This is an optimization exercise on Yosys and OpenROAD, whose aim is small area and a short achievable clock period, not a production implementation.
At most, simulation tests tie the RTL to the original design; equivalence was not proved.
The series may have gaps, and a smaller design here may also do less where the tests do not look.
No functional check of the RTL was part of runs 2 to 5.
Power and IR drop assume default switching activity.

### CTS result over the die, run 1

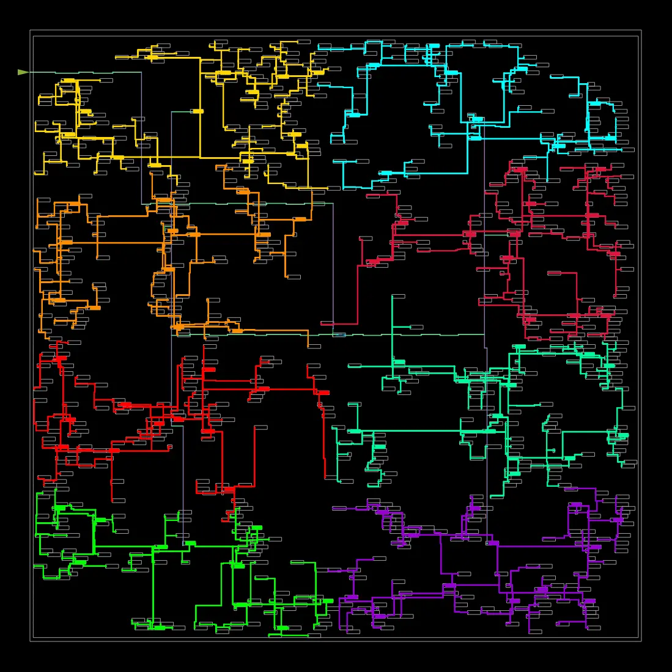
### Layout detail, run 1

Region (98, 98) to (118, 118) µm. Cells in gray, sequential cells in the stronger gray; small squares are vias.
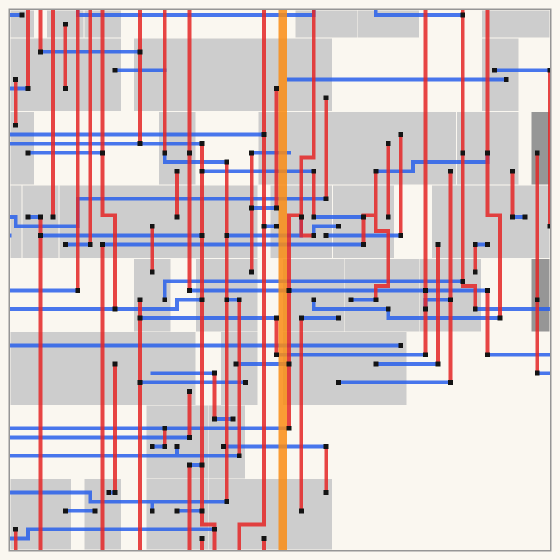
### Local utilization, run 1

The die is cut into 22 by 22 equal tiles; dark blue is low, red is high, 0 to 100% covered.
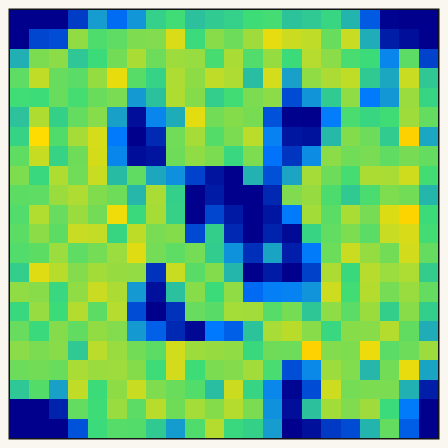
### Path with the least slack, run 1

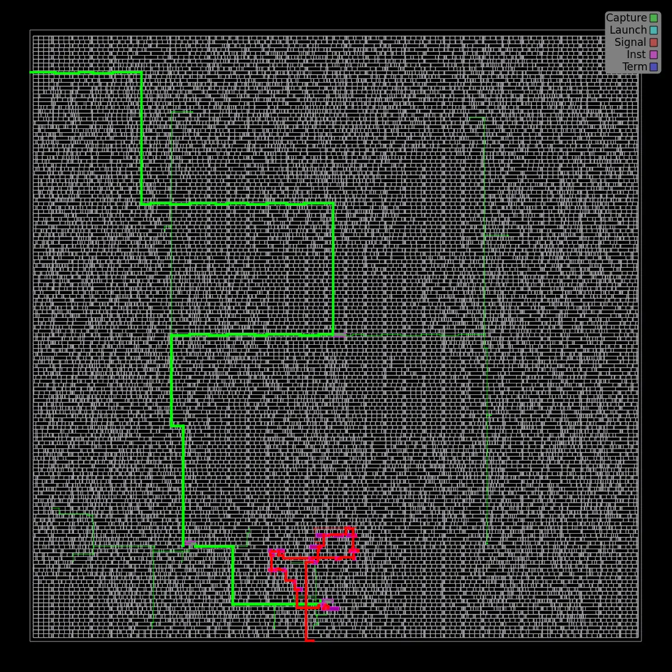
## flow/config.mk

```make
export PLATFORM = sky130hd
export DESIGN_NAME = PE_Array
export DESIGN_NICKNAME = PE_Array
export VERILOG_FILES = /design/flow/design.v
export SDC_FILE = /design/flow/constraint.sdc
export NUM_CORES = 4
export LEC_CHECK = 0
export CAP_MARGIN = 20
export CORE_MARGIN = 2
export CORE_UTILIZATION = 40
export SETUP_SLACK_MARGIN = 0.2
export SLEW_MARGIN = 20
```

## flow/constraint.sdc

```tcl
create_clock -name core_clock -period 7.0 [get_ports {clk}]
set_input_delay 1.4000 -clock core_clock [delete_from_list [all_inputs] [get_ports {clk}]]
set_output_delay 1.4000 -clock core_clock [all_outputs]
set_load 0.01 [all_outputs]
```

## flow/design.v

```verilog
(*use_dsp="yes"*)module PE#(
    parameter DATA_WIDTH = 8,
    parameter SUM_WIDTH = 32
)(
    input [DATA_WIDTH-1:0] ifm_in,
    input [DATA_WIDTH-1:0] w_in,
    input clk,
    input rst_n,
    input done,
    output [DATA_WIDTH-1:0] ifm_pass,
    output [DATA_WIDTH-1:0] w_pass,
    output [SUM_WIDTH-1:0] psum_out
);
    reg [DATA_WIDTH-1:0] ifm_pass_r;
    reg [DATA_WIDTH-1:0] w_pass_r;
    wire [SUM_WIDTH-1:0] mul;
    reg [SUM_WIDTH-1:0] psum_out_r;
    assign ifm_pass = ifm_pass_r;
    assign w_pass = w_pass_r;
    assign psum_out = psum_out_r;
    assign mul =  w_in * ifm_in;
    always @(posedge clk or negedge rst_n) begin
        if(!rst_n) begin
            ifm_pass_r <= 0;
            w_pass_r <= 0;
            psum_out_r <= 0;
        end
        else begin
            ifm_pass_r <= ifm_in;
            w_pass_r <= w_in;
            case(done)
                1'b0 : psum_out_r <= psum_out_r + mul;
                1'b1 : psum_out_r <= mul;
                default : psum_out_r <= 0;
            endcase
        end
    end
endmodule
module PE_Array #(
    parameter DATA_WIDTH = 8,
    parameter ARRAY_SIZE = 4,
    parameter DIAG_NUM = 2 * ARRAY_SIZE - 1,
    parameter SUM_WIDTH = 32
)(
    input [ARRAY_SIZE*DATA_WIDTH-1:0] ifm_in,
    input [ARRAY_SIZE*DATA_WIDTH-1:0] w_in,
    input clk,
    input rst_n,
    input [DIAG_NUM-1:0] done,
    output [ARRAY_SIZE*DATA_WIDTH-1:0] ifm_pass,
    output [ARRAY_SIZE*DATA_WIDTH-1:0] w_pass,
    output [ARRAY_SIZE*ARRAY_SIZE*SUM_WIDTH-1:0] psum_out
);
    wire [DATA_WIDTH-1:0] ifm_wire [0:ARRAY_SIZE-1][0:ARRAY_SIZE];
    wire [DATA_WIDTH-1:0] w_wire [0:ARRAY_SIZE][0:ARRAY_SIZE-1];
    generate
        for(genvar i=0; i<ARRAY_SIZE; i=i+1) begin : input_connections
            assign ifm_wire[i][0] = ifm_in[DATA_WIDTH*i +: DATA_WIDTH];
            assign w_wire[0][i] = w_in[DATA_WIDTH*i +: DATA_WIDTH];
        end
    endgenerate
    generate
        for(genvar i=0; i<ARRAY_SIZE; i=i+1) begin : output_connections
            assign ifm_pass[DATA_WIDTH*i +: DATA_WIDTH] = ifm_wire[i][ARRAY_SIZE];
            assign w_pass[DATA_WIDTH*i +: DATA_WIDTH] = w_wire[ARRAY_SIZE][i];
        end
    endgenerate
    generate
        for(genvar i=0;i<ARRAY_SIZE;i=i+1) begin : row_gen
            for(genvar j=0;j<ARRAY_SIZE;j=j+1) begin : col_gen
                PE #(
                .DATA_WIDTH(DATA_WIDTH),
                .SUM_WIDTH(SUM_WIDTH)
                )Processing_Element(
                .ifm_in(ifm_wire[i][j]),
                .w_in(w_wire[i][j]),
                .clk(clk),
                .rst_n(rst_n),
                .done(done[i+j]),
                .ifm_pass(ifm_wire[i][j+1]),
                .w_pass(w_wire[i+1][j]),
                .psum_out(psum_out[SUM_WIDTH*(i*ARRAY_SIZE+j) +: SUM_WIDTH])
                );
            end
        end
    endgenerate
endmodule
```

## flow/run.sh

```bash
#!/bin/bash
# synth_recipe.tcl (not shown) runs the flow's synth.tcl, then flattens the netlist and writes it again
# the make line also repeats each setting of config.mk as NAME=value (left out here)
make -C /OpenROAD-flow-scripts/flow DESIGN_CONFIG=/design/flow/config.mk WORK_HOME=/design/flow/orfs CLKGATE_MAP_FILE= SYNTH_SCRIPT=/design/flow/synth_recipe.tcl finish
```

==> notes.md, run 1 <==
Tcrit/Tclk final = 0.938
Synth Warn # = 2
Pwr Density = 478 nW/µm²
clock latency on the worst-skew pair = 0.74 ns
CTS tree = yes
most common cell in the synthesized netlist = and2_1
Crit. Startpoint = w_in[25]
drt total wl = 204 mm
post-route ant nets = 0
Syn Inst Count = 7,721
Post-synth top flop = dfrtp_1
Core ar. = 181,000 µm²
Synth top area share = 0.263
leakage = 43.4 nW
Iteration-0 DRC Markers = 2,683
Slew HR = 0.285
Worst Skew = 0.0224 ns
Worst path slowest cell = clkdlybuf4s50_1
Critical Path Most Common Cell = fa_1
Mean Syn Cell Area = 9.46 µm²
Max Clock Freq = 152 MHz
Port Buffers = 648
vias in the first global route = 60,700
clk buf depth = 3
Hold Path Depth = 2
CP arrival = 7.15 ns
die height = 431 µm
CP Max Fanout = 5
RSZ-0062 raised after global routing = yes
Post-Syn Nets = 9,250
filler cell count = 16,800
hold slack = 0.536 ns
Inst Count DP = 11,100
Crit Path Class = in -> reg
drt wl/cell = 18.1 µm
Post-synth EDFFs = 0
Setup violations, final = 0
GRT Overall Usage = 0.220
mapped cell area = 73,100 µm²
fin nets = 10,300
drt pass-1 iters = 5
Synth top cells by count = and2_1, inv_1, ha_1
Worst Tran Pin Value = 1.07 ns
status = no timing/DRC/antenna violations
peak supply drop = 0.000329 V
DRC Markers = 0
total gr overflow = 0
Yosys reg bits = 768
post-synthesis async set-or-reset flop share = 1.00
Synth area leaders = dfrtp_1, fa_1, ha_1
fin crit period = 6.56 ns
crit start category = input port
Synth cell types = 97
num rows = 156
Synth area leader = dfrtp_1
About 'CTS result over the die':
clock root buffer master: clkbuf_16
seq_cells: 768

About 'Layout detail':
Key: met1 = blue; met4 = orange; met2 = red
Sequential cells in the window: 0. 25 logic cells have their middle in the window. Most frequent: and2_1 (8), fa_1 (5).

About 'Local utilization':
The mean over all tiles is 46%. The fullest tile reaches 76%. The emptiest ninth of the die: middle. 0.60% of the tiles are over 75% full.

About 'Path with the least slack':
Layout Utilization: 0.493
Finished Layout Cells: 11,300

-- run 1: layer usage --
metal	share of wire	up-vias	track usage
met2	0.49	1163	0.380
met5	0.00090	-	0
met1	0.43	28800	0.279
li1	-	28000	-
met4	0.032	26	0.0731
met3	0.050	303	0.0362
-- run 1: report_power, final --
part	total, mW	internal, mW	leakage [nW]	switching [mW]
combinational	30.7	14.5	32.0	16.2
clock	5.64	3.40	1.74	2.23
sequential	6.33	5.41	9.62	0.912
-- run 1: layout make-up --
class,count,area (µm²),share of cell area
Antenna cell,8,20.0,0.000224
Clock buffer,142,3020,0.0338
Clock inverter,46,584,0.00655
Inverter,888,3330,0.0374
Multi-Input combinational cell,5956,50200,0.562
Sequential cell,768,19200,0.215
Tap cell,2370,2970,0.0332
Timing Repair Buffer,1088,9900,0.111
-- run 1: metrics by stage --
stage | utilization | setup WS, ns | power, mW | area (µm²) | setup TNS [ns]
5_1_grt | 0.493 | 0.144 | 46.7 | 89200 | 0
4_1_cts | 0.492 | 0.256 | 42.8 | 89100 | 0
3_3_place_gp | 0.472 | -0.505 | 36.3 | 85500 | -26.57
6_report | 0.493 | 0.435 | 42.7 | 89200 | 0
3_5_place_dp | 0.472 | -0.537 | 36.7 | 85500 | -32.75
2_1_floorplan | - | 0.413 | 26.8 | 73100 | 0
-- run 1: how the worst min path moves through the flow --
stage	end	startpoint	slack [ns]
final	flop	flop	0.54
after global routing	flop	flop	0.56
after CTS	flop	flop	0.54
after detailed placement	flop	flop	0.53
after global placement	flop	flop	0.52
after floorplan	flop	flop	0.43
-- run 1: state kept, by name, summed over array words and instances, names as in the netlist --
register,flops
row_gen.col_gen.Processing_Element.psum_out_r,512
row_gen.col_gen.Processing_Element.ifm_pass_r,128
row_gen.col_gen.Processing_Element.w_pass_r,128
-- run 1: cells in the final DEF (no fill, tap or decap), types with 63 or more instances in the layout --
cell type        synthesis  final
a21o_1                 189    188
a21oi_1                434    430
and2_1                 909    909
and3_1                  66     66
buf_4                    0    436
clkbuf_16                0    105
clkdlybuf4s50_1          0    627
dfrtp_1                768    763
fa_1                   592    592
ha_1                   864    864
inv_1                  886    886
mux2_2                  74     74
nand2_1                542    542
nand3_1                148    148
nand4_1                 70     70
nor2_1                 434    433
o21ai_0                347    343
o21bai_1                64     63
xnor2_1                303    302
xor2_1                 273    272
-- run 1: worst reg2reg max path, cell delays in order, from the launching register on --
cell,delay (ns)
dfrtp_1,0.51
and2_1,0.25
fa_1,0.45
fa_1,0.50
inv_1,0.06
fa_1,0.49
fa_1,0.49
inv_1,0.04
ha_1,0.32
a21o_1,0.19
a21oi_1,0.21
o21ai_1,0.15
a21oi_1,0.25
nor2_1,0.07
a2111oi_1,0.41
nor3_1,0.13
ha_1,0.43
inv_1,0.07
nor2_1,0.15
nand3_1,0.09
o21ai_1,0.31
a31oi_2,0.22
nor3b_1,0.30
xnor2_1,0.15
nor2_1,0.06
-- run 1: timing repair --
item	4_1_cts	5_1_grt
resized for setup	0	45
endpoints found under the setup margin	0	113
hold buffers	0	0
setup buffers	0	2
-- run 1: kinds of logic after synthesis --
logic type,share of synthesized area
buf+inv,0.0513
xor+xnor,0.0691
mux,0.0121
fa+ha+maj,0.310
simple gates,0.174
flops,0.263
compound gates,0.121
## Run 2: files that changed since run 1, shown whole
==> flow/design.v <==
module PE (
    input  [7:0]  ifm_in,
    input  [7:0]  w_in,
    input         clk,
    input         rst_n,
    input         done,
    output [7:0]  ifm_pass,
    output [7:0]  w_pass,
    output [31:0] psum_out
);
    reg [7:0]  ifm_pass_r;
    reg [7:0]  w_pass_r;
    reg [31:0] psum_out_r;
    assign ifm_pass = ifm_pass_r;
    assign w_pass = w_pass_r;
    assign psum_out = psum_out_r;
    wire [15:0] acc = psum_out_r[15:0] & {16{~done}};
    wire pp0_0 = w_in[0] & ifm_in[0];
    wire pp0_1 = w_in[0] & ifm_in[1];
    wire pp0_2 = w_in[0] & ifm_in[2];
    wire pp0_3 = w_in[0] & ifm_in[3];
    wire pp0_4 = w_in[0] & ifm_in[4];
    wire pp0_5 = w_in[0] & ifm_in[5];
    wire pp0_6 = w_in[0] & ifm_in[6];
    wire pp0_7 = w_in[0] & ifm_in[7];
    wire pp1_0 = w_in[1] & ifm_in[0];
    wire pp1_1 = w_in[1] & ifm_in[1];
    wire pp1_2 = w_in[1] & ifm_in[2];
    wire pp1_3 = w_in[1] & ifm_in[3];
    wire pp1_4 = w_in[1] & ifm_in[4];
    wire pp1_5 = w_in[1] & ifm_in[5];
    wire pp1_6 = w_in[1] & ifm_in[6];
    wire pp1_7 = w_in[1] & ifm_in[7];
    wire pp2_0 = w_in[2] & ifm_in[0];
    wire pp2_1 = w_in[2] & ifm_in[1];
    wire pp2_2 = w_in[2] & ifm_in[2];
    wire pp2_3 = w_in[2] & ifm_in[3];
    wire pp2_4 = w_in[2] & ifm_in[4];
    wire pp2_5 = w_in[2] & ifm_in[5];
    wire pp2_6 = w_in[2] & ifm_in[6];
    wire pp2_7 = w_in[2] & ifm_in[7];
    wire pp3_0 = w_in[3] & ifm_in[0];
    wire pp3_1 = w_in[3] & ifm_in[1];
    wire pp3_2 = w_in[3] & ifm_in[2];
    wire pp3_3 = w_in[3] & ifm_in[3];
    wire pp3_4 = w_in[3] & ifm_in[4];
    wire pp3_5 = w_in[3] & ifm_in[5];
    wire pp3_6 = w_in[3] & ifm_in[6];
    wire pp3_7 = w_in[3] & ifm_in[7];
    wire pp4_0 = w_in[4] & ifm_in[0];
    wire pp4_1 = w_in[4] & ifm_in[1];
    wire pp4_2 = w_in[4] & ifm_in[2];
    wire pp4_3 = w_in[4] & ifm_in[3];
    wire pp4_4 = w_in[4] & ifm_in[4];
    wire pp4_5 = w_in[4] & ifm_in[5];
    wire pp4_6 = w_in[4] & ifm_in[6];
    wire pp4_7 = w_in[4] & ifm_in[7];
    wire pp5_0 = w_in[5] & ifm_in[0];
    wire pp5_1 = w_in[5] & ifm_in[1];
    wire pp5_2 = w_in[5] & ifm_in[2];
    wire pp5_3 = w_in[5] & ifm_in[3];
    wire pp5_4 = w_in[5] & ifm_in[4];
    wire pp5_5 = w_in[5] & ifm_in[5];
    wire pp5_6 = w_in[5] & ifm_in[6];
    wire pp5_7 = w_in[5] & ifm_in[7];
    wire pp6_0 = w_in[6] & ifm_in[0];
    wire pp6_1 = w_in[6] & ifm_in[1];
    wire pp6_2 = w_in[6] & ifm_in[2];
    wire pp6_3 = w_in[6] & ifm_in[3];
    wire pp6_4 = w_in[6] & ifm_in[4];
    wire pp6_5 = w_in[6] & ifm_in[5];
    wire pp6_6 = w_in[6] & ifm_in[6];
    wire pp6_7 = w_in[6] & ifm_in[7];
    wire pp7_0 = w_in[7] & ifm_in[0];
    wire pp7_1 = w_in[7] & ifm_in[1];
    wire pp7_2 = w_in[7] & ifm_in[2];
    wire pp7_3 = w_in[7] & ifm_in[3];
    wire pp7_4 = w_in[7] & ifm_in[4];
    wire pp7_5 = w_in[7] & ifm_in[5];
    wire pp7_6 = w_in[7] & ifm_in[6];
    wire pp7_7 = w_in[7] & ifm_in[7];
    wire ts0 = pp0_5 ^ pp1_4;
    wire tc0 = pp0_5 & pp1_4;
    wire ts1 = pp0_6 ^ pp1_5 ^ pp2_4;
    wire tc1 = (pp0_6 & pp1_5) | (pp0_6 & pp2_4) | (pp1_5 & pp2_4);
    wire ts2 = pp3_3 ^ pp4_2;
    wire tc2 = pp3_3 & pp4_2;
    wire ts3 = pp0_7 ^ pp1_6 ^ pp2_5;
    wire tc3 = (pp0_7 & pp1_6) | (pp0_7 & pp2_5) | (pp1_6 & pp2_5);
    wire ts4 = pp3_4 ^ pp4_3 ^ pp5_2;
    wire tc4 = (pp3_4 & pp4_3) | (pp3_4 & pp5_2) | (pp4_3 & pp5_2);
    wire ts5 = pp6_1 ^ pp7_0;
    wire tc5 = pp6_1 & pp7_0;
    wire ts6 = pp1_7 ^ pp2_6 ^ pp3_5;
    wire tc6 = (pp1_7 & pp2_6) | (pp1_7 & pp3_5) | (pp2_6 & pp3_5);
    wire ts7 = pp4_4 ^ pp5_3 ^ pp6_2;
    wire tc7 = (pp4_4 & pp5_3) | (pp4_4 & pp6_2) | (pp5_3 & pp6_2);
    wire ts8 = pp7_1 ^ acc[8];
    wire tc8 = pp7_1 & acc[8];
    wire ts9 = pp2_7 ^ pp3_6 ^ pp4_5;
    wire tc9 = (pp2_7 & pp3_6) | (pp2_7 & pp4_5) | (pp3_6 & pp4_5);
    wire ts10 = pp5_4 ^ pp6_3 ^ pp7_2;
    wire tc10 = (pp5_4 & pp6_3) | (pp5_4 & pp7_2) | (pp6_3 & pp7_2);
    wire ts11 = pp3_7 ^ pp4_6 ^ pp5_5;
    wire tc11 = (pp3_7 & pp4_6) | (pp3_7 & pp5_5) | (pp4_6 & pp5_5);
    wire ts12 = pp0_3 ^ pp1_2;
    wire tc12 = pp0_3 & pp1_2;
    wire ts13 = pp0_4 ^ pp1_3 ^ pp2_2;
    wire tc13 = (pp0_4 & pp1_3) | (pp0_4 & pp2_2) | (pp1_3 & pp2_2);
    wire ts14 = pp3_1 ^ pp4_0;
    wire tc14 = pp3_1 & pp4_0;
    wire ts15 = ts0 ^ pp2_3 ^ pp3_2;
    wire tc15 = (ts0 & pp2_3) | (ts0 & pp3_2) | (pp2_3 & pp3_2);
    wire ts16 = pp4_1 ^ pp5_0 ^ acc[5];
    wire tc16 = (pp4_1 & pp5_0) | (pp4_1 & acc[5]) | (pp5_0 & acc[5]);
    wire ts17 = tc0 ^ ts1 ^ ts2;
    wire tc17 = (tc0 & ts1) | (tc0 & ts2) | (ts1 & ts2);
    wire ts18 = pp5_1 ^ pp6_0 ^ acc[6];
    wire tc18 = (pp5_1 & pp6_0) | (pp5_1 & acc[6]) | (pp6_0 & acc[6]);
    wire ts19 = tc1 ^ tc2 ^ ts3;
    wire tc19 = (tc1 & tc2) | (tc1 & ts3) | (tc2 & ts3);
    wire ts20 = ts4 ^ ts5 ^ acc[7];
    wire tc20 = (ts4 & ts5) | (ts4 & acc[7]) | (ts5 & acc[7]);
    wire ts21 = tc3 ^ tc4 ^ tc5;
    wire tc21 = (tc3 & tc4) | (tc3 & tc5) | (tc4 & tc5);
    wire ts22 = ts6 ^ ts7 ^ ts8;
    wire tc22 = (ts6 & ts7) | (ts6 & ts8) | (ts7 & ts8);
    wire ts23 = tc6 ^ tc7 ^ tc8;
    wire tc23 = (tc6 & tc7) | (tc6 & tc8) | (tc7 & tc8);
    wire ts24 = ts9 ^ ts10 ^ acc[9];
    wire tc24 = (ts9 & ts10) | (ts9 & acc[9]) | (ts10 & acc[9]);
    wire ts25 = tc9 ^ tc10 ^ ts11;
    wire tc25 = (tc9 & tc10) | (tc9 & ts11) | (tc10 & ts11);
    wire ts26 = pp6_4 ^ pp7_3 ^ acc[10];
    wire tc26 = (pp6_4 & pp7_3) | (pp6_4 & acc[10]) | (pp7_3 & acc[10]);
    wire ts27 = tc11 ^ pp4_7 ^ pp5_6;
    wire tc27 = (tc11 & pp4_7) | (tc11 & pp5_6) | (pp4_7 & pp5_6);
    wire ts28 = pp6_5 ^ pp7_4 ^ acc[11];
    wire tc28 = (pp6_5 & pp7_4) | (pp6_5 & acc[11]) | (pp7_4 & acc[11]);
    wire ts29 = pp5_7 ^ pp6_6 ^ pp7_5;
    wire tc29 = (pp5_7 & pp6_6) | (pp5_7 & pp7_5) | (pp6_6 & pp7_5);
    wire ts30 = pp0_2 ^ pp1_1;
    wire tc30 = pp0_2 & pp1_1;
    wire ts31 = ts12 ^ pp2_1 ^ pp3_0;
    wire tc31 = (ts12 & pp2_1) | (ts12 & pp3_0) | (pp2_1 & pp3_0);
    wire ts32 = tc12 ^ ts13 ^ ts14;
    wire tc32 = (tc12 & ts13) | (tc12 & ts14) | (ts13 & ts14);
    wire ts33 = tc13 ^ tc14 ^ ts15;
    wire tc33 = (tc13 & tc14) | (tc13 & ts15) | (tc14 & ts15);
    wire ts34 = tc15 ^ tc16 ^ ts17;
    wire tc34 = (tc15 & tc16) | (tc15 & ts17) | (tc16 & ts17);
    wire ts35 = tc17 ^ tc18 ^ ts19;
    wire tc35 = (tc17 & tc18) | (tc17 & ts19) | (tc18 & ts19);
    wire ts36 = tc19 ^ tc20 ^ ts21;
    wire tc36 = (tc19 & tc20) | (tc19 & ts21) | (tc20 & ts21);
    wire ts37 = tc21 ^ tc22 ^ ts23;
    wire tc37 = (tc21 & tc22) | (tc21 & ts23) | (tc22 & ts23);
    wire ts38 = tc23 ^ tc24 ^ ts25;
    wire tc38 = (tc23 & tc24) | (tc23 & ts25) | (tc24 & ts25);
    wire ts39 = tc25 ^ tc26 ^ ts27;
    wire tc39 = (tc25 & tc26) | (tc25 & ts27) | (tc26 & ts27);
    wire ts40 = tc27 ^ tc28 ^ ts29;
    wire tc40 = (tc27 & tc28) | (tc27 & ts29) | (tc28 & ts29);
    wire ts41 = tc29 ^ pp6_7 ^ pp7_6;
    wire tc41 = (tc29 & pp6_7) | (tc29 & pp7_6) | (pp6_7 & pp7_6);
    wire ts42 = pp0_1 ^ pp1_0;
    wire tc42 = pp0_1 & pp1_0;
    wire ts43 = ts30 ^ pp2_0 ^ acc[2];
    wire tc43 = (ts30 & pp2_0) | (ts30 & acc[2]) | (pp2_0 & acc[2]);
    wire ts44 = tc30 ^ ts31 ^ acc[3];
    wire tc44 = (tc30 & ts31) | (tc30 & acc[3]) | (ts31 & acc[3]);
    wire ts45 = tc31 ^ ts32 ^ acc[4];
    wire tc45 = (tc31 & ts32) | (tc31 & acc[4]) | (ts32 & acc[4]);
    wire ts46 = tc32 ^ ts33 ^ ts16;
    wire tc46 = (tc32 & ts33) | (tc32 & ts16) | (ts33 & ts16);
    wire ts47 = tc33 ^ ts34 ^ ts18;
    wire tc47 = (tc33 & ts34) | (tc33 & ts18) | (ts34 & ts18);
    wire ts48 = tc34 ^ ts35 ^ ts20;
    wire tc48 = (tc34 & ts35) | (tc34 & ts20) | (ts35 & ts20);
    wire ts49 = tc35 ^ ts36 ^ ts22;
    wire tc49 = (tc35 & ts36) | (tc35 & ts22) | (ts36 & ts22);
    wire ts50 = tc36 ^ ts37 ^ ts24;
    wire tc50 = (tc36 & ts37) | (tc36 & ts24) | (ts37 & ts24);
    wire ts51 = tc37 ^ ts38 ^ ts26;
    wire tc51 = (tc37 & ts38) | (tc37 & ts26) | (ts38 & ts26);
    wire ts52 = tc38 ^ ts39 ^ ts28;
    wire tc52 = (tc38 & ts39) | (tc38 & ts28) | (ts39 & ts28);
    wire ts53 = tc39 ^ ts40 ^ acc[12];
    wire tc53 = (tc39 & ts40) | (tc39 & acc[12]) | (ts40 & acc[12]);
    wire ts54 = tc40 ^ ts41 ^ acc[13];
    wire tc54 = (tc40 & ts41) | (tc40 & acc[13]) | (ts41 & acc[13]);
    wire ts55 = tc41 ^ pp7_7 ^ acc[14];
    wire tc55 = (tc41 & pp7_7) | (tc41 & acc[14]) | (pp7_7 & acc[14]);
    wire [15:0] ra = {tc55, tc54, tc53, tc52, tc51, tc50, tc49, tc48, tc47, tc46, tc45, tc44, tc43, tc42, ts42, pp0_0};
    wire [15:0] rb = {acc[15], ts55, ts54, ts53, ts52, ts51, ts50, ts49, ts48, ts47, ts46, ts45, ts44, ts43, acc[1], acc[0]};
    wire [16:0] lo = {1'b0, ra} + {1'b0, rb};
    wire [15:0] hi_inc = psum_out_r[31:16] + 16'd1;
    wire [15:0] hi = done ? 16'd0 : (lo[16] ? hi_inc : psum_out_r[31:16]);
    always @(posedge clk or negedge rst_n) begin
        if (!rst_n) begin
            ifm_pass_r <= 8'd0;
            w_pass_r <= 8'd0;
            psum_out_r <= 32'd0;
        end else begin
            ifm_pass_r <= ifm_in;
            w_pass_r <= w_in;
            psum_out_r <= {hi, lo[15:0]};
        end
    end
endmodule
module PE_Array #(
    parameter DATA_WIDTH = 8,
    parameter ARRAY_SIZE = 4,
    parameter DIAG_NUM = 2 * ARRAY_SIZE - 1,
    parameter SUM_WIDTH = 32
)(
    input [ARRAY_SIZE*DATA_WIDTH-1:0] ifm_in,
    input [ARRAY_SIZE*DATA_WIDTH-1:0] w_in,
    input clk,
    input rst_n,
    input [DIAG_NUM-1:0] done,
    output [ARRAY_SIZE*DATA_WIDTH-1:0] ifm_pass,
    output [ARRAY_SIZE*DATA_WIDTH-1:0] w_pass,
    output [ARRAY_SIZE*ARRAY_SIZE*SUM_WIDTH-1:0] psum_out
);
    wire [DATA_WIDTH-1:0] ifm_wire [0:ARRAY_SIZE-1][0:ARRAY_SIZE];
    wire [DATA_WIDTH-1:0] w_wire [0:ARRAY_SIZE][0:ARRAY_SIZE-1];
    generate
        for(genvar i=0; i<ARRAY_SIZE; i=i+1) begin : input_connections
            assign ifm_wire[i][0] = ifm_in[DATA_WIDTH*i +: DATA_WIDTH];
            assign w_wire[0][i] = w_in[DATA_WIDTH*i +: DATA_WIDTH];
        end
    endgenerate
    generate
        for(genvar i=0; i<ARRAY_SIZE; i=i+1) begin : output_connections
            assign ifm_pass[DATA_WIDTH*i +: DATA_WIDTH] = ifm_wire[i][ARRAY_SIZE];
            assign w_pass[DATA_WIDTH*i +: DATA_WIDTH] = w_wire[ARRAY_SIZE][i];
        end
    endgenerate
    generate
        for(genvar i=0;i<ARRAY_SIZE;i=i+1) begin : row_gen
            for(genvar j=0;j<ARRAY_SIZE;j=j+1) begin : col_gen
                PE Processing_Element(
                .ifm_in(ifm_wire[i][j]),
                .w_in(w_wire[i][j]),
                .clk(clk),
                .rst_n(rst_n),
                .done(done[i+j]),
                .ifm_pass(ifm_wire[i][j+1]),
                .w_pass(w_wire[i+1][j]),
                .psum_out(psum_out[SUM_WIDTH*(i*ARRAY_SIZE+j) +: SUM_WIDTH])
                );
            end
        end
    endgenerate
endmodule
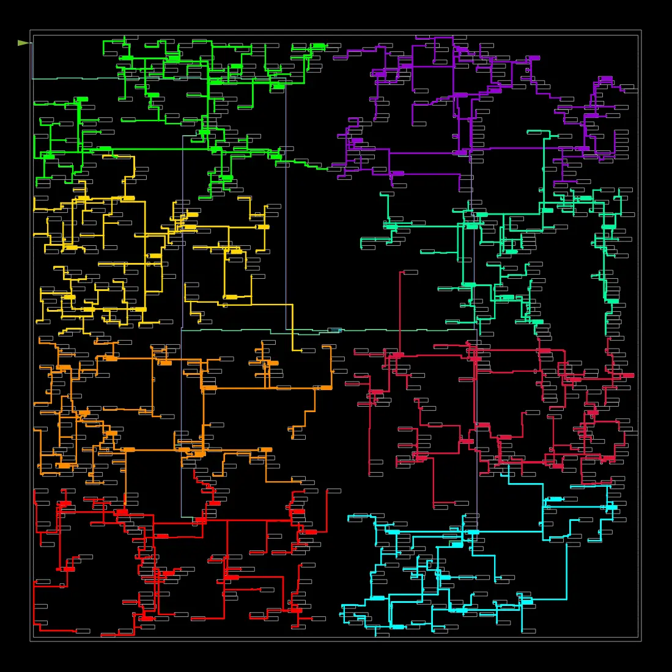
*CTS result over the die, run 2*
clock sink count: 768
CTS H-Tree Depth: 3
Num CTS Buffers: 98

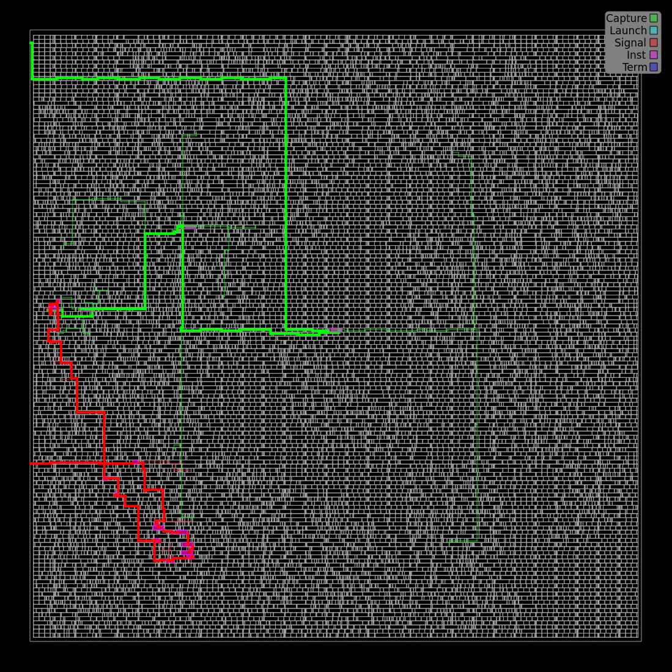
*Path with the least slack, run 2*
Final TNS setup: 0 ns
Finished Layout Cells: 9,270
Worst Slack Setup Final: 0.829 ns
Layout Utilization: 0.483

==> run 2 against run 1 <==
Hold slack gained 0.0055 ns; critical path depth shrank 8; clock skew grew 0.0097 ns; maximum frequency grew 6.4%; combinational power shrank 45%; non-clock buffer count shrank 369; register-to-register slack gained 0.89 ns; power shrank 33%.
==> notes.md, run 2 <==
status = no timing/DRC/antenna violations (unchanged)
Mean Syn Cell Area = 9.97 µm² (was 9.46 µm²)
Hold Path Depth = 2 (unchanged)
CP Max Fanout = 16 (was 5)
Post-synth top flop = dfrtp_1 (unchanged)
fin nets = 8,370 (was 10,300)
Setup violations, final = 0 (unchanged)
Comb pwr share = 0.587 (was 0.719)
drt total wl = 180 mm (was 204 mm)
Int Power = 16.4 mW (was 23.3 mW)
Synth Warn # = 2 (unchanged)
Most flops, register = row_gen.col_gen.Processing_Element.psum_out_r (unchanged)
fin crit period = 6.17 ns (was 6.56 ns)
peak supply drop = 0.000254 V (was 0.000329 V)
Iteration-0 DRC Markers = 2,487 (was 2,683)
CP arrival = 6.75 ns (was 7.15 ns)
Max Clock Freq = 162 MHz (was 152 MHz)
Syn Inst Count = 6,398 (was 7,721)
drt pass-1 iters = 7 (was 5)
crit start category = input port (unchanged)
Worst Skew = 0.0321 ns (was 0.0224 ns)
clock latency on the worst-skew pair = 0.72 ns (was 0.74 ns)
Post-Syn Nets = 7,655 (was 9,250)
Synth area leaders = dfrtp_1, fa_1, ha_1 (unchanged)
Seq pwr share = 0.228 (was 0.148)
Synth area leader = dfrtp_1 (unchanged)
Pwr Density = 374 nW/µm² (was 478 nW/µm²)
filler cell count = 14,700 (was 16,800)
leakage = 35.3 nW (was 43.4 nW)
clock root buffer master = clkbuf_16 (unchanged)
Worst Tran Pin Value = 1.00 ns (was 1.07 ns)
Sw Pwr = 12.3 mW (was 19.4 mW)
Tcrit/Tclk final = 0.882 (was 0.938)
Core ar. = 158,000 µm² (was 181,000 µm²)
Slew HR = 0.331 (was 0.285)
clk buf depth = 3 (unchanged)
num rows = 146 (was 156)
die height = 403 µm (was 431 µm)
clock power share = 0.185 (was 0.132)
vias in the first global route = 50,400 (was 60,700)
max reg flops = 512 (unchanged)
RSZ-0062 raised after global routing = no (was yes)
Port Buffers = 648 (unchanged)
most frequent cells in the layout = inv_1, fa_1, dfrtp_1 (was and2_1, inv_1, ha_1)
Synth cell types = 90 (was 97)
mapped cell area = 63,800 µm² (was 73,100 µm²)
Worst path slowest cell = clkdlybuf4s50_1 (unchanged)
GRT Overall Usage = 0.226 (was 0.220)
hold slack = 0.541 ns (was 0.536 ns)
# Post-CTS Setup Buffers = 0 (unchanged)
most common cell in the synthesized netlist = inv_1 (was and2_1)
post_cts resized = 0 (unchanged)
biggest regs = row_gen.col_gen.Processing_Element.psum_out_r x512, row_gen.col_gen.Processing_Element.ifm_pass_r x128, row_gen.col_gen.Processing_Element.w_pass_r x128 (unchanged)
DRC Markers = 0 (unchanged)
count of hold-fix buffers inserted at cts = 0 (unchanged)
Synth top area share = 0.301 (was 0.263)
total gr overflow = 0 (unchanged)
sw frac = 0.428 (was 0.454)
post-route ant nets = 0 (unchanged)
CTS tree = yes (unchanged)
drt wl/cell = 19.4 µm (was 18.1 µm)
run 2: through the flow:
| stage | setup slack, ns | power [mW] | std cells | cell area, µm² | util |
|---|---|---|---|---|---|
| global placement | 0.176 | 23.1 | 9085 | 73100 | 0.461 |
| floorplan | 1.16 | 18.0 | 6398 | 63800 | - |
| finish | 0.829 | 28.6 | 9270 | 76400 | 0.483 |
| detailed placement | 0.104 | 23.3 | 9085 | 73100 | 0.461 |
| global route | 0.513 | 31.3 | 9268 | 76400 | 0.482 |
| CTS | 0.850 | 28.9 | 9266 | 76400 | 0.482 |
run 2: worst max-delay path by stage:
stage	slack, ns	cells after the start	start	end
after floorplan	1.16	18	done[1]	flop
after global placement	0.18	17	ifm_in[13]	flop
after detailed placement	0.10	17	ifm_in[13]	flop
after CTS	0.85	17	ifm_in[13]	flop
after global routing	0.51	17	ifm_in[13]	flop
final	0.83	17	ifm_in[13]	flop
run 2: critical path, delay by kind of cell:
| family | cells | cell delay, ns |
|---|---|---|
| adder cells (fa/ha/maj) | 5 | 2.19 |
| AO/OA/AOI/OAI | 4 | 1.42 |
| AND/OR/NAND/NOR | 4 | 0.83 |
| buffers and inverters | 3 | 0.70 |
| XOR/XNOR | 1 | 0.17 |
run 2: layout make-up:
class                   instances  area (µm²)  share of cell area
well taps                    2072        2590              0.0339
flip-flops and latches        768       19200               0.251
clock buffers                 131        2770              0.0362
multi-input cells            4619       40700               0.533
inverters                     907        3400              0.0445
clock inverters                50         576             0.00753
repair buffers                719        7130              0.0933
diodes                          4        10.0            0.000131
run 2: logic make-up (layout without fill, tap and decap cells):
kind of cell | after synthesis | count (layout) | synth area share
adder cells (fa/ha/maj) | 1184 | 1184 | 0.325
AO/OA/AOI/OAI | 720 | 720 | 0.0756
multiplexers | 27 | 27 | 0.00449
buffers and inverters | 1011 | 1807 | 0.0606
flip-flops | 768 | 768 | 0.301
other | 0 | 4 | 0
AND/OR/NAND/NOR | 2348 | 2348 | 0.187
XOR/XNOR | 340 | 340 | 0.0467
run 2: routing by layer:
layer	up-vias	GRT usage	wire [µm]
met5	-	0	66
met1	24000	0.294	76200
met2	1078	0.375	85900
met3	226	0.0556	12800
met4	10	0.0624	4570
li1	21800	-	-
run 2: power groups by stage:
stage | Sequential, mW | Clock [mW] | Combinational [mW]
3_3_place_gp | 6.59 | 0 | 16.5
4_1_cts | 6.54 | 5.48 | 16.9
3_5_place_dp | 6.60 | 0 | 16.7
6_report | 6.51 | 5.30 | 16.8
5_1_grt | 6.64 | 5.65 | 19.0
2_1_floorplan | 6.58 | 0 | 11.4
### Layout detail, run 2

Region (91, 91) to (111, 111) µm. Cells in gray, sequential cells in the stronger gray; small squares are vias.
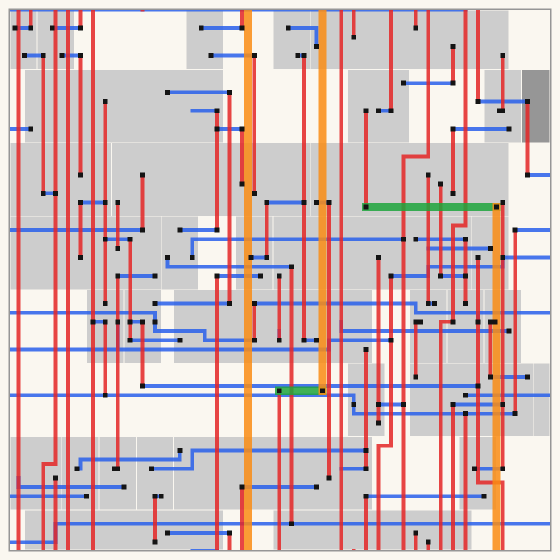

## Run 3: files that changed since run 2, shown whole
==> flow/design.v <==
module PE (
    input  [7:0]  ifm_in,
    input  [7:0]  w_in,
    input         clk,
    input         rst_n,
    input         done,
    output [7:0]  ifm_pass,
    output [7:0]  w_pass,
    output [31:0] psum_out
);
    reg [7:0]  ifm_pass_r;
    reg [7:0]  w_pass_r;
    assign ifm_pass = ifm_pass_r;
    assign w_pass = w_pass_r;
    wire pp0_0 = w_in[0] & ifm_in[0];
    wire pp0_1 = w_in[0] & ifm_in[1];
    wire pp0_2 = w_in[0] & ifm_in[2];
    wire pp0_3 = w_in[0] & ifm_in[3];
    wire pp0_4 = w_in[0] & ifm_in[4];
    wire pp0_5 = w_in[0] & ifm_in[5];
    wire pp0_6 = w_in[0] & ifm_in[6];
    wire pp0_7 = w_in[0] & ifm_in[7];
    wire pp1_0 = w_in[1] & ifm_in[0];
    wire pp1_1 = w_in[1] & ifm_in[1];
    wire pp1_2 = w_in[1] & ifm_in[2];
    wire pp1_3 = w_in[1] & ifm_in[3];
    wire pp1_4 = w_in[1] & ifm_in[4];
    wire pp1_5 = w_in[1] & ifm_in[5];
    wire pp1_6 = w_in[1] & ifm_in[6];
    wire pp1_7 = w_in[1] & ifm_in[7];
    wire pp2_0 = w_in[2] & ifm_in[0];
    wire pp2_1 = w_in[2] & ifm_in[1];
    wire pp2_2 = w_in[2] & ifm_in[2];
    wire pp2_3 = w_in[2] & ifm_in[3];
    wire pp2_4 = w_in[2] & ifm_in[4];
    wire pp2_5 = w_in[2] & ifm_in[5];
    wire pp2_6 = w_in[2] & ifm_in[6];
    wire pp2_7 = w_in[2] & ifm_in[7];
    wire pp3_0 = w_in[3] & ifm_in[0];
    wire pp3_1 = w_in[3] & ifm_in[1];
    wire pp3_2 = w_in[3] & ifm_in[2];
    wire pp3_3 = w_in[3] & ifm_in[3];
    wire pp3_4 = w_in[3] & ifm_in[4];
    wire pp3_5 = w_in[3] & ifm_in[5];
    wire pp3_6 = w_in[3] & ifm_in[6];
    wire pp3_7 = w_in[3] & ifm_in[7];
    wire pp4_0 = w_in[4] & ifm_in[0];
    wire pp4_1 = w_in[4] & ifm_in[1];
    wire pp4_2 = w_in[4] & ifm_in[2];
    wire pp4_3 = w_in[4] & ifm_in[3];
    wire pp4_4 = w_in[4] & ifm_in[4];
    wire pp4_5 = w_in[4] & ifm_in[5];
    wire pp4_6 = w_in[4] & ifm_in[6];
    wire pp4_7 = w_in[4] & ifm_in[7];
    wire pp5_0 = w_in[5] & ifm_in[0];
    wire pp5_1 = w_in[5] & ifm_in[1];
    wire pp5_2 = w_in[5] & ifm_in[2];
    wire pp5_3 = w_in[5] & ifm_in[3];
    wire pp5_4 = w_in[5] & ifm_in[4];
    wire pp5_5 = w_in[5] & ifm_in[5];
    wire pp5_6 = w_in[5] & ifm_in[6];
    wire pp5_7 = w_in[5] & ifm_in[7];
    wire pp6_0 = w_in[6] & ifm_in[0];
    wire pp6_1 = w_in[6] & ifm_in[1];
    wire pp6_2 = w_in[6] & ifm_in[2];
    wire pp6_3 = w_in[6] & ifm_in[3];
    wire pp6_4 = w_in[6] & ifm_in[4];
    wire pp6_5 = w_in[6] & ifm_in[5];
    wire pp6_6 = w_in[6] & ifm_in[6];
    wire pp6_7 = w_in[6] & ifm_in[7];
    wire pp7_0 = w_in[7] & ifm_in[0];
    wire pp7_1 = w_in[7] & ifm_in[1];
    wire pp7_2 = w_in[7] & ifm_in[2];
    wire pp7_3 = w_in[7] & ifm_in[3];
    wire pp7_4 = w_in[7] & ifm_in[4];
    wire pp7_5 = w_in[7] & ifm_in[5];
    wire pp7_6 = w_in[7] & ifm_in[6];
    wire pp7_7 = w_in[7] & ifm_in[7];
    reg [15:0] lo_a;
    reg [15:0] lo_b;
    reg [15:0] hi;
    wire [16:0] lo = {1'b0, lo_a} + {1'b0, lo_b};
    wire [15:0] hi_inc = hi + 16'd1;
    wire [15:0] p_hi = lo[16] ? hi_inc : hi;
    assign psum_out = {p_hi, lo[15:0]};
    wire [15:0] acc = lo[15:0] & {16{~done}};
    wire [15:0] acc_hi = p_hi & {16{~done}};
    wire ts0 = pp0_5 ^ pp1_4;
    wire tc0 = pp0_5 & pp1_4;
    wire ts1 = pp0_6 ^ pp1_5 ^ pp2_4;
    wire tc1 = (pp0_6 & pp1_5) | (pp0_6 & pp2_4) | (pp1_5 & pp2_4);
    wire ts2 = pp3_3 ^ pp4_2;
    wire tc2 = pp3_3 & pp4_2;
    wire ts3 = pp0_7 ^ pp1_6 ^ pp2_5;
    wire tc3 = (pp0_7 & pp1_6) | (pp0_7 & pp2_5) | (pp1_6 & pp2_5);
    wire ts4 = pp3_4 ^ pp4_3 ^ pp5_2;
    wire tc4 = (pp3_4 & pp4_3) | (pp3_4 & pp5_2) | (pp4_3 & pp5_2);
    wire ts5 = pp6_1 ^ pp7_0;
    wire tc5 = pp6_1 & pp7_0;
    wire ts6 = pp1_7 ^ pp2_6 ^ pp3_5;
    wire tc6 = (pp1_7 & pp2_6) | (pp1_7 & pp3_5) | (pp2_6 & pp3_5);
    wire ts7 = pp4_4 ^ pp5_3 ^ pp6_2;
    wire tc7 = (pp4_4 & pp5_3) | (pp4_4 & pp6_2) | (pp5_3 & pp6_2);
    wire ts8 = pp7_1 ^ acc[8];
    wire tc8 = pp7_1 & acc[8];
    wire ts9 = pp2_7 ^ pp3_6 ^ pp4_5;
    wire tc9 = (pp2_7 & pp3_6) | (pp2_7 & pp4_5) | (pp3_6 & pp4_5);
    wire ts10 = pp5_4 ^ pp6_3 ^ pp7_2;
    wire tc10 = (pp5_4 & pp6_3) | (pp5_4 & pp7_2) | (pp6_3 & pp7_2);
    wire ts11 = pp3_7 ^ pp4_6 ^ pp5_5;
    wire tc11 = (pp3_7 & pp4_6) | (pp3_7 & pp5_5) | (pp4_6 & pp5_5);
    wire ts12 = pp0_3 ^ pp1_2;
    wire tc12 = pp0_3 & pp1_2;
    wire ts13 = pp0_4 ^ pp1_3 ^ pp2_2;
    wire tc13 = (pp0_4 & pp1_3) | (pp0_4 & pp2_2) | (pp1_3 & pp2_2);
    wire ts14 = pp3_1 ^ pp4_0;
    wire tc14 = pp3_1 & pp4_0;
    wire ts15 = pp2_3 ^ pp3_2 ^ pp4_1;
    wire tc15 = (pp2_3 & pp3_2) | (pp2_3 & pp4_1) | (pp3_2 & pp4_1);
    wire ts16 = pp5_0 ^ ts0 ^ acc[5];
    wire tc16 = (pp5_0 & ts0) | (pp5_0 & acc[5]) | (ts0 & acc[5]);
    wire ts17 = pp5_1 ^ pp6_0 ^ tc0;
    wire tc17 = (pp5_1 & pp6_0) | (pp5_1 & tc0) | (pp6_0 & tc0);
    wire ts18 = ts2 ^ ts1 ^ acc[6];
    wire tc18 = (ts2 & ts1) | (ts2 & acc[6]) | (ts1 & acc[6]);
    wire ts19 = tc2 ^ ts5 ^ tc1;
    wire tc19 = (tc2 & ts5) | (tc2 & tc1) | (ts5 & tc1);
    wire ts20 = ts3 ^ ts4 ^ acc[7];
    wire tc20 = (ts3 & ts4) | (ts3 & acc[7]) | (ts4 & acc[7]);
    wire ts21 = tc5 ^ tc3 ^ tc4;
    wire tc21 = (tc5 & tc3) | (tc5 & tc4) | (tc3 & tc4);
    wire ts22 = ts6 ^ ts7 ^ ts8;
    wire tc22 = (ts6 & ts7) | (ts6 & ts8) | (ts7 & ts8);
    wire ts23 = tc6 ^ tc7 ^ ts10;
    wire tc23 = (tc6 & tc7) | (tc6 & ts10) | (tc7 & ts10);
    wire ts24 = ts9 ^ acc[9] ^ tc8;
    wire tc24 = (ts9 & acc[9]) | (ts9 & tc8) | (acc[9] & tc8);
    wire ts25 = pp6_4 ^ pp7_3 ^ tc10;
    wire tc25 = (pp6_4 & pp7_3) | (pp6_4 & tc10) | (pp7_3 & tc10);
    wire ts26 = tc9 ^ ts11 ^ acc[10];
    wire tc26 = (tc9 & ts11) | (tc9 & acc[10]) | (ts11 & acc[10]);
    wire ts27 = pp4_7 ^ pp5_6 ^ pp6_5;
    wire tc27 = (pp4_7 & pp5_6) | (pp4_7 & pp6_5) | (pp5_6 & pp6_5);
    wire ts28 = pp7_4 ^ tc11 ^ acc[11];
    wire tc28 = (pp7_4 & tc11) | (pp7_4 & acc[11]) | (tc11 & acc[11]);
    wire ts29 = pp5_7 ^ pp6_6 ^ pp7_5;
    wire tc29 = (pp5_7 & pp6_6) | (pp5_7 & pp7_5) | (pp6_6 & pp7_5);
    wire ts30 = pp0_2 ^ pp1_1;
    wire tc30 = pp0_2 & pp1_1;
    wire ts31 = pp2_1 ^ pp3_0 ^ ts12;
    wire tc31 = (pp2_1 & pp3_0) | (pp2_1 & ts12) | (pp3_0 & ts12);
    wire ts32 = tc12 ^ ts14 ^ ts13;
    wire tc32 = (tc12 & ts14) | (tc12 & ts13) | (ts14 & ts13);
    wire ts33 = tc14 ^ tc13 ^ ts15;
    wire tc33 = (tc14 & tc13) | (tc14 & ts15) | (tc13 & ts15);
    wire ts34 = tc15 ^ ts17 ^ tc16;
    wire tc34 = (tc15 & ts17) | (tc15 & tc16) | (ts17 & tc16);
    wire ts35 = tc17 ^ ts19 ^ tc18;
    wire tc35 = (tc17 & ts19) | (tc17 & tc18) | (ts19 & tc18);
    wire ts36 = tc19 ^ ts21 ^ tc20;
    wire tc36 = (tc19 & ts21) | (tc19 & tc20) | (ts21 & tc20);
    wire ts37 = tc21 ^ ts23 ^ ts24;
    wire tc37 = (tc21 & ts23) | (tc21 & ts24) | (ts23 & ts24);
    wire ts38 = tc23 ^ ts25 ^ ts26;
    wire tc38 = (tc23 & ts25) | (tc23 & ts26) | (ts25 & ts26);
    wire ts39 = ts27 ^ tc25 ^ tc26;
    wire tc39 = (ts27 & tc25) | (ts27 & tc26) | (tc25 & tc26);
    wire ts40 = tc27 ^ ts29 ^ acc[12];
    wire tc40 = (tc27 & ts29) | (tc27 & acc[12]) | (ts29 & acc[12]);
    wire ts41 = pp6_7 ^ pp7_6 ^ tc29;
    wire tc41 = (pp6_7 & pp7_6) | (pp6_7 & tc29) | (pp7_6 & tc29);
    wire ts42 = pp0_1 ^ pp1_0;
    wire tc42 = pp0_1 & pp1_0;
    wire ts43 = pp2_0 ^ ts30 ^ acc[2];
    wire tc43 = (pp2_0 & ts30) | (pp2_0 & acc[2]) | (ts30 & acc[2]);
    wire ts44 = tc30 ^ acc[3] ^ ts31;
    wire tc44 = (tc30 & acc[3]) | (tc30 & ts31) | (acc[3] & ts31);
    wire ts45 = acc[4] ^ tc31 ^ ts32;
    wire tc45 = (acc[4] & tc31) | (acc[4] & ts32) | (tc31 & ts32);
    wire ts46 = tc32 ^ ts33 ^ ts16;
    wire tc46 = (tc32 & ts33) | (tc32 & ts16) | (ts33 & ts16);
    wire ts47 = tc33 ^ ts18 ^ ts34;
    wire tc47 = (tc33 & ts18) | (tc33 & ts34) | (ts18 & ts34);
    wire ts48 = ts20 ^ tc34 ^ ts35;
    wire tc48 = (ts20 & tc34) | (ts20 & ts35) | (tc34 & ts35);
    wire ts49 = ts22 ^ tc35 ^ ts36;
    wire tc49 = (ts22 & tc35) | (ts22 & ts36) | (tc35 & ts36);
    wire ts50 = tc22 ^ tc36 ^ ts37;
    wire tc50 = (tc22 & tc36) | (tc22 & ts37) | (tc36 & ts37);
    wire ts51 = tc24 ^ ts38 ^ tc37;
    wire tc51 = (tc24 & ts38) | (tc24 & tc37) | (ts38 & tc37);
    wire ts52 = ts28 ^ ts39 ^ tc38;
    wire tc52 = (ts28 & ts39) | (ts28 & tc38) | (ts39 & tc38);
    wire ts53 = tc28 ^ ts40 ^ tc39;
    wire tc53 = (tc28 & ts40) | (tc28 & tc39) | (ts40 & tc39);
    wire ts54 = acc[13] ^ ts41 ^ tc40;
    wire tc54 = (acc[13] & ts41) | (acc[13] & tc40) | (ts41 & tc40);
    wire ts55 = pp7_7 ^ acc[14] ^ tc41;
    wire tc55 = (pp7_7 & acc[14]) | (pp7_7 & tc41) | (acc[14] & tc41);
    wire [15:0] ta = {acc[15], ts55, ts54, ts53, ts52, ts51, ts50, ts49, ts48, ts47, ts46, ts45, ts44, ts43, acc[1], pp0_0};
    wire [15:0] tb = {tc55, tc54, tc53, tc52, tc51, tc50, tc49, tc48, tc47, tc46, tc45, tc44, tc43, tc42, ts42, acc[0]};
    always @(posedge clk or negedge rst_n) begin
        if (!rst_n) begin
            ifm_pass_r <= 8'd0;
            w_pass_r <= 8'd0;
            lo_a <= 16'd0;
            lo_b <= 16'd0;
            hi <= 16'd0;
        end else begin
            ifm_pass_r <= ifm_in;
            w_pass_r <= w_in;
            lo_a <= ta;
            lo_b <= tb;
            hi <= acc_hi;
        end
    end
endmodule
module PE_Array #(
    parameter DATA_WIDTH = 8,
    parameter ARRAY_SIZE = 4,
    parameter DIAG_NUM = 2 * ARRAY_SIZE - 1,
    parameter SUM_WIDTH = 32
)(
    input [ARRAY_SIZE*DATA_WIDTH-1:0] ifm_in,
    input [ARRAY_SIZE*DATA_WIDTH-1:0] w_in,
    input clk,
    input rst_n,
    input [DIAG_NUM-1:0] done,
    output [ARRAY_SIZE*DATA_WIDTH-1:0] ifm_pass,
    output [ARRAY_SIZE*DATA_WIDTH-1:0] w_pass,
    output [ARRAY_SIZE*ARRAY_SIZE*SUM_WIDTH-1:0] psum_out
);
    wire [DATA_WIDTH-1:0] ifm_wire [0:ARRAY_SIZE-1][0:ARRAY_SIZE];
    wire [DATA_WIDTH-1:0] w_wire [0:ARRAY_SIZE][0:ARRAY_SIZE-1];
    generate
        for(genvar i=0; i<ARRAY_SIZE; i=i+1) begin : input_connections
            assign ifm_wire[i][0] = ifm_in[DATA_WIDTH*i +: DATA_WIDTH];
            assign w_wire[0][i] = w_in[DATA_WIDTH*i +: DATA_WIDTH];
        end
    endgenerate
    generate
        for(genvar i=0; i<ARRAY_SIZE; i=i+1) begin : output_connections
            assign ifm_pass[DATA_WIDTH*i +: DATA_WIDTH] = ifm_wire[i][ARRAY_SIZE];
            assign w_pass[DATA_WIDTH*i +: DATA_WIDTH] = w_wire[ARRAY_SIZE][i];
        end
    endgenerate
    generate
        for(genvar i=0;i<ARRAY_SIZE;i=i+1) begin : row_gen
            for(genvar j=0;j<ARRAY_SIZE;j=j+1) begin : col_gen
                PE Processing_Element(
                .ifm_in(ifm_wire[i][j]),
                .w_in(w_wire[i][j]),
                .clk(clk),
                .rst_n(rst_n),
                .done(done[i+j]),
                .ifm_pass(ifm_wire[i][j+1]),
                .w_pass(w_wire[i+1][j]),
                .psum_out(psum_out[SUM_WIDTH*(i*ARRAY_SIZE+j) +: SUM_WIDTH])
                );
            end
        end
    endgenerate
endmodule
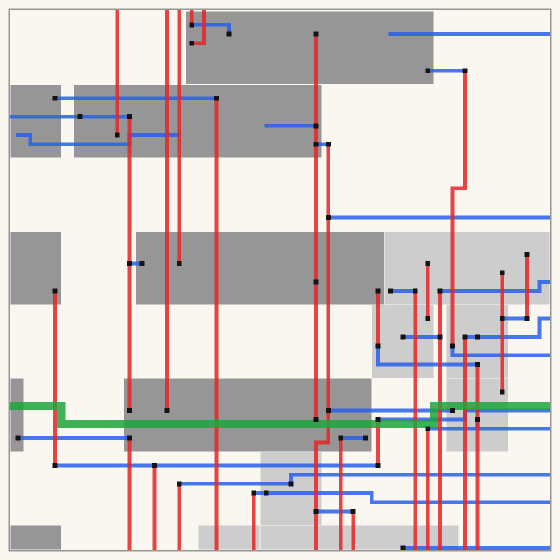
*Layout detail, run 3*
Region (97, 97) to (117, 117) µm. Cells in gray, sequential cells in the stronger gray; small squares are vias.
Key: met3 = green; met2 = red; met1 = blue
Sequential cells in the window: 4. 9 logic cells have their middle in the window. Netlist names of flops here include `row_gen.col_gen.Processing_Element.w_pass_r` (4). Most frequent: and2_1 (4), dfrtp_1 (4), fa_1 (1).

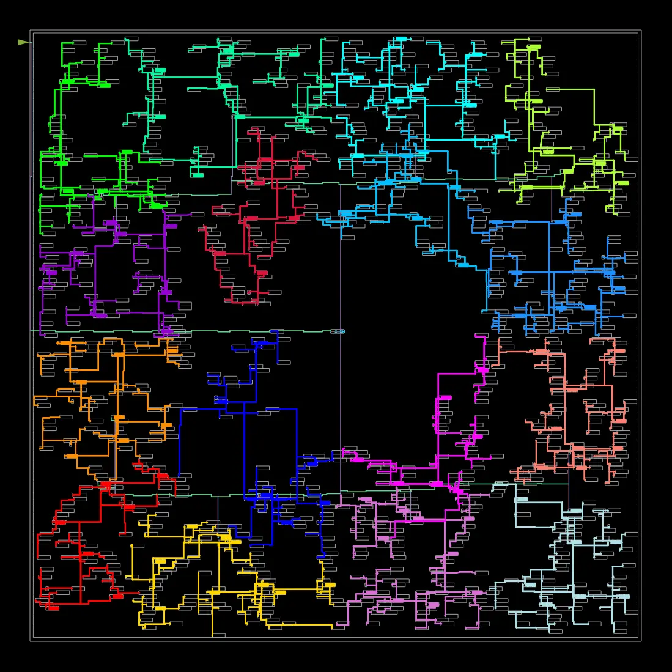
*CTS result over the die, run 3*
CTS H-Tree Depth: 4
clock sink count: 1,024
Num CTS Buffers: 130

==> run 3 against run 2 <==
Still clean on timing, DRC and antenna; area after synthesis increased by 12%; worst setup slack got worse by 0.19 ns; final cell count increased by 5.2%; non-clock buffer count decreased by 39; critical path depth decreased by 4; design area increased by 11%; clock skew increased by 0.0019 ns; clock-buffer cell count increased by 53; power increased by 22%; critical path type is now reg -> out; largest cell class unchanged.
==> notes.md, run 3 <==
area of the multi-input gates = 42,100 µm² (was 40,700 µm²)
endpoint class of the critical path = output pin (was flop)
Worst Hold Class = reg -> reg (unchanged)
Int Power = 20.4 mW (was 16.4 mW)
RR Startpoint = row_gen[2].col_gen[1].Processing_Element.lo_b[0]
crit path cell chain = ha_1 > inv_1 > fa_1 > nor2b_1 > o21ai_0 > a21boi_0 > o211ai_1 > a21boi_0 > o211ai_2 > a21boi_4 > nand3_1 > xnor2_1 > clkdlybuf4s50_1 (was clkdlybuf4s50_1 > and2_1 > fa_1 > inv_1 > fa_1 > fa_1 > inv_1 > fa_1 > ha_1 > nor3_1 > o21ai_0 > a311oi_1 > o31ai_1 > a31o_2 > nand4_1 > xor2_1 > nor2_1)
Slew HR = 0.264 (was 0.331)
# IOs = 649 (unchanged)
fin nets = 8,551 (was 8,370)
Synth area leaders = dfrtp_1, fa_1, and2_1 (was dfrtp_1, fa_1, ha_1)
register area share after synthesis = 0.359 (was 0.301)
Synth area leader = dfrtp_1 (unchanged)
largest net degree at the start of global routing = 143 (was 162)
drt wl/cell = 18.9 µm (was 19.4 µm)
Placer Congestion = 0.861 (was 0.886)
WP data required = 5.60 ns (was 7.58 ns)
Crit Path Class = reg -> out (was in -> reg)
Worst Skew = 0.0340 ns (was 0.0321 ns)
biggest regs = row_gen.col_gen.Processing_Element.hi x256, row_gen.col_gen.Processing_Element.lo_a x256, row_gen.col_gen.Processing_Element.lo_b x256 (was row_gen.col_gen.Processing_Element.psum_out_r x512, row_gen.col_gen.Processing_Element.ifm_pass_r x128, row_gen.col_gen.Processing_Element.w_pass_r x128)
num rows = 155 (was 146)
Critical Path Most Common Cell = a21boi_0 (was fa_1)
clock power share = 0.191 (was 0.185)
Seq pwr share = 0.228 (about the same)
Via Count = 48,200 (was 47,100)
commonest non-fill, non-tap cell in the layout = dfrtp_1 (was inv_1)
initial antenna violation count = 7 (was 11)
DP HPWL = 141 mm (was 140 mm)
fin crit period = 6.36 ns (was 6.17 ns)
post-route ant nets = 0 (unchanged)
Core ar. = 178,000 µm² (was 158,000 µm²)
Setup violations, final = 0 (unchanged)
Post-Syn Nets = 7,826 (was 7,655)
Worst Tran Pin Value = 1.10 ns (was 1.00 ns)
total gr overflow = 0 (unchanged)
CP max stage delay = 0.64 ns (was 0.60 ns)
first-pass GRT wire length = 297 mm (was 290 mm)
Comb pwr share = 0.582 (was 0.587)
RSZ-0062 raised after global routing = no (unchanged)
R2R cell count = 17 (unchanged)
mapped cell area = 71,400 µm² (was 63,800 µm²)
Starting Density = 0.401 (was 0.403)
post-synthesis async set-or-reset flop share = 1.00 (unchanged)
count of hold-fix buffers inserted at cts = 0 (unchanged)
Iteration-0 DRC Markers = 2,280 (was 2,487)
Pwr Density = 409 nW/µm² (was 374 nW/µm²)
drt total wl = 185 mm (was 180 mm)
max_cap viols = 0 (unchanged)
status = no timing/DRC/antenna violations (unchanged)
reg2reg setup slack = 2.49 ns (was 1.43 ns)
most common cell in the synthesized netlist = dfrtp_1 (was inv_1)
Synth cell types = 91 (was 90)
sw frac = 0.413 (was 0.428)
die width = 426 µm (was 403 µm)
CP arrival = 4.96 ns (was 6.75 ns)
GRT Overall Usage = 0.209 (was 0.226)
Layout area overhead = 19.1% (was 19.8%)
Crit. Startpoint = row_gen[2].col_gen[1].Processing_Element.lo_b[0] (was ifm_in[13])
register area = 25,600 µm² (was 19,200 µm²)
clock latency on the worst-skew pair = 0.78 ns (was 0.72 ns)
die height = 426 µm (was 403 µm)
Synth top cells by count = dfrtp_1, and2_1, inv_1 (was inv_1, fa_1, dfrtp_1)
CP Max Fanout = 9 (was 16)
vias in the first global route = 52,800 (was 50,400)
Final TNS setup = 0 ns (unchanged)
Syn Inst Count = 6,569 (was 6,398)
filler cell count = 16,300 (was 14,700)
crit path to = psum_out[316]
Worst path slowest cell = a21boi_4 (was clkdlybuf4s50_1)
peak supply drop = 0.000429 V (was 0.000254 V)
Final Hold Viols = 0 (unchanged)
Synth top area share = 0.359 (was 0.301)
Mean Syn Cell Area = 10.9 µm² (was 9.97 µm²)
clock-pin transition on the worst setup and hold timing paths = 0.06 ns (about the same)
Via-to-Cell Ratio = 4.94 (was 5.08)
Sw Pwr = 14.4 mW (was 12.3 mW)
crit start category = flop (was input port)
Slew Limit Fails = 0 (unchanged)
Synth Warn # = 2 (unchanged)
Worst R2R End = row_gen[2].col_gen[1].Processing_Element.lo_a[9]
Post-synth EDFFs = 0 (unchanged)
hold slack = 0.533 ns (was 0.541 ns)
clock root buffer master = clkbuf_16 (unchanged)
CTS tree = yes (unchanged)
layout cell share with drive strength beyond 1 = 0.0454 (was 0.0450)
drt pass-1 iters = 5 (was 7)
Max Clock Freq = 157 MHz (was 162 MHz)
Yosys reg bits = 1,024 (was 768)
most frequent cells in the layout = dfrtp_1, and2_1, inv_1 (was inv_1, fa_1, dfrtp_1)
clk buf depth = 3 (unchanged)
Post-synth top flop = dfrtp_1 (unchanged)
leakage = 40.5 nW (was 35.3 nW)
Port Buffers = 648 (unchanged)
Tcrit/Tclk final = 0.909 (was 0.882)
DRC Markers = 0 (unchanged)
run 3: cell families after synthesis:
family                     Yosys count  synth area share
buffers and inverters              966            0.0510
adders and majority gates         1184             0.290
xor gates and xnor gates           432            0.0530
AOI/OAI and AO/OA                  559            0.0525
DFF                               1024             0.359
muxes                               44           0.00685
and+or+nand+nor                   2360             0.188
run 3: worst min path at each step:
stage | start | to | slack (ns) | cells after the start
4_1_cts | flop | flop | 0.54 | 0
3_5_place_dp | row_gen[1].col_gen[3].Processing_Element.hi[15] | row_gen[1].col_gen[3].Processing_Element.hi[15] | 0.55 | 2
5_1_grt | flop | flop | 0.55 | 0
2_1_floorplan | flop | flop | 0.43 | 0
6_report | flop | flop | 0.53 | 0
3_3_place_gp | flop | flop | 0.54 | 0
run 3: layout make-up:
| cell class | instances | area share |
|---|---|---|
| multi-input combinational | 4579 | 0.496 |
| clock buffer | 184 | 0.0450 |
| antenna | 3 | 0.0000883 |
| timing repair buffer | 680 | 0.0797 |
| inverter | 879 | 0.0388 |
| tap | 2355 | 0.0347 |
| sequential | 1024 | 0.301 |
| clock inverter | 47 | 0.00489 |
run 3: power groups by stage:
stage / combinational, mW / sequential (mW) / clock [mW]
4_1_cts: 20.6 / 7.94 / 6.86
6_report: 20.3 / 7.92 / 6.63
3_3_place_gp: 20.2 / 8.01 / 0
3_5_place_dp: 20.4 / 8.03 / 0
2_1_floorplan: 12.1 / 7.79 / 0
5_1_grt: 22.7 / 8.06 / 7.10
run 3: critical path: cells and delay by family (launching register included):
kind                     cells  cell delay [ns]
AO/OA/AOI/OAI                6             2.02
buffers and inverters        2             0.65
adder cells (fa/ha/maj)      2             0.56
AND/OR/NAND/NOR              2             0.35
flip-flops                   1             0.32
XOR/XNOR                     1             0.28
run 3: stage by stage:
step / instance area, µm² / utilization / cells / worst slack, ns / power (mW)
finish: 85000 / 0.478 / 9751 / 0.638 / 34.8
global placement: 80800 / 0.454 / 9517 / 1.14 / 28.2
global route: 85000 / 0.478 / 9749 / 0.401 / 37.8
CTS: 85000 / 0.478 / 9748 / 0.460 / 35.4
detailed placement: 80800 / 0.454 / 9517 / 1.06 / 28.5
floorplan: 71400 / - / 6569 / 2.68 / 19.8
run 3: per-layer routing:
layer	vias up	global-route usage	part of all wire
met2	936	0.357	0.49
met3	301	0.0381	0.047
met5	-	0	0.000070
met4	2	0.0800	0.040
li1	22200	-	-
met1	24700	0.263	0.42
run 3: repair_timing:
action	in CTS	in global routing
setup endpoints to repair	1	0
buffers inserted	0	0
resized for setup	1	0
### Path with the least slack, run 3

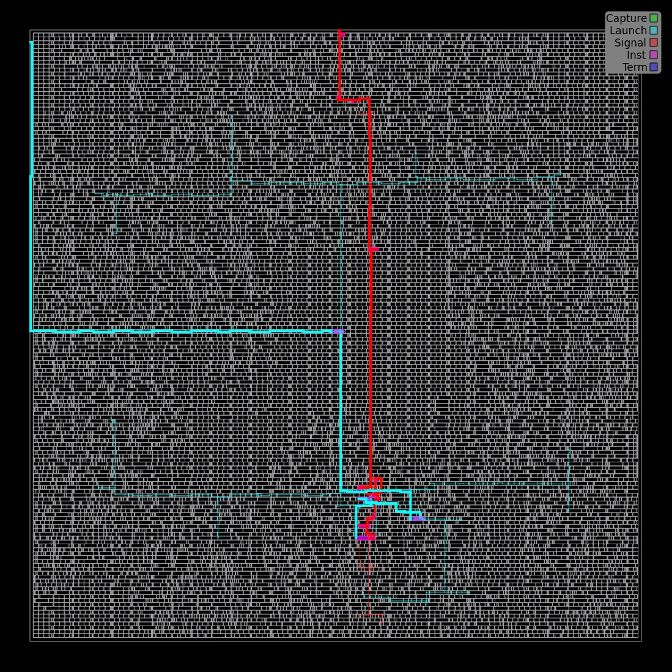

## Run 4: files that changed since run 3, shown whole
removed: flow/run.sh
==> flow/design.v <==
module PE (
    input  [7:0]  ifm_in,
    input  [7:0]  w_in,
    input         clk,
    input         rst_n,
    input         done,
    output [7:0]  ifm_pass,
    output [7:0]  w_pass,
    output [31:0] psum_out
);
    reg [7:0]  ifm_pass_r;
    reg [7:0]  w_pass_r;
    assign ifm_pass = ifm_pass_r;
    assign w_pass = w_pass_r;
    wire pp0_0 = w_in[0] & ifm_in[0];
    wire pp0_1 = w_in[0] & ifm_in[1];
    wire pp0_2 = w_in[0] & ifm_in[2];
    wire pp0_3 = w_in[0] & ifm_in[3];
    wire pp0_4 = w_in[0] & ifm_in[4];
    wire pp0_5 = w_in[0] & ifm_in[5];
    wire pp0_6 = w_in[0] & ifm_in[6];
    wire pp0_7 = w_in[0] & ifm_in[7];
    wire pp1_0 = w_in[1] & ifm_in[0];
    wire pp1_1 = w_in[1] & ifm_in[1];
    wire pp1_2 = w_in[1] & ifm_in[2];
    wire pp1_3 = w_in[1] & ifm_in[3];
    wire pp1_4 = w_in[1] & ifm_in[4];
    wire pp1_5 = w_in[1] & ifm_in[5];
    wire pp1_6 = w_in[1] & ifm_in[6];
    wire pp1_7 = w_in[1] & ifm_in[7];
    wire pp2_0 = w_in[2] & ifm_in[0];
    wire pp2_1 = w_in[2] & ifm_in[1];
    wire pp2_2 = w_in[2] & ifm_in[2];
    wire pp2_3 = w_in[2] & ifm_in[3];
    wire pp2_4 = w_in[2] & ifm_in[4];
    wire pp2_5 = w_in[2] & ifm_in[5];
    wire pp2_6 = w_in[2] & ifm_in[6];
    wire pp2_7 = w_in[2] & ifm_in[7];
    wire pp3_0 = w_in[3] & ifm_in[0];
    wire pp3_1 = w_in[3] & ifm_in[1];
    wire pp3_2 = w_in[3] & ifm_in[2];
    wire pp3_3 = w_in[3] & ifm_in[3];
    wire pp3_4 = w_in[3] & ifm_in[4];
    wire pp3_5 = w_in[3] & ifm_in[5];
    wire pp3_6 = w_in[3] & ifm_in[6];
    wire pp3_7 = w_in[3] & ifm_in[7];
    wire pp4_0 = w_in[4] & ifm_in[0];
    wire pp4_1 = w_in[4] & ifm_in[1];
    wire pp4_2 = w_in[4] & ifm_in[2];
    wire pp4_3 = w_in[4] & ifm_in[3];
    wire pp4_4 = w_in[4] & ifm_in[4];
    wire pp4_5 = w_in[4] & ifm_in[5];
    wire pp4_6 = w_in[4] & ifm_in[6];
    wire pp4_7 = w_in[4] & ifm_in[7];
    wire pp5_0 = w_in[5] & ifm_in[0];
    wire pp5_1 = w_in[5] & ifm_in[1];
    wire pp5_2 = w_in[5] & ifm_in[2];
    wire pp5_3 = w_in[5] & ifm_in[3];
    wire pp5_4 = w_in[5] & ifm_in[4];
    wire pp5_5 = w_in[5] & ifm_in[5];
    wire pp5_6 = w_in[5] & ifm_in[6];
    wire pp5_7 = w_in[5] & ifm_in[7];
    wire pp6_0 = w_in[6] & ifm_in[0];
    wire pp6_1 = w_in[6] & ifm_in[1];
    wire pp6_2 = w_in[6] & ifm_in[2];
    wire pp6_3 = w_in[6] & ifm_in[3];
    wire pp6_4 = w_in[6] & ifm_in[4];
    wire pp6_5 = w_in[6] & ifm_in[5];
    wire pp6_6 = w_in[6] & ifm_in[6];
    wire pp6_7 = w_in[6] & ifm_in[7];
    wire pp7_0 = w_in[7] & ifm_in[0];
    wire pp7_1 = w_in[7] & ifm_in[1];
    wire pp7_2 = w_in[7] & ifm_in[2];
    wire pp7_3 = w_in[7] & ifm_in[3];
    wire pp7_4 = w_in[7] & ifm_in[4];
    wire pp7_5 = w_in[7] & ifm_in[5];
    wire pp7_6 = w_in[7] & ifm_in[6];
    wire pp7_7 = w_in[7] & ifm_in[7];
    reg [15:0] lo_a;    
    reg [8:0] lo_b;    
    reg        lo_c;
    reg [15:0] hi;
    wire [15:0] ra = {lo_a[15], lo_a[14], lo_a[13], lo_a[12], lo_a[11], lo_a[10], lo_a[9], lo_a[8], lo_a[7], lo_a[6], lo_a[5], lo_a[4], lo_a[3], lo_a[2], lo_a[1], lo_a[0]};
    wire [15:0] rb = {1'b0, lo_b[8], lo_b[7], 1'b0, lo_b[6], lo_b[5], lo_b[4], lo_b[3], lo_b[2], 1'b0, lo_b[1], lo_b[0], 1'b0, 1'b0, 1'b0, 1'b0};
    wire [16:0] lo = {1'b0, ra} + {1'b0, rb};
    wire [15:0] hi_inc = hi + 16'd1;
    wire [15:0] p_hi = (lo[16] | lo_c) ? hi_inc : hi;
    assign psum_out = {p_hi, lo[15:0]};
    wire [15:0] acc = lo[15:0] & {16{~done}};
    wire [15:0] acc_hi = p_hi & {16{~done}};
    wire hs0 = pp0_0 ^ acc[0];
    wire hc0 = pp0_0 & acc[0];
    wire ts0 = pp0_1 ^ pp1_0 ^ acc[1];
    wire tc0 = (pp0_1 & pp1_0) | (pp0_1 & acc[1]) | (pp1_0 & acc[1]);
    wire hs1 = hc0 ^ ts0;
    wire hc1 = hc0 & ts0;
    wire ts1 = pp0_2 ^ pp1_1 ^ pp2_0;
    wire tc1 = (pp0_2 & pp1_1) | (pp0_2 & pp2_0) | (pp1_1 & pp2_0);
    wire ts2 = ts1 ^ acc[2] ^ tc0;
    wire tc2 = (ts1 & acc[2]) | (ts1 & tc0) | (acc[2] & tc0);
    wire hs2 = hc1 ^ ts2;
    wire hc2 = hc1 & ts2;
    wire ts3 = pp0_3 ^ pp1_2 ^ pp2_1;
    wire tc3 = (pp0_3 & pp1_2) | (pp0_3 & pp2_1) | (pp1_2 & pp2_1);
    wire ts4 = pp3_0 ^ tc1 ^ ts3;
    wire tc4 = (pp3_0 & tc1) | (pp3_0 & ts3) | (tc1 & ts3);
    wire ts5 = acc[3] ^ ts4 ^ tc2;
    wire tc5 = (acc[3] & ts4) | (acc[3] & tc2) | (ts4 & tc2);
    wire hs3 = hc2 ^ ts5;
    wire hc3 = hc2 & ts5;
    wire ts6 = pp0_4 ^ pp1_3 ^ pp2_2;
    wire tc6 = (pp0_4 & pp1_3) | (pp0_4 & pp2_2) | (pp1_3 & pp2_2);
    wire ts7 = pp3_1 ^ pp4_0 ^ tc3;
    wire tc7 = (pp3_1 & pp4_0) | (pp3_1 & tc3) | (pp4_0 & tc3);
    wire ts8 = ts6 ^ acc[4] ^ tc4;
    wire tc8 = (ts6 & acc[4]) | (ts6 & tc4) | (acc[4] & tc4);
    wire ts9 = ts7 ^ ts8 ^ tc5;
    wire tc9 = (ts7 & ts8) | (ts7 & tc5) | (ts8 & tc5);
    wire ts10 = pp0_5 ^ pp1_4 ^ pp2_3;
    wire tc10 = (pp0_5 & pp1_4) | (pp0_5 & pp2_3) | (pp1_4 & pp2_3);
    wire ts11 = pp3_2 ^ pp4_1 ^ pp5_0;
    wire tc11 = (pp3_2 & pp4_1) | (pp3_2 & pp5_0) | (pp4_1 & pp5_0);
    wire ts12 = tc6 ^ ts10 ^ ts11;
    wire tc12 = (tc6 & ts10) | (tc6 & ts11) | (ts10 & ts11);
    wire ts13 = acc[5] ^ tc7 ^ ts12;
    wire tc13 = (acc[5] & tc7) | (acc[5] & ts12) | (tc7 & ts12);
    wire hs4 = tc8 ^ ts13;
    wire hc4 = tc8 & ts13;
    wire ts14 = pp0_6 ^ pp1_5 ^ pp2_4;
    wire tc14 = (pp0_6 & pp1_5) | (pp0_6 & pp2_4) | (pp1_5 & pp2_4);
    wire ts15 = pp3_3 ^ pp4_2 ^ pp5_1;
    wire tc15 = (pp3_3 & pp4_2) | (pp3_3 & pp5_1) | (pp4_2 & pp5_1);
    wire ts16 = pp6_0 ^ tc10 ^ tc11;
    wire tc16 = (pp6_0 & tc10) | (pp6_0 & tc11) | (tc10 & tc11);
    wire ts17 = ts14 ^ ts15 ^ acc[6];
    wire tc17 = (ts14 & ts15) | (ts14 & acc[6]) | (ts15 & acc[6]);
    wire ts18 = tc12 ^ ts16 ^ ts17;
    wire tc18 = (tc12 & ts16) | (tc12 & ts17) | (ts16 & ts17);
    wire ts19 = tc13 ^ ts18 ^ hc4;
    wire tc19 = (tc13 & ts18) | (tc13 & hc4) | (ts18 & hc4);
    wire ts20 = pp0_7 ^ pp1_6 ^ pp2_5;
    wire tc20 = (pp0_7 & pp1_6) | (pp0_7 & pp2_5) | (pp1_6 & pp2_5);
    wire ts21 = pp3_4 ^ pp4_3 ^ pp5_2;
    wire tc21 = (pp3_4 & pp4_3) | (pp3_4 & pp5_2) | (pp4_3 & pp5_2);
    wire ts22 = pp6_1 ^ pp7_0 ^ tc14;
    wire tc22 = (pp6_1 & pp7_0) | (pp6_1 & tc14) | (pp7_0 & tc14);
    wire ts23 = tc15 ^ ts20 ^ ts21;
    wire tc23 = (tc15 & ts20) | (tc15 & ts21) | (ts20 & ts21);
    wire ts24 = acc[7] ^ tc16 ^ ts22;
    wire tc24 = (acc[7] & tc16) | (acc[7] & ts22) | (tc16 & ts22);
    wire ts25 = tc17 ^ ts23 ^ ts24;
    wire tc25 = (tc17 & ts23) | (tc17 & ts24) | (ts23 & ts24);
    wire hs5 = tc18 ^ ts25;
    wire hc5 = tc18 & ts25;
    wire ts26 = pp1_7 ^ pp2_6 ^ pp3_5;
    wire tc26 = (pp1_7 & pp2_6) | (pp1_7 & pp3_5) | (pp2_6 & pp3_5);
    wire ts27 = pp4_4 ^ pp5_3 ^ pp6_2;
    wire tc27 = (pp4_4 & pp5_3) | (pp4_4 & pp6_2) | (pp5_3 & pp6_2);
    wire ts28 = pp7_1 ^ tc20 ^ tc21;
    wire tc28 = (pp7_1 & tc20) | (pp7_1 & tc21) | (tc20 & tc21);
    wire ts29 = ts26 ^ ts27 ^ acc[8];
    wire tc29 = (ts26 & ts27) | (ts26 & acc[8]) | (ts27 & acc[8]);
    wire ts30 = tc22 ^ tc23 ^ ts28;
    wire tc30 = (tc22 & tc23) | (tc22 & ts28) | (tc23 & ts28);
    wire ts31 = ts29 ^ tc24 ^ ts30;
    wire tc31 = (ts29 & tc24) | (ts29 & ts30) | (tc24 & ts30);
    wire hs6 = tc25 ^ ts31;
    wire hc6 = tc25 & ts31;
    wire ts32 = pp2_7 ^ pp3_6 ^ pp4_5;
    wire tc32 = (pp2_7 & pp3_6) | (pp2_7 & pp4_5) | (pp3_6 & pp4_5);
    wire ts33 = pp5_4 ^ pp6_3 ^ pp7_2;
    wire tc33 = (pp5_4 & pp6_3) | (pp5_4 & pp7_2) | (pp6_3 & pp7_2);
    wire ts34 = tc26 ^ tc27 ^ ts32;
    wire tc34 = (tc26 & tc27) | (tc26 & ts32) | (tc27 & ts32);
    wire ts35 = ts33 ^ acc[9] ^ tc28;
    wire tc35 = (ts33 & acc[9]) | (ts33 & tc28) | (acc[9] & tc28);
    wire ts36 = tc29 ^ ts34 ^ tc30;
    wire tc36 = (tc29 & ts34) | (tc29 & tc30) | (ts34 & tc30);
    wire ts37 = ts35 ^ ts36 ^ tc31;
    wire tc37 = (ts35 & ts36) | (ts35 & tc31) | (ts36 & tc31);
    wire ts38 = pp3_7 ^ pp4_6 ^ pp5_5;
    wire tc38 = (pp3_7 & pp4_6) | (pp3_7 & pp5_5) | (pp4_6 & pp5_5);
    wire ts39 = pp6_4 ^ pp7_3 ^ tc32;
    wire tc39 = (pp6_4 & pp7_3) | (pp6_4 & tc32) | (pp7_3 & tc32);
    wire ts40 = tc33 ^ ts38 ^ acc[10];
    wire tc40 = (tc33 & ts38) | (tc33 & acc[10]) | (ts38 & acc[10]);
    wire ts41 = tc34 ^ ts39 ^ ts40;
    wire tc41 = (tc34 & ts39) | (tc34 & ts40) | (ts39 & ts40);
    wire ts42 = tc35 ^ ts41 ^ tc36;
    wire tc42 = (tc35 & ts41) | (tc35 & tc36) | (ts41 & tc36);
    wire ts43 = pp4_7 ^ pp5_6 ^ pp6_5;
    wire tc43 = (pp4_7 & pp5_6) | (pp4_7 & pp6_5) | (pp5_6 & pp6_5);
    wire ts44 = pp7_4 ^ tc38 ^ ts43;
    wire tc44 = (pp7_4 & tc38) | (pp7_4 & ts43) | (tc38 & ts43);
    wire ts45 = acc[11] ^ tc39 ^ tc40;
    wire tc45 = (acc[11] & tc39) | (acc[11] & tc40) | (tc39 & tc40);
    wire ts46 = ts44 ^ tc41 ^ ts45;
    wire tc46 = (ts44 & tc41) | (ts44 & ts45) | (tc41 & ts45);
    wire ts47 = pp5_7 ^ pp6_6 ^ pp7_5;
    wire tc47 = (pp5_7 & pp6_6) | (pp5_7 & pp7_5) | (pp6_6 & pp7_5);
    wire ts48 = tc43 ^ ts47 ^ acc[12];
    wire tc48 = (tc43 & ts47) | (tc43 & acc[12]) | (ts47 & acc[12]);
    wire ts49 = tc44 ^ ts48 ^ tc45;
    wire tc49 = (tc44 & ts48) | (tc44 & tc45) | (ts48 & tc45);
    wire hs7 = tc46 ^ ts49;
    wire hc7 = tc46 & ts49;
    wire ts50 = pp6_7 ^ pp7_6 ^ tc47;
    wire tc50 = (pp6_7 & pp7_6) | (pp6_7 & tc47) | (pp7_6 & tc47);
    wire ts51 = acc[13] ^ ts50 ^ tc48;
    wire tc51 = (acc[13] & ts50) | (acc[13] & tc48) | (ts50 & tc48);
    wire hs8 = ts51 ^ tc49;
    wire hc8 = ts51 & tc49;
    wire ts52 = pp7_7 ^ acc[14] ^ tc50;
    wire tc52 = (pp7_7 & acc[14]) | (pp7_7 & tc50) | (acc[14] & tc50);
    wire hs9 = ts52 ^ tc51;
    wire hc9 = ts52 & tc51;
    wire ts53 = acc[15] ^ tc52 ^ hc9;
    wire tc53 = (acc[15] & tc52) | (acc[15] & hc9) | (tc52 & hc9);
    always @(posedge clk or negedge rst_n) begin
        if (!rst_n) begin
            ifm_pass_r <= 8'd0;
            w_pass_r <= 8'd0;
            lo_a <= 0;
            lo_b <= 0;
            lo_c <= 1'b0;
            hi <= 16'd0;
        end else begin
            ifm_pass_r <= ifm_in;
            w_pass_r <= w_in;
            lo_a <= {ts53, hs9, hc7, hs7, ts46, tc37, hc6, hc5, tc19, ts19, hs4, hc3, hs3, hs2, hs1, hs0};
            lo_b <= {hc8, hs8, tc42, ts42, ts37, hs6, hs5, tc9, ts9};
            lo_c <= tc53;
            hi <= acc_hi;
        end
    end
endmodule
module PE_Array #(
    parameter DATA_WIDTH = 8,
    parameter ARRAY_SIZE = 4,
    parameter DIAG_NUM = 2 * ARRAY_SIZE - 1,
    parameter SUM_WIDTH = 32
)(
    input [ARRAY_SIZE*DATA_WIDTH-1:0] ifm_in,
    input [ARRAY_SIZE*DATA_WIDTH-1:0] w_in,
    input clk,
    input rst_n,
    input [DIAG_NUM-1:0] done,
    output [ARRAY_SIZE*DATA_WIDTH-1:0] ifm_pass,
    output [ARRAY_SIZE*DATA_WIDTH-1:0] w_pass,
    output [ARRAY_SIZE*ARRAY_SIZE*SUM_WIDTH-1:0] psum_out
);
    wire [DATA_WIDTH-1:0] ifm_wire [0:ARRAY_SIZE-1][0:ARRAY_SIZE];
    wire [DATA_WIDTH-1:0] w_wire [0:ARRAY_SIZE][0:ARRAY_SIZE-1];
    generate
        for(genvar i=0; i<ARRAY_SIZE; i=i+1) begin : input_connections
            assign ifm_wire[i][0] = ifm_in[DATA_WIDTH*i +: DATA_WIDTH];
            assign w_wire[0][i] = w_in[DATA_WIDTH*i +: DATA_WIDTH];
        end
    endgenerate
    generate
        for(genvar i=0; i<ARRAY_SIZE; i=i+1) begin : output_connections
            assign ifm_pass[DATA_WIDTH*i +: DATA_WIDTH] = ifm_wire[i][ARRAY_SIZE];
            assign w_pass[DATA_WIDTH*i +: DATA_WIDTH] = w_wire[ARRAY_SIZE][i];
        end
    endgenerate
    generate
        for(genvar i=0;i<ARRAY_SIZE;i=i+1) begin : row_gen
            for(genvar j=0;j<ARRAY_SIZE;j=j+1) begin : col_gen
                PE Processing_Element(
                .ifm_in(ifm_wire[i][j]),
                .w_in(w_wire[i][j]),
                .clk(clk),
                .rst_n(rst_n),
                .done(done[i+j]),
                .ifm_pass(ifm_wire[i][j+1]),
                .w_pass(w_wire[i+1][j]),
                .psum_out(psum_out[SUM_WIDTH*(i*ARRAY_SIZE+j) +: SUM_WIDTH])
                );
            end
        end
    endgenerate
endmodule
==> flow/flow/run.sh <==
#!/bin/bash
# Own layout flow: the standard synthesis unchanged, then the standard
# ORFS layout with the port buffers made from the smallest plain buffer
# (buffer_ports would otherwise pick the 10 um2 clkdlybuf4s50_1 delay cell).
set -euo pipefail
bash standard.sh synth > synth.log 2>&1
bash standard.sh "BUFFER_PORTS_ARGS=-buffer_cell sky130_fd_sc_hd__buf_1" finish > layout.log 2>&1
==> flow/standard.sh <==
#!/bin/bash
# synth_recipe.tcl (not shown) runs the flow's synth.tcl, then flattens the netlist and writes it again
# the make line also repeats each setting of config.mk as NAME=value (left out here)
make -C /OpenROAD-flow-scripts/flow DESIGN_CONFIG=/design/flow/config.mk WORK_HOME=/design/flow/orfs CLKGATE_MAP_FILE= SYNTH_SCRIPT=/design/flow/synth_recipe.tcl "${@:-finish}"
==> flow/config.mk <==
export PLATFORM = sky130hd
export DESIGN_NAME = PE_Array
export DESIGN_NICKNAME = PE_Array
export VERILOG_FILES = /design/flow/design.v
export SDC_FILE = /design/flow/constraint.sdc
export NUM_CORES = 4
export LEC_CHECK = 0
export CAP_MARGIN = 20
export CORE_MARGIN = 2
export CORE_UTILIZATION = 40
export CTS_BUF_LIST = sky130_fd_sc_hd__clkbuf_4 sky130_fd_sc_hd__clkbuf_8
export SETUP_SLACK_MARGIN = 0.2
export SLEW_MARGIN = 20
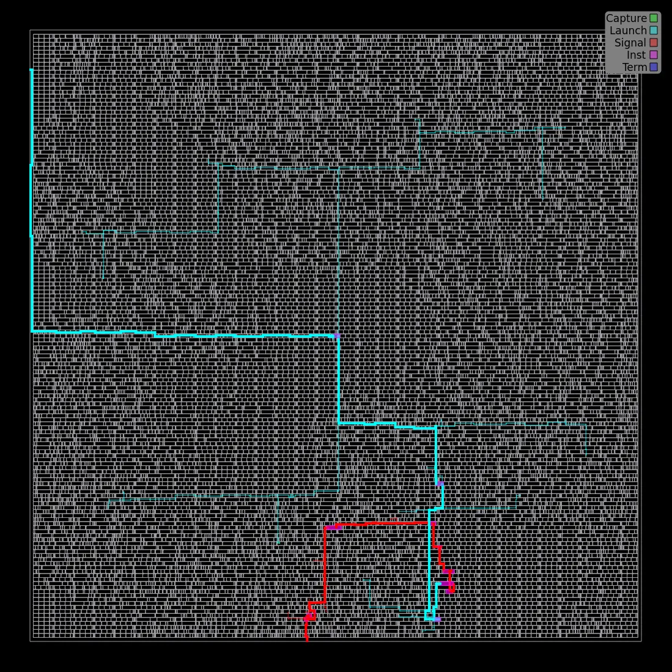
*Path with the least slack, run 4*
Worst Slack Setup Final: 1.56 ns
fin crit period: 5.44 ns
Layout Utilization: 0.455
Finished Layout Cells: 9,236

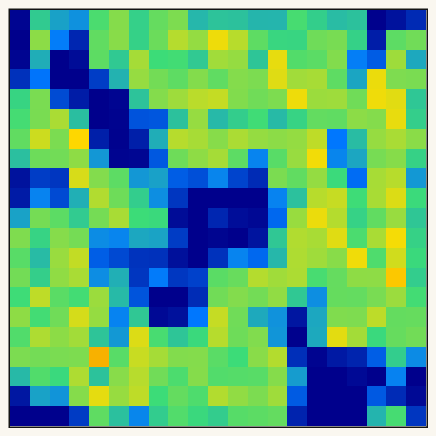
*Local utilization, run 4*
Drawn at 1 px/µm. The die is cut into 21 by 21 equal tiles; dark blue is low, red is high, 0 to 100% covered.
10% of the tiles are nearly empty. 0.70% of the tiles are over 75% full. The emptiest ninth of the die: middle. The fullest tile reaches 80%. The mean over all tiles is 43%.

==> run 4 against run 3 <==
Still clean on timing, DRC and antenna; global-route usage up 0.67 points; hold slack better by 0.011 ns; design area down 9.6%; area after synthesis down 4.7%; core utilization down 2.4 points; highest routed layer unchanged.
==> notes.md, run 4 <==
status = no timing/DRC/antenna violations (unchanged)
Synth cell types = 91 (unchanged)
# Post-CTS Setup Buffers = 0 (unchanged)
clk buf depth = 3 (unchanged)
Worst Hold Class = reg -> reg (unchanged)
Setup violations, final = 0 (unchanged)
Synth top cells by count = and2_1, dfrtp_1, fa_1 (was dfrtp_1, and2_1, inv_1)
register area share after synthesis = 0.341 (was 0.359)
clock root buffer master = clkbuf_8 (was clkbuf_16)
Via-to-Cell Ratio = 4.96 (was 4.94)
CTS H-Tree Depth = 4 (unchanged)
clock-pin transition on the worst setup and hold timing paths = 0.06 ns (about the same)
DRC Markers = 0 (unchanged)
Yosys reg bits = 928 (was 1,024)
CTS tree = yes (unchanged)
num rows = 151 (was 155)
CP Max Fanout = 13 (was 9)
die height = 416 µm (was 426 µm)
vias in the first global route = 49,600 (was 52,800)
Slew Limit Fails = 0 (unchanged)
Total Power = 27.7 mW (was 34.8 mW)
Tcrit/Tclk final = 0.777 (was 0.909)
clock sink count = 928 (was 1,024)
Pwr Density = 360 nW/µm² (was 409 nW/µm²)
# IOs = 649 (unchanged)
RSZ-0062 raised after global routing = no (unchanged)
WP data required = 5.60 ns (about the same)
Post-synth EDFFs = 0 (unchanged)
most frequent cells in the layout = and2_1, dfrtp_1, fa_1 (was dfrtp_1, and2_1, inv_1)
Inst Count DP = 8,902 (was 9,517)
Worst Skew = 0.0520 ns (was 0.0340 ns)
Final Hold Viols = 0 (unchanged)
Crit Path Class = reg -> out (unchanged)
max_cap viols = 0 (unchanged)
most common cell in the synthesized netlist = and2_1 (was dfrtp_1)
crit start category = flop (unchanged)
DIE AREA = 173,000 µm² (was 182,000 µm²)
Post-Syn Nets = 7,414 (was 7,826)
DP HPWL = 142 mm (was 141 mm)
initial antenna violation count = 7 (unchanged)
Synth area leader = dfrtp_1 (unchanged)
Slew HR = 0.216 (was 0.264)
fin nets = 8,137 (was 8,551)
biggest regs = row_gen.col_gen.Processing_Element.hi x256, row_gen.col_gen.Processing_Element.lo_a x256, row_gen.col_gen.Processing_Element.lo_b x144 (was row_gen.col_gen.Processing_Element.hi x256, row_gen.col_gen.Processing_Element.lo_a x256, row_gen.col_gen.Processing_Element.lo_b x256)
post-synthesis async set-or-reset flop share = 1.00 (unchanged)
filler cell count = 15,900 (was 16,300)
Core ar. = 169,000 µm² (was 178,000 µm²)
drt pass-1 iters = 5 (unchanged)
CP arrival = 4.04 ns (was 4.96 ns)
Synth area leaders = dfrtp_1, fa_1, and2_1 (unchanged)
die width = 416 µm (was 426 µm)
drt wl/cell = 19.7 µm (was 18.9 µm)
total gr overflow = 0 (unchanged)
Max Clock Freq = 184 MHz (was 157 MHz)
post-route ant nets = 0 (unchanged)
Starting Density = 0.402 (was 0.401)
peak supply drop = 0.000322 V (was 0.000429 V)
first-pass GRT wire length = 289 mm (was 297 mm)
drt total wl = 182 mm (was 185 mm)
Port Buffers = 648 (unchanged)
Worst Tran Pin Value = 1.18 ns (was 1.10 ns)
Placer Congestion = 0.886 (was 0.861)
Iteration-0 DRC Markers = 2,229 (was 2,280)
endpoint class of the critical path = output pin (unchanged)
Syn Inst Count = 6,141 (was 6,569)
count of hold-fix buffers inserted at cts = 0 (unchanged)
Synth top area share = 0.341 (was 0.359)
Num CTS Buffers = 178 (was 130)
largest net degree at the start of global routing = 142 (was 143)
layout cell share with drive strength beyond 1 = 0.0696 (was 0.0454)
Via Count = 45,800 (was 48,200)
leakage = 36.9 nW (was 40.5 nW)
commonest non-fill, non-tap cell in the layout = and2_1 (was dfrtp_1)
hold slack = 0.544 ns (was 0.533 ns)
mapped cell area = 68,000 µm² (was 71,400 µm²)
run 4: cell families after synthesis:
| family | Yosys count | share of synthesized area |
|---|---|---|
| AO/OA/AOI/OAI | 399 | 0.0415 |
| adder cells (fa/ha/maj) | 1200 | 0.318 |
| flip-flops | 928 | 0.341 |
| multiplexers | 59 | 0.00977 |
| XOR/XNOR | 369 | 0.0475 |
| buffers and inverters | 960 | 0.0570 |
| AND/OR/NAND/NOR | 2226 | 0.185 |
run 4: metal layers:
metal  routed length, µm  vias up  global-route usage
met1               73200    23600               0.264
met2               91300     1122               0.371
met4                8390        4              0.0942
met3                9080      339              0.0404
li1                    -    20700                   -
met5                  23        -                   0
run 4: worst paths after layout:
kind	slack, ns	to	startpoint	cells after the start
max	1.56	psum_out[124]	row_gen[0].col_gen[3].Processing_Element.lo_b[0]	9
min	0.54	flop	flop	0
max reg2reg	2.92	row_gen[2].col_gen[1].Processing_Element.lo_a[15]	row_gen[2].col_gen[1].Processing_Element.lo_b[0]	13
min reg2reg	0.54	flop	flop	0
max in group asynchronous	4.97	asynchronous set/reset pin	rst_n	2
min in group asynchronous	0.65	row_gen[3].col_gen[2].Processing_Element.hi[7]	rst_n	1
run 4: critical path, cell delays in order (launching register included):
cell       delay (ns)
dfrtp_1          0.36
ha_1             0.22
fa_1             0.42
a31oi_1          0.29
a22oi_2          0.23
a2111oi_4        0.79
nor2_1           0.23
nor3b_1          0.24
xor2_1           0.17
buf_1            0.17
run 4: where the power goes:
| group | internal [mW] | total, mW | switching, mW |
|---|---|---|---|
| Sequential | 6.64 | 7.41 | 0.773 |
| Combinational | 5.38 | 14.2 | 8.83 |
| Clock | 3.52 | 6.04 | 2.52 |
run 4: per-stage QoR:
| step | worst slack (ns) | area [µm²] | utilization |
|---|---|---|---|
| after floorplan | 2.75 | 68000 | - |
| after global placement | 2.32 | 72800 | 0.430 |
| after detailed placement | 2.45 | 72800 | 0.431 |
| after CTS | 1.45 | 76800 | 0.454 |
| after global routing | 1.25 | 76900 | 0.455 |
| final | 1.56 | 76900 | 0.455 |
run 4: layout make-up:
type,count,area (µm²),share of cell area
Antenna cell,7,17.5,0.000228
Clock buffer,290,3650,0.0475
Clock inverter,37,385,0.00501
Inverter,819,3070,0.0400
Multi-Input combinational cell,4253,40900,0.533
Sequential cell,928,23200,0.302
Tap cell,2218,2780,0.0361
Timing Repair Buffer,684,2800,0.0364
### Met3 routing, run 4

Drawn at 1.5 px/µm.
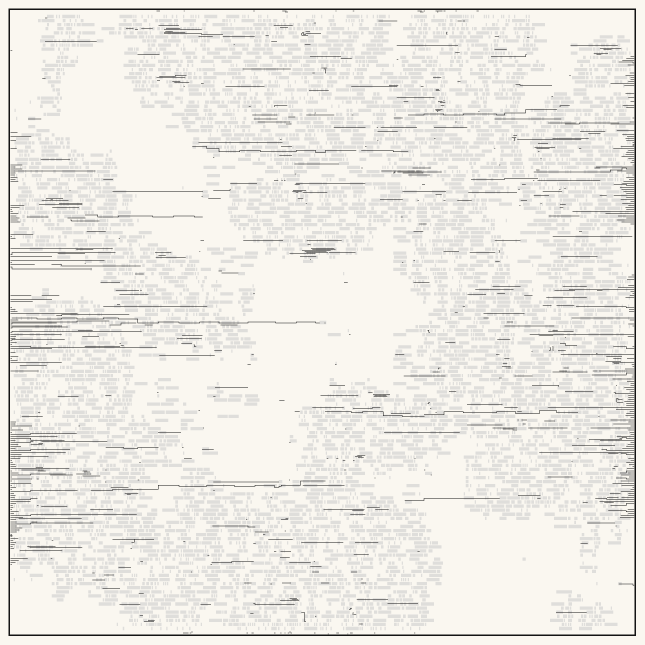

## Run 5: what changed since run 4
--- a/flow/config.mk
+++ b/flow/config.mk
@@ -10,4 +10,4 @@
 export CORE_UTILIZATION = 40
 export CTS_BUF_LIST = sky130_fd_sc_hd__clkbuf_4 sky130_fd_sc_hd__clkbuf_8
-export SETUP_SLACK_MARGIN = 0.2
+export SETUP_SLACK_MARGIN = 2.5
 export SLEW_MARGIN = 20
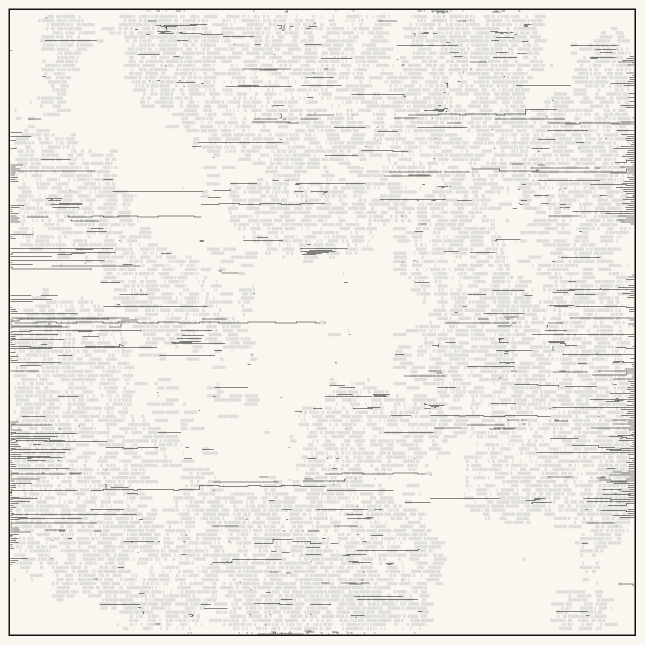
*Met3 routing, run 5*
Drawn at 1.5 px/µm.
The layer holds 4.8% of the routed length. The wires run mostly horizontal. 593 nets have wire on it. The longest straight run is 84.0 µm.

==> run 5 against run 4 <==
Power grew 10%; core utilization up 4.8 points; worst setup slack gained 0.48 ns; final cell count grew 3.9%; critical path type unchanged; sequential power grew 1%; still clean on timing, DRC and antenna.
==> notes.md, run 5 <==
first-pass GRT wire length = 303 mm (was 289 mm)
clock-pin transition on the worst setup and hold timing paths = 0.06 ns (about the same)
mapped cell area = 68,000 µm² (unchanged)
layout cell share with drive strength beyond 1 = 0.222 (was 0.0696)
XOR/XNOR Fraction of Synth Area = 0.0475 (unchanged)
clock sink count = 928 (unchanged)
die width = 416 µm (unchanged)
Pwr Density = 359 nW/µm² (was 360 nW/µm²)
Syn Inst Count = 6,141 (unchanged)
Post-Synth Simple-Gate Area = 0.185 (unchanged)
Synth area leader = dfrtp_1 (unchanged)
num rows = 151 (unchanged)
post-synthesis async set-or-reset flop share = 1.00 (unchanged)
status = no timing/DRC/antenna violations (unchanged)
post-route ant nets = 0 (unchanged)
Slew Limit Fails = 0 (unchanged)
Yosys reg bits = 928 (unchanged)
leakage = 41.8 nW (was 36.9 nW)
drt total wl = 195 mm (was 182 mm)
Mean Syn Cell Area = 11.1 µm² (unchanged)
Comb pwr share = 0.556 (was 0.514)
Post-Syn Nets = 7,414 (unchanged)
fin nets = 8,502 (was 8,137)
Synth top area share = 0.341 (unchanged)
CP arrival = 3.56 ns (was 4.04 ns)
GRT Overall Usage = 0.226 (was 0.216)
DRC Markers = 0 (unchanged)
Crit Path Class = reg -> out (unchanged)
CP Max Fanout = 5 (was 13)
Core ar. = 169,000 µm² (unchanged)
RSZ-0062 raised after global routing = yes (was no)
peak supply drop = 0.000324 V (was 0.000322 V)
Final Instance Area = 84,900 µm² (was 76,900 µm²)
Slew HR = 0.103 (was 0.216)
adder-cell share of the synthesized area = 0.318 (unchanged)
mux share of post-synthesis cell area = 0.00977 (unchanged)
total gr overflow = 0 (unchanged)
drt pass-1 iters = 5 (unchanged)
endpoint class of the critical path = output pin (unchanged)
DP HPWL = 142 mm (unchanged)
Synth Area in Compound Gates = 0.0415 (unchanged)
Via-to-Cell Ratio = 4.99 (was 4.96)
clk buf depth = 3 (unchanged)
Num CTS Buffers = 178 (unchanged)
# IOs = 649 (unchanged)
register area share after synthesis = 0.341 (unchanged)
Placer Congestion = 0.886 (unchanged)
Worst Hold Class = reg -> reg (unchanged)
largest family of logic cells by synthesized area = adder cells (unchanged)
Tcrit/Tclk final = 0.708 (was 0.777)
Max Clock Freq = 202 MHz (was 184 MHz)
Post-synth top flop = dfrtp_1 (unchanged)
Worst Skew = 0.0523 ns (was 0.0520 ns)
sw frac = 0.438 (about the same)
max_cap viols = 0 (unchanged)
crit start category = flop (unchanged)
drt wl/cell = 20.3 µm (was 19.7 µm)
Setup violations, final = 0 (unchanged)
CTS H-Tree Depth = 4 (unchanged)
most common cell in the synthesized netlist = and2_1 (unchanged)
Layout area overhead = 24.8% (was 13.0%)
Seq pwr share = 0.246 (was 0.268)
DIE AREA = 173,000 µm² (unchanged)
Iteration-0 DRC Markers = 2,279 (was 2,229)
Int Power = 17.1 mW (was 15.5 mW)
commonest non-fill, non-tap cell in the layout = and2_1 (unchanged)
Final Hold Viols = 0 (unchanged)
Port Buffers = 648 (unchanged)
largest net degree at the start of global routing = 142 (unchanged)
Worst Tran Pin Value = 1.34 ns (was 1.18 ns)
vias in the first global route = 52,000 (was 49,600)
initial antenna violation count = 7 (unchanged)
fin crit period = 4.96 ns (was 5.44 ns)
Final TNS setup = 0 ns (unchanged)
Synth area leaders = dfrtp_1, fa_1, and2_1 (unchanged)
Sw Pwr = 13.4 mW (was 12.1 mW)
most frequent cells in the layout = and2_1, dfrtp_1, fa_1 (unchanged)
Synth cell types = 91 (unchanged)
clock power share = 0.198 (was 0.218)
Synth Warn # = 2 (unchanged)
Synth top cells by count = and2_1, dfrtp_1, fa_1 (unchanged)
clock latency on the worst-skew pair = 0.93 ns (was 0.94 ns)
CTS tree = yes (unchanged)
Starting Density = 0.402 (unchanged)
biggest regs = row_gen.col_gen.Processing_Element.hi x256, row_gen.col_gen.Processing_Element.lo_a x256, row_gen.col_gen.Processing_Element.lo_b x144 (unchanged)
die height = 416 µm (unchanged)
WP data required = 5.60 ns (about the same)
Via Count = 47,900 (was 45,800)
Placed Area = 72,800 µm² (unchanged)
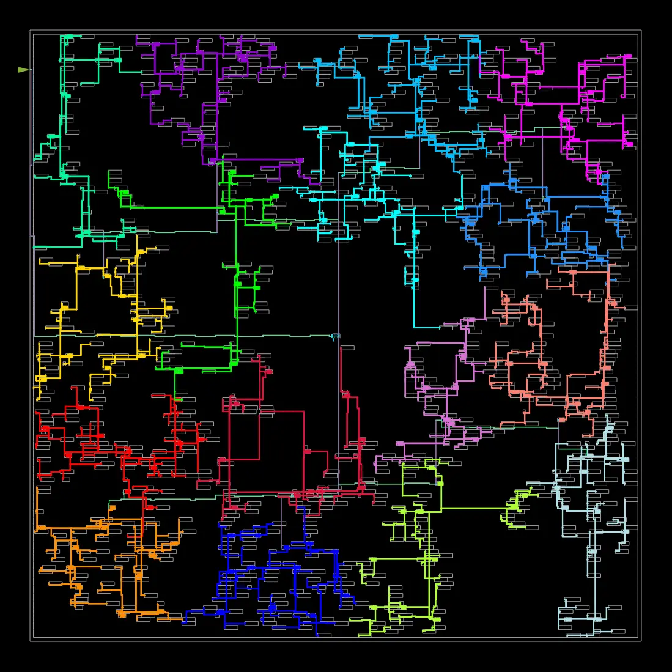
*CTS result over the die, run 5*
clock root buffer master: clkbuf_8
seq_cells: 928

-- run 5: cells by family (layout without fill, tap and decap cells) --
kind of cell,count (synthesis),count (layout)
adder cells (fa/ha/maj),1200,1200
AO/OA/AOI/OAI,399,402
buffers and inverters,960,2189
AND/OR/NAND/NOR,2226,2229
flip-flops,928,928
other,0,5
XOR/XNOR,369,369
multiplexers,59,59
-- run 5: layout make-up --
cell class	instances	area, µm²
flip-flops and latches	928	23200
fillers	15000	84200
repair buffers	1043	6710
multi-input cells	4259	45100
clock inverters	37	385
well taps	2218	2780
diodes	5	12.5
inverters	819	3070
clock buffers	290	3650
-- run 5: what timing repair did --
action                     4_1_cts  5_1_grt
hold buffers                     0        0
cloned                           8        0
setup buffers                  205      151
pin swaps                      377      283
setup endpoints to repair      311      320
resized for setup              876      376
-- run 5: worst paths after layout --
kind	from	endpoint	slack [ns]	depth (start not counted)
min in group asynchronous	rst_n	row_gen[3].col_gen[2].Processing_Element.hi[7]	0.66	1
hold reg to reg	flop	flop	0.55	0
max in group asynchronous	rst_n	asynchronous set/reset pin	4.96	2
setup / recovery	row_gen[3].col_gen[0].Processing_Element.lo_b[0]	psum_out[412]	2.04	11
setup reg to reg	row_gen[2].col_gen[1].Processing_Element.lo_b[0]	row_gen[2].col_gen[1].Processing_Element.lo_a[15]	2.86	14
hold / removal	flop	flop	0.55	0
-- run 5: routing by layer --
metal	routed length (µm)	part of all wire	track usage	vias to the layer above
met5	23	0.00012	0	-
met4	10400	0.054	0.109	4
met3	9360	0.048	0.0417	386
met2	98700	0.51	0.390	1183
met1	76100	0.39	0.272	24900
li1	-	-	-	21400
-- run 5: critical path, cell delays in order (launching register included) --
cell and delay, ns:
dfrtp_1 0.37, ha_4 0.16, inv_2 0.04, fa_2 0.34, nand4b_1 0.28, a211oi_4 0.34
nor2_4 0.17, buf_4 0.19, a21oi_4 0.18, nand4_1 0.15, xnor2_1 0.22, clkbuf_2 0.19
-- run 5: per-stage QoR --
stage	power, mW	instances	setup WS, ns	hold WS [ns]	utilization
floorplan	17.0	6141	2.75	0.438	-
global placement	21.5	8901	2.32	0.547	0.430
detailed placement	21.9	8902	2.45	0.541	0.431
CTS	29.9	9442	1.87	0.537	0.484
global route	33.2	9599	1.88	0.561	0.502
finish	30.5	9599	2.04	0.547	0.502
-- run 5: power by group through the flow --
stage | Clock (mW) | Combinational (mW) | Sequential, mW
after floorplan | 0 | 9.80 | 7.20
final | 6.05 | 16.9 | 7.50
after detailed placement | 0 | 14.4 | 7.50
after CTS | 6.25 | 16.1 | 7.47
after global placement | 0 | 14.1 | 7.48
after global routing | 6.49 | 19.1 | 7.63
### Local utilization, run 5

Drawn at 1 px/µm. The die is cut into 21 by 21 equal tiles; dark blue is low, red is high, 0 to 100% covered.
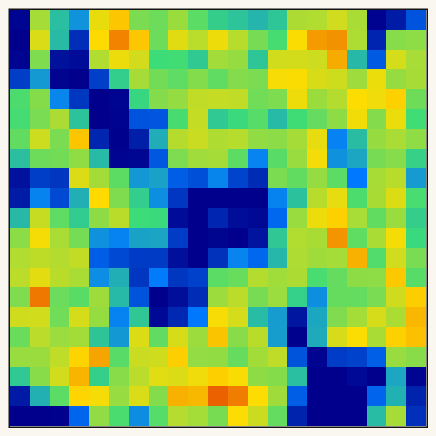

--- run 6: outline of the changes from run 5 ---
flow/design.v: 282 -> 284 lines; modules unchanged: 1
  PE: edited, 236 -> 238 lines
--- a/flow/config.mk
+++ b/flow/config.mk
@@ -10,4 +10,4 @@
 export CORE_UTILIZATION = 40
 export CTS_BUF_LIST = sky130_fd_sc_hd__clkbuf_4 sky130_fd_sc_hd__clkbuf_8
-export SETUP_SLACK_MARGIN = 2.5
+export SETUP_SLACK_MARGIN = 0.2
 export SLEW_MARGIN = 20
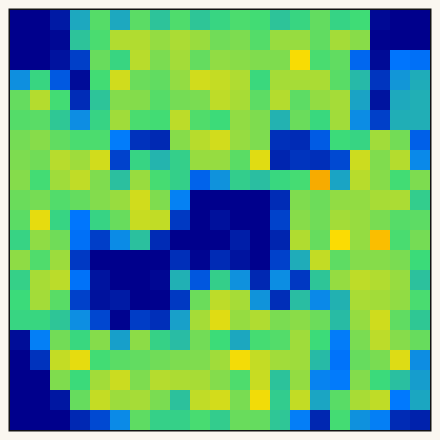
*Local utilization, run 6*
Drawn at 1 px/µm. The die is cut into 21 by 21 equal tiles; dark blue is low, red is high, 0 to 100% covered.
The emptiest ninth of the die: middle. The fullest tile reaches 81%. 10% of the tiles are nearly empty. The mean over all tiles is 43%.

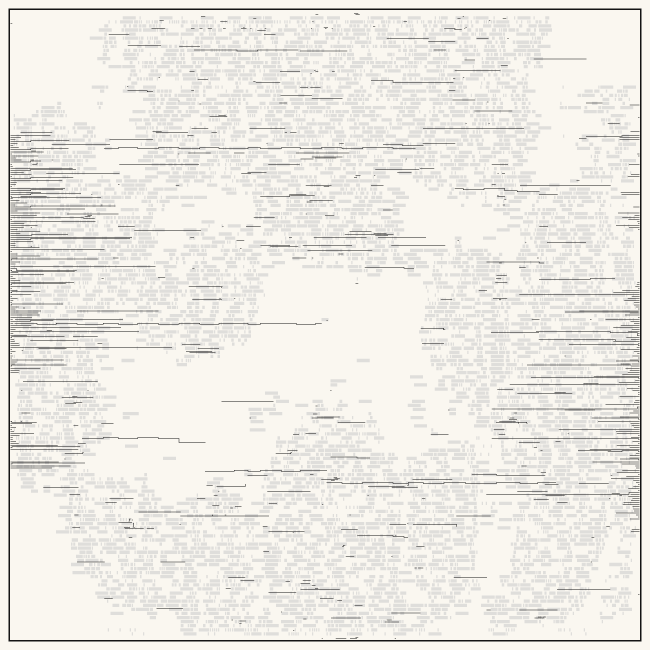
*Met3 routing, run 6*
Drawn at 1.5 px/µm.
The layer carries 9,330 µm of wire. The layer holds 5.3% of the routed length. The wires run mostly horizontal. The longest straight run is 107 µm.

==> run 6 against run 5 <==
Still clean on timing, DRC and antenna; clock power is 1% higher; combinational power hardly changed; critical path depth is 4 higher; critical path type is now reg -> reg; largest cell class unchanged; largest power group unchanged; highest routed layer unchanged.
==> notes.md, run 6 <==
status = no timing/DRC/antenna violations (unchanged)
mapped cell area = 69,200 µm² (was 68,000 µm²)
most frequent cells in the layout = dfrtp_1, fa_1, inv_1 (was and2_1, dfrtp_1, fa_1)
peak supply drop = 0.000305 V (was 0.000324 V)
Post-synth EDFFs = 0 (unchanged)
Yosys reg bits = 944 (was 928)
layout cell share with drive strength beyond 1 = 0.0606 (was 0.222)
Finished Layout Cells = 9,449 (was 9,599)
most common cell in the synthesized netlist = dfrtp_1 (was and2_1)
num rows = 152 (was 151)
Final Hold Viols = 0 (unchanged)
DRC Markers = 0 (unchanged)
Final TNS setup = 0 ns (unchanged)
CTS tree = yes (unchanged)
post_cts resized = 0 (was 876)
Worst path slowest cell = a2111oi_0 (was dfrtp_1)
Num CTS Buffers = 180 (was 178)
Placer Congestion = 0.871 (was 0.886)
biggest regs = row_gen.col_gen.Processing_Element.hi x256, row_gen.col_gen.Processing_Element.lo_a x256, row_gen.col_gen.Processing_Element.lo_b x160 (was row_gen.col_gen.Processing_Element.hi x256, row_gen.col_gen.Processing_Element.lo_a x256, row_gen.col_gen.Processing_Element.lo_b x144)
Critical Path Most Common Cell = ha_1
GRT Overall Usage = 0.204 (was 0.226)
WP data required = 7.70 ns (was 5.60 ns)
Tcrit/Tclk final = 0.717 (was 0.708)
Slew HR = 0.364 (was 0.103)
# IOs = 649 (unchanged)
clk buf depth = 3 (unchanged)
leakage = 37.8 nW (was 41.8 nW)
Synth cell types = 79 (was 91)
die height = 420 µm (was 416 µm)
drt total wl = 175 mm (was 195 mm)
Inst Count DP = 9,119 (was 8,902)
post-route ant nets = 0 (unchanged)
die width = 420 µm (was 416 µm)
Iteration-0 DRC Markers = 2,312 (was 2,279)
R2R cell count = 15 (was 14)
Via Count = 45,800 (was 47,900)
post-synthesis async set-or-reset flop share = 1.00 (unchanged)
clock sink count = 944 (was 928)
Via-to-Cell Ratio = 4.84 (was 4.99)
max_cap viols = 0 (unchanged)
first-pass GRT wire length = 282 mm (was 303 mm)
Worst Tran Pin Value = 0.954 ns (was 1.34 ns)
Crit Path Class = reg -> reg (was reg -> out)
Starting Density = 0.403 (was 0.402)
Setup violations, final = 0 (unchanged)
Synth top cells by count = dfrtp_1, fa_1, inv_1 (was and2_1, dfrtp_1, fa_1)
CP max stage delay = 0.50 ns (was 0.37 ns)
Mean Syn Cell Area = 11.1 µm² (about the same)
CP Max Fanout = 3 (was 5)
clock root buffer master = clkbuf_8 (unchanged)
reg2reg setup slack = 1.98 ns (was 2.86 ns)
Layout area overhead = 13.2% (was 24.8%)
vias in the first global route = 50,600 (was 52,000)
register area share after synthesis = 0.341 (about the same)
# Post-CTS Setup Buffers = 0 (was 205)
CTS H-Tree Depth = 4 (unchanged)
crit path cell chain = ha_1 > fa_1 > a311o_1 > a21oi_2 > o21ai_1 > xor2_1 > nor2b_1 > fa_1 > fa_1 > ha_1 > ha_1 > ha_1 > and4_1 > a2111oi_0 > o21ai_0 (was ha_4 > inv_2 > fa_2 > nand4b_1 > a211oi_4 > nor2_4 > buf_4 > a21oi_4 > nand4_1 > xnor2_1 > clkbuf_2)
Worst Hold Class = reg -> reg (unchanged)
Hold Path Depth = 0 (unchanged)
drt pass-1 iters = 5 (unchanged)
count of hold-fix buffers inserted at cts = 0 (unchanged)
fin crit period = 5.02 ns (was 4.96 ns)
largest net degree at the start of global routing = 162 (was 142)
Synth area leader = dfrtp_1 (unchanged)
filler cell count = 16,200 (was 15,000)
Core ar. = 172,000 µm² (was 169,000 µm²)
clock-pin transition on the worst setup and hold timing paths = 0.06 ns (about the same)
clock latency on the worst-skew pair = 0.95 ns (was 0.93 ns)
endpoint class of the critical path = flop (was output pin)
Post-synth top flop = dfrtp_1 (unchanged)
crit start category = flop (unchanged)
DP HPWL = 139 mm (was 142 mm)
Worst R2R End = row_gen[1].col_gen[2].Processing_Element.cy (was row_gen[2].col_gen[1].Processing_Element.lo_a[15])
Syn Inst Count = 6,238 (was 6,141)
Max Clock Freq = 199 MHz (was 202 MHz)
Synth area leaders = dfrtp_1, fa_1, ha_1 (was dfrtp_1, fa_1, and2_1)
DIE AREA = 176,000 µm² (was 173,000 µm²)
CP arrival = 5.73 ns (was 3.56 ns)
Synth top area share = 0.341 (about the same)
Slew Limit Fails = 0 (unchanged)
Pwr Density = 391 nW/µm² (was 359 nW/µm²)
fin nets = 8,392 (was 8,502)
==> run 6: metal layers <==
layer | track usage | share of wire | up-vias
li1 | - | - | 21000
met1 | 0.248 | 0.41 | 23600
met2 | 0.355 | 0.50 | 886
met3 | 0.0454 | 0.053 | 284
met4 | 0.0741 | 0.035 | 2
met5 | 0 | 0.000074 | -
==> run 6: metrics by stage <==
stage | power [mW] | hold WS, ns | worst slack [ns] | instance area (µm²) | util
2_1_floorplan | 19.1 | 0.432 | 1.90 | 69200 | -
3_3_place_gp | 24.4 | 0.541 | 1.37 | 74200 | 0.432
3_5_place_dp | 24.8 | 0.535 | 1.31 | 74200 | 0.432
4_1_cts | 31.2 | 0.497 | 1.87 | 78300 | 0.456
5_1_grt | 33.8 | 0.553 | 1.67 | 78400 | 0.456
6_report | 30.6 | 0.538 | 1.98 | 78400 | 0.456
==> run 6: cell type report <==
cell class / instances / area, µm² / share of cell area
inverters: 834 / 3130 / 0.0400
flip-flops and latches: 944 / 23600 / 0.301
well taps: 2310 / 2890 / 0.0369
clock inverters: 51 / 618 / 0.00789
multi-input cells: 4359 / 41900 / 0.535
repair buffers: 672 / 2690 / 0.0344
diodes: 5 / 12.5 / 0.000160
clock buffers: 274 / 3480 / 0.0444
==> run 6: cell families (layout without fill, tap and decap cells) <==
logic type / Yosys count / count (layout) / share of synthesized area
AOI/OAI and AO/OA: 408 / 408 / 0.0386
DFF: 944 / 944 / 0.341
muxes: 21 / 21 / 0.00338
other: 0 / 5 / 0
buffers and inverters: 935 / 1831 / 0.0533
adders and majority gates: 1328 / 1328 / 0.334
xor gates and xnor gates: 421 / 421 / 0.0539
and+or+nand+nor: 2181 / 2181 / 0.176
==> run 6: power by group <==
| part | leakage (nW) | switching (mW) | internal (mW) | total, mW |
|---|---|---|---|---|
| combinational | 23.7 | 10.3 | 6.77 | 17.1 |
| clock | 2.16 | 2.57 | 3.56 | 6.13 |
| sequential | 11.9 | 0.694 | 6.72 | 7.42 |
==> run 6: critical path, delay by kind of cell (launching register included) <==
kind	cells	cell delay (ns)
adder cells (fa/ha/maj)	7	2.34
AO/OA/AOI/OAI	5	1.51
AND/OR/NAND/NOR	2	0.39
flip-flops	1	0.36
XOR/XNOR	1	0.19
==> run 6: worst max path at each step <==
stage / startpoint / end / slack (ns) / depth (start not counted)
3_3_place_gp: ifm_in[21] / row_gen[2].col_gen[0].Processing_Element.cy / 1.37 / 15
6_report: row_gen[1].col_gen[2].Processing_Element.lo_b[0] / row_gen[1].col_gen[2].Processing_Element.cy / 1.98 / 15
5_1_grt: flop / row_gen[1].col_gen[2].Processing_Element.cy / 1.67 / 11
4_1_cts: row_gen[1].col_gen[2].Processing_Element.lo_b[0] / row_gen[1].col_gen[2].Processing_Element.cy / 1.87 / 15
2_1_floorplan: ifm_in[21] / row_gen[2].col_gen[0].Processing_Element.cy / 1.90 / 11
3_5_place_dp: ifm_in[18] / row_gen[2].col_gen[0].Processing_Element.cy / 1.31 / 15
### CTS result over the die, run 6

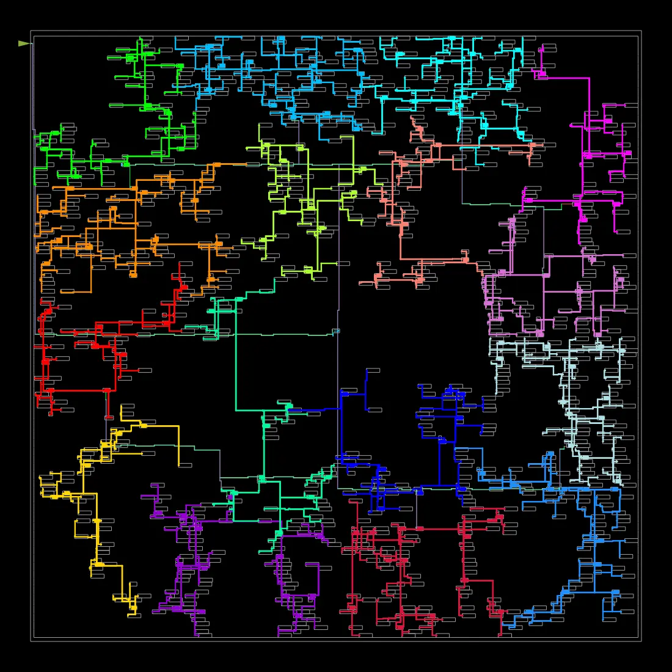

## Run 7: what changed since run 6
==> flow/flow/run.sh (replaced) <==
#!/bin/bash
# Own layout flow: the standard synthesis unchanged, then the standard
# ORFS layout with two changes: the port buffers are the smallest plain
# buffer (buffer_ports would otherwise pick the 10 um2 clkdlybuf4s50_1 delay
# cell), and clock tree synthesis uses larger sink clusters and no dummy loads.
set -euo pipefail
bash standard.sh synth > synth.log 2>&1
bash standard.sh "BUFFER_PORTS_ARGS=-buffer_cell sky130_fd_sc_hd__buf_1" \
  "CTS_ARGS=-sink_clustering_enable -repair_clock_nets -sink_clustering_size 30 -sink_clustering_max_diameter 80 -buf_list {sky130_fd_sc_hd__clkbuf_8 sky130_fd_sc_hd__clkbuf_16} -dont_use_dummy_load" \
  finish > layout.log 2>&1
--- a/flow/config.mk
+++ b/flow/config.mk
@@ -10,4 +10,4 @@
 export CORE_UTILIZATION = 40
 export CTS_BUF_LIST = sky130_fd_sc_hd__clkbuf_4 sky130_fd_sc_hd__clkbuf_8
-export SETUP_SLACK_MARGIN = 0.2
+export SETUP_SLACK_MARGIN = 2.5
 export SLEW_MARGIN = 20
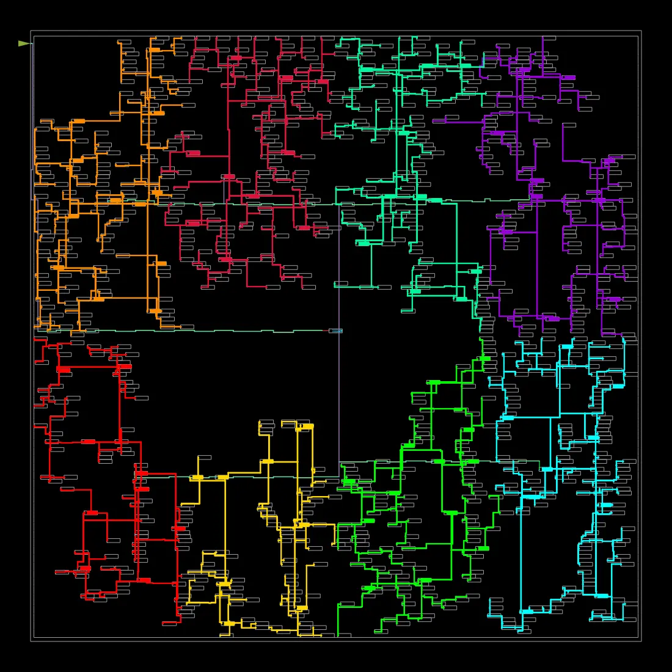
*CTS result over the die, run 7*
CTS H-Tree Depth: 3
Num CTS Buffers: 83
clock sink count: 944
clock root buffer master: clkbuf_16
seq_cells: 944

==> run 7 against run 6 <==
Sequential share of layout area up 0.17 points; non-clock buffer count is 98 higher; maximum frequency increased by 9.4%; via count shrank 0.67%; critical path type is now in -> reg; largest cell class unchanged; global-route usage is 0.19 points lower; clock-buffer cell count is 191 lower.
==> notes.md, run 7 <==
num rows = 152 (unchanged)
die width = 420 µm (unchanged)
register area share after synthesis = 0.341 (unchanged)
CP Max Fanout = 8 (was 3)
Iteration-0 DRC Markers = 2,016 (was 2,312)
Placed Area = 74,300 µm² (was 74,200 µm²)
Synth top cells by count = dfrtp_1, fa_1, inv_1 (unchanged)
Final Hold Viols = 0 (unchanged)
Crit Path Class = in -> reg (was reg -> reg)
# IOs = 649 (unchanged)
CP arrival = 5.11 ns (was 5.73 ns)
most common cell in the synthesized netlist = dfrtp_1 (unchanged)
Worst path slowest cell = fa_2 (was a2111oi_0)
drt total wl = 176 mm (was 175 mm)
most frequent cells in the layout = dfrtp_1, inv_1, fa_1 (was dfrtp_1, fa_1, inv_1)
reg2reg setup slack = 2.54 ns (was 1.98 ns)
M1 WL = 71.5 mm (was 71.3 mm)
Starting Density = 0.403 (unchanged)
Setup violations, final = 0 (unchanged)
RSZ-0062 raised after global routing = yes (was no)
post-route ant nets = 0 (unchanged)
count of hold-fix buffers inserted at cts = 0 (unchanged)
Via Count = 45,400 (was 45,800)
Port Buffers = 648 (unchanged)
max_cap viols = 0 (unchanged)
Final Instance Area = 78,300 µm² (was 78,400 µm²)
die height = 420 µm (unchanged)
total gr overflow = 0 (unchanged)
leakage = 37.4 nW (was 37.8 nW)
peak supply drop = 0.000275 V (was 0.000305 V)
Mean Syn Cell Area = 11.1 µm² (unchanged)
filler cell count = 16,200 (about the same)
commonest non-fill, non-tap cell in the layout = dfrtp_1 (unchanged)
fin nets = 8,393 (was 8,392)
DRC Markers = 0 (unchanged)
Max Clock Freq = 218 MHz (was 199 MHz)
Worst Hold Class = reg -> reg (unchanged)
hold slack = 0.440 ns (was 0.538 ns)
Worst R2R End = row_gen[1].col_gen[3].Processing_Element.cy (was row_gen[1].col_gen[2].Processing_Element.cy)
Post-synth top flop = dfrtp_1 (unchanged)
mapped cell area = 69,200 µm² (unchanged)
post-synthesis async set-or-reset flop share = 1.00 (unchanged)
status = no timing/DRC/antenna violations (unchanged)
Crit. Startpoint = w_in[18] (was row_gen[1].col_gen[2].Processing_Element.lo_b[0])
WP data required = 7.52 ns (was 7.70 ns)
met3 WL = 8.60 mm (was 9.32 mm)
drt wl/cell = 18.9 µm (was 18.5 µm)
Final TNS setup = 0 ns (unchanged)
DP HPWL = 139 mm (about the same)
crit start category = input port (was flop)
max layer used = met5 (unchanged)
Buf/Inv on CP = 2 (was 0)
Synth top area share = 0.341 (unchanged)
first-pass GRT wire length = 279 mm (was 282 mm)
crit path cell chain = buf_12 > nand2_4 > fa_1 > inv_2 > fa_1 > fa_1 > fa_1 > fa_2 > ha_4 > a21o_1 > a21oi_2 > a21oi_2 > a211o_1 (was ha_1 > fa_1 > a311o_1 > a21oi_2 > o21ai_1 > xor2_1 > nor2b_1 > fa_1 > fa_1 > ha_1 > ha_1 > ha_1 > and4_1 > a2111oi_0 > o21ai_0)
Slew HR = 0.285 (was 0.364)
initial antenna violation count = 5 (was 3)
Synth area leader = dfrtp_1 (unchanged)
layout cell share with drive strength beyond 1 = 0.0896 (was 0.0606)
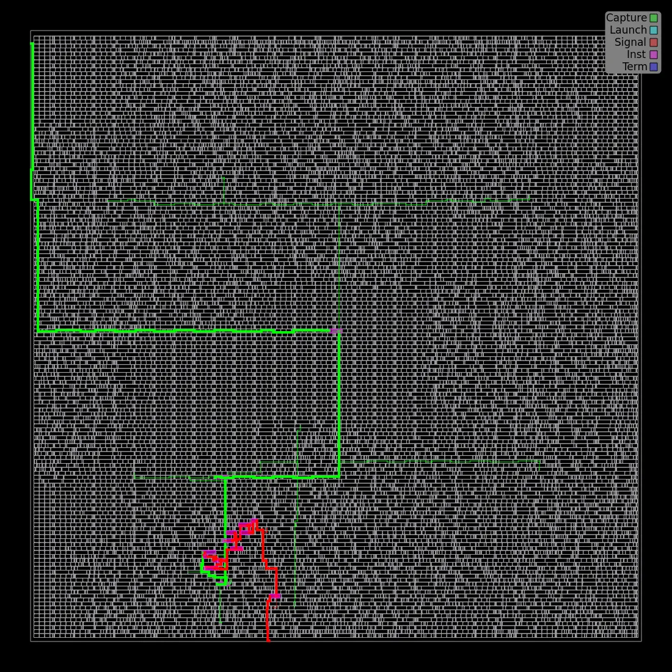
*Path with the least slack, run 7*
fin crit period: 4.59 ns
Worst Slack Setup Final: 2.41 ns
Layout Utilization: 0.456
Finished Layout Cells: 9,302

==> run 7: changes by cell type in the layout (fill, tap and decap cells not counted), sizes merged <==
cell and delta:
clkbuf -170, buf +77, clkinv -30, bufinv -10, inv -6, clkinvlp -5, diode -3
==> run 7: kinds of logic (layout without fill, tap and decap cells) <==
group / after synthesis / count (layout) / share of synthesized area
simple gates: 2181 / 2181 / 0.176
fa+ha+maj: 1328 / 1328 / 0.334
flops: 944 / 944 / 0.341
buf+inv: 935 / 1687 / 0.0533
xor+xnor: 421 / 421 / 0.0539
compound gates: 408 / 408 / 0.0386
mux: 21 / 21 / 0.00338
other cells: 0 / 2 / 0
==> run 7: layout make-up <==
| class | count | area [µm²] | share of cell area |
|---|---|---|---|
| antenna | 2 | 5.00 | 0.0000639 |
| clock buffer | 83 | 2080 | 0.0265 |
| inverter | 834 | 3130 | 0.0400 |
| multi-input combinational | 4359 | 42700 | 0.545 |
| sequential | 944 | 23700 | 0.303 |
| tap | 2310 | 2890 | 0.0369 |
| timing repair buffer | 770 | 3760 | 0.0481 |
==> run 7: what timing repair did <==
item / CTS / global route
endpoints found under the setup margin: 27 / 42
gates resized for setup: 142 / 273
buffers inserted: 33 / 67
pin swaps: 22 / 100
==> run 7: metrics by stage <==
| stage | utilization | power [mW] |
|---|---|---|
| 2_1_floorplan | - | 19.1 |
| 3_3_place_gp | 0.433 | 24.4 |
| 3_5_place_dp | 0.433 | 24.8 |
| 4_1_cts | 0.448 | 29.3 |
| 5_1_grt | 0.456 | 32.6 |
| 6_report | 0.456 | 29.6 |
==> run 7: per-layer routing <==
metal / vias to the layer above / track usage
met1: 23500 / 0.248
met4: 6 / 0.0796
met5: - / 0
met3: 251 / 0.0406
met2: 792 / 0.349
li1: 20900 / -
==> run 7: power breakdown <==
group	internal, mW	total (mW)	switching [mW]
Combinational	7.32	18.0	10.7
Sequential	6.72	7.43	0.708
Clock	2.08	4.13	2.05
Total	16.1	29.6	13.5
==> run 7: worst max-delay path by stage <==
stage                                                   to  depth (start not counted)
4_1_cts        row_gen[1].col_gen[3].Processing_Element.cy                         18
3_5_place_dp   row_gen[2].col_gen[0].Processing_Element.cy                         15
2_1_floorplan  row_gen[0].col_gen[2].Processing_Element.cy                         16
5_1_grt        row_gen[0].col_gen[2].Processing_Element.cy                         13
3_3_place_gp   row_gen[2].col_gen[0].Processing_Element.cy                         15
6_report       row_gen[0].col_gen[2].Processing_Element.cy                         13

re-timing with driven ports:
Ports are ideal in the flow. The routed layouts listed here were re-timed in OpenROAD. Step 1 assumes that a clkbuf_16 drives the clock port and a buf_2 every other input. Step 2 adds t to the input delays and takes it off the output delays; t is the mean of the earliest and latest rising clock arrival at the registers after step 1. Input paths then give back, and output paths get back, about the clock's delay inside the block. a / b / c = ideal / step 1 / step 2; a / b = the first two.
| run | t, ns | slack for setup (ns) | worst setup path at the end | clock arrival spread, ns | slew at the worst register clock pin (ns) |
|---|---|---|---|---|---|
| run 1 | 0.814 | 0.435 / 0.454 / -0.360 | input to register | 0.026 / 0.026 | 0.07 / 0.07 |
| run 2 | 0.786 | 0.829 / 0.846 / 0.060 | input to register | 0.035 / 0.034 | 0.07 / 0.07 |
| run 3 | 0.845 | 0.638 / 0.556 / 1.402 | register to output | 0.034 / 0.035 | 0.06 / 0.06 |
| run 4 | 0.986 | 1.564 / 1.487 / 2.417 | input to register | 0.058 / 0.059 | 0.07 / 0.07 |
| run 5 | 0.984 | 2.043 / 1.963 / 2.407 | input to register | 0.059 / 0.058 | 0.07 / 0.07 |
| run 6 | 0.996 | 1.978 / 1.926 / 1.179 | input to register | 0.068 / 0.067 | 0.07 / 0.07 |
| run 7 | 0.753 | 2.409 / 2.411 / 1.658 | input to register | 0.108 / 0.108 | 0.10 / 0.10 |
With both steps, setup timing fails in run 1, where it was met with ideal ports. For run 6, which loses most, drivers alone change the setup slack by -0.052 ns; drivers and shift together by -0.799 ns.
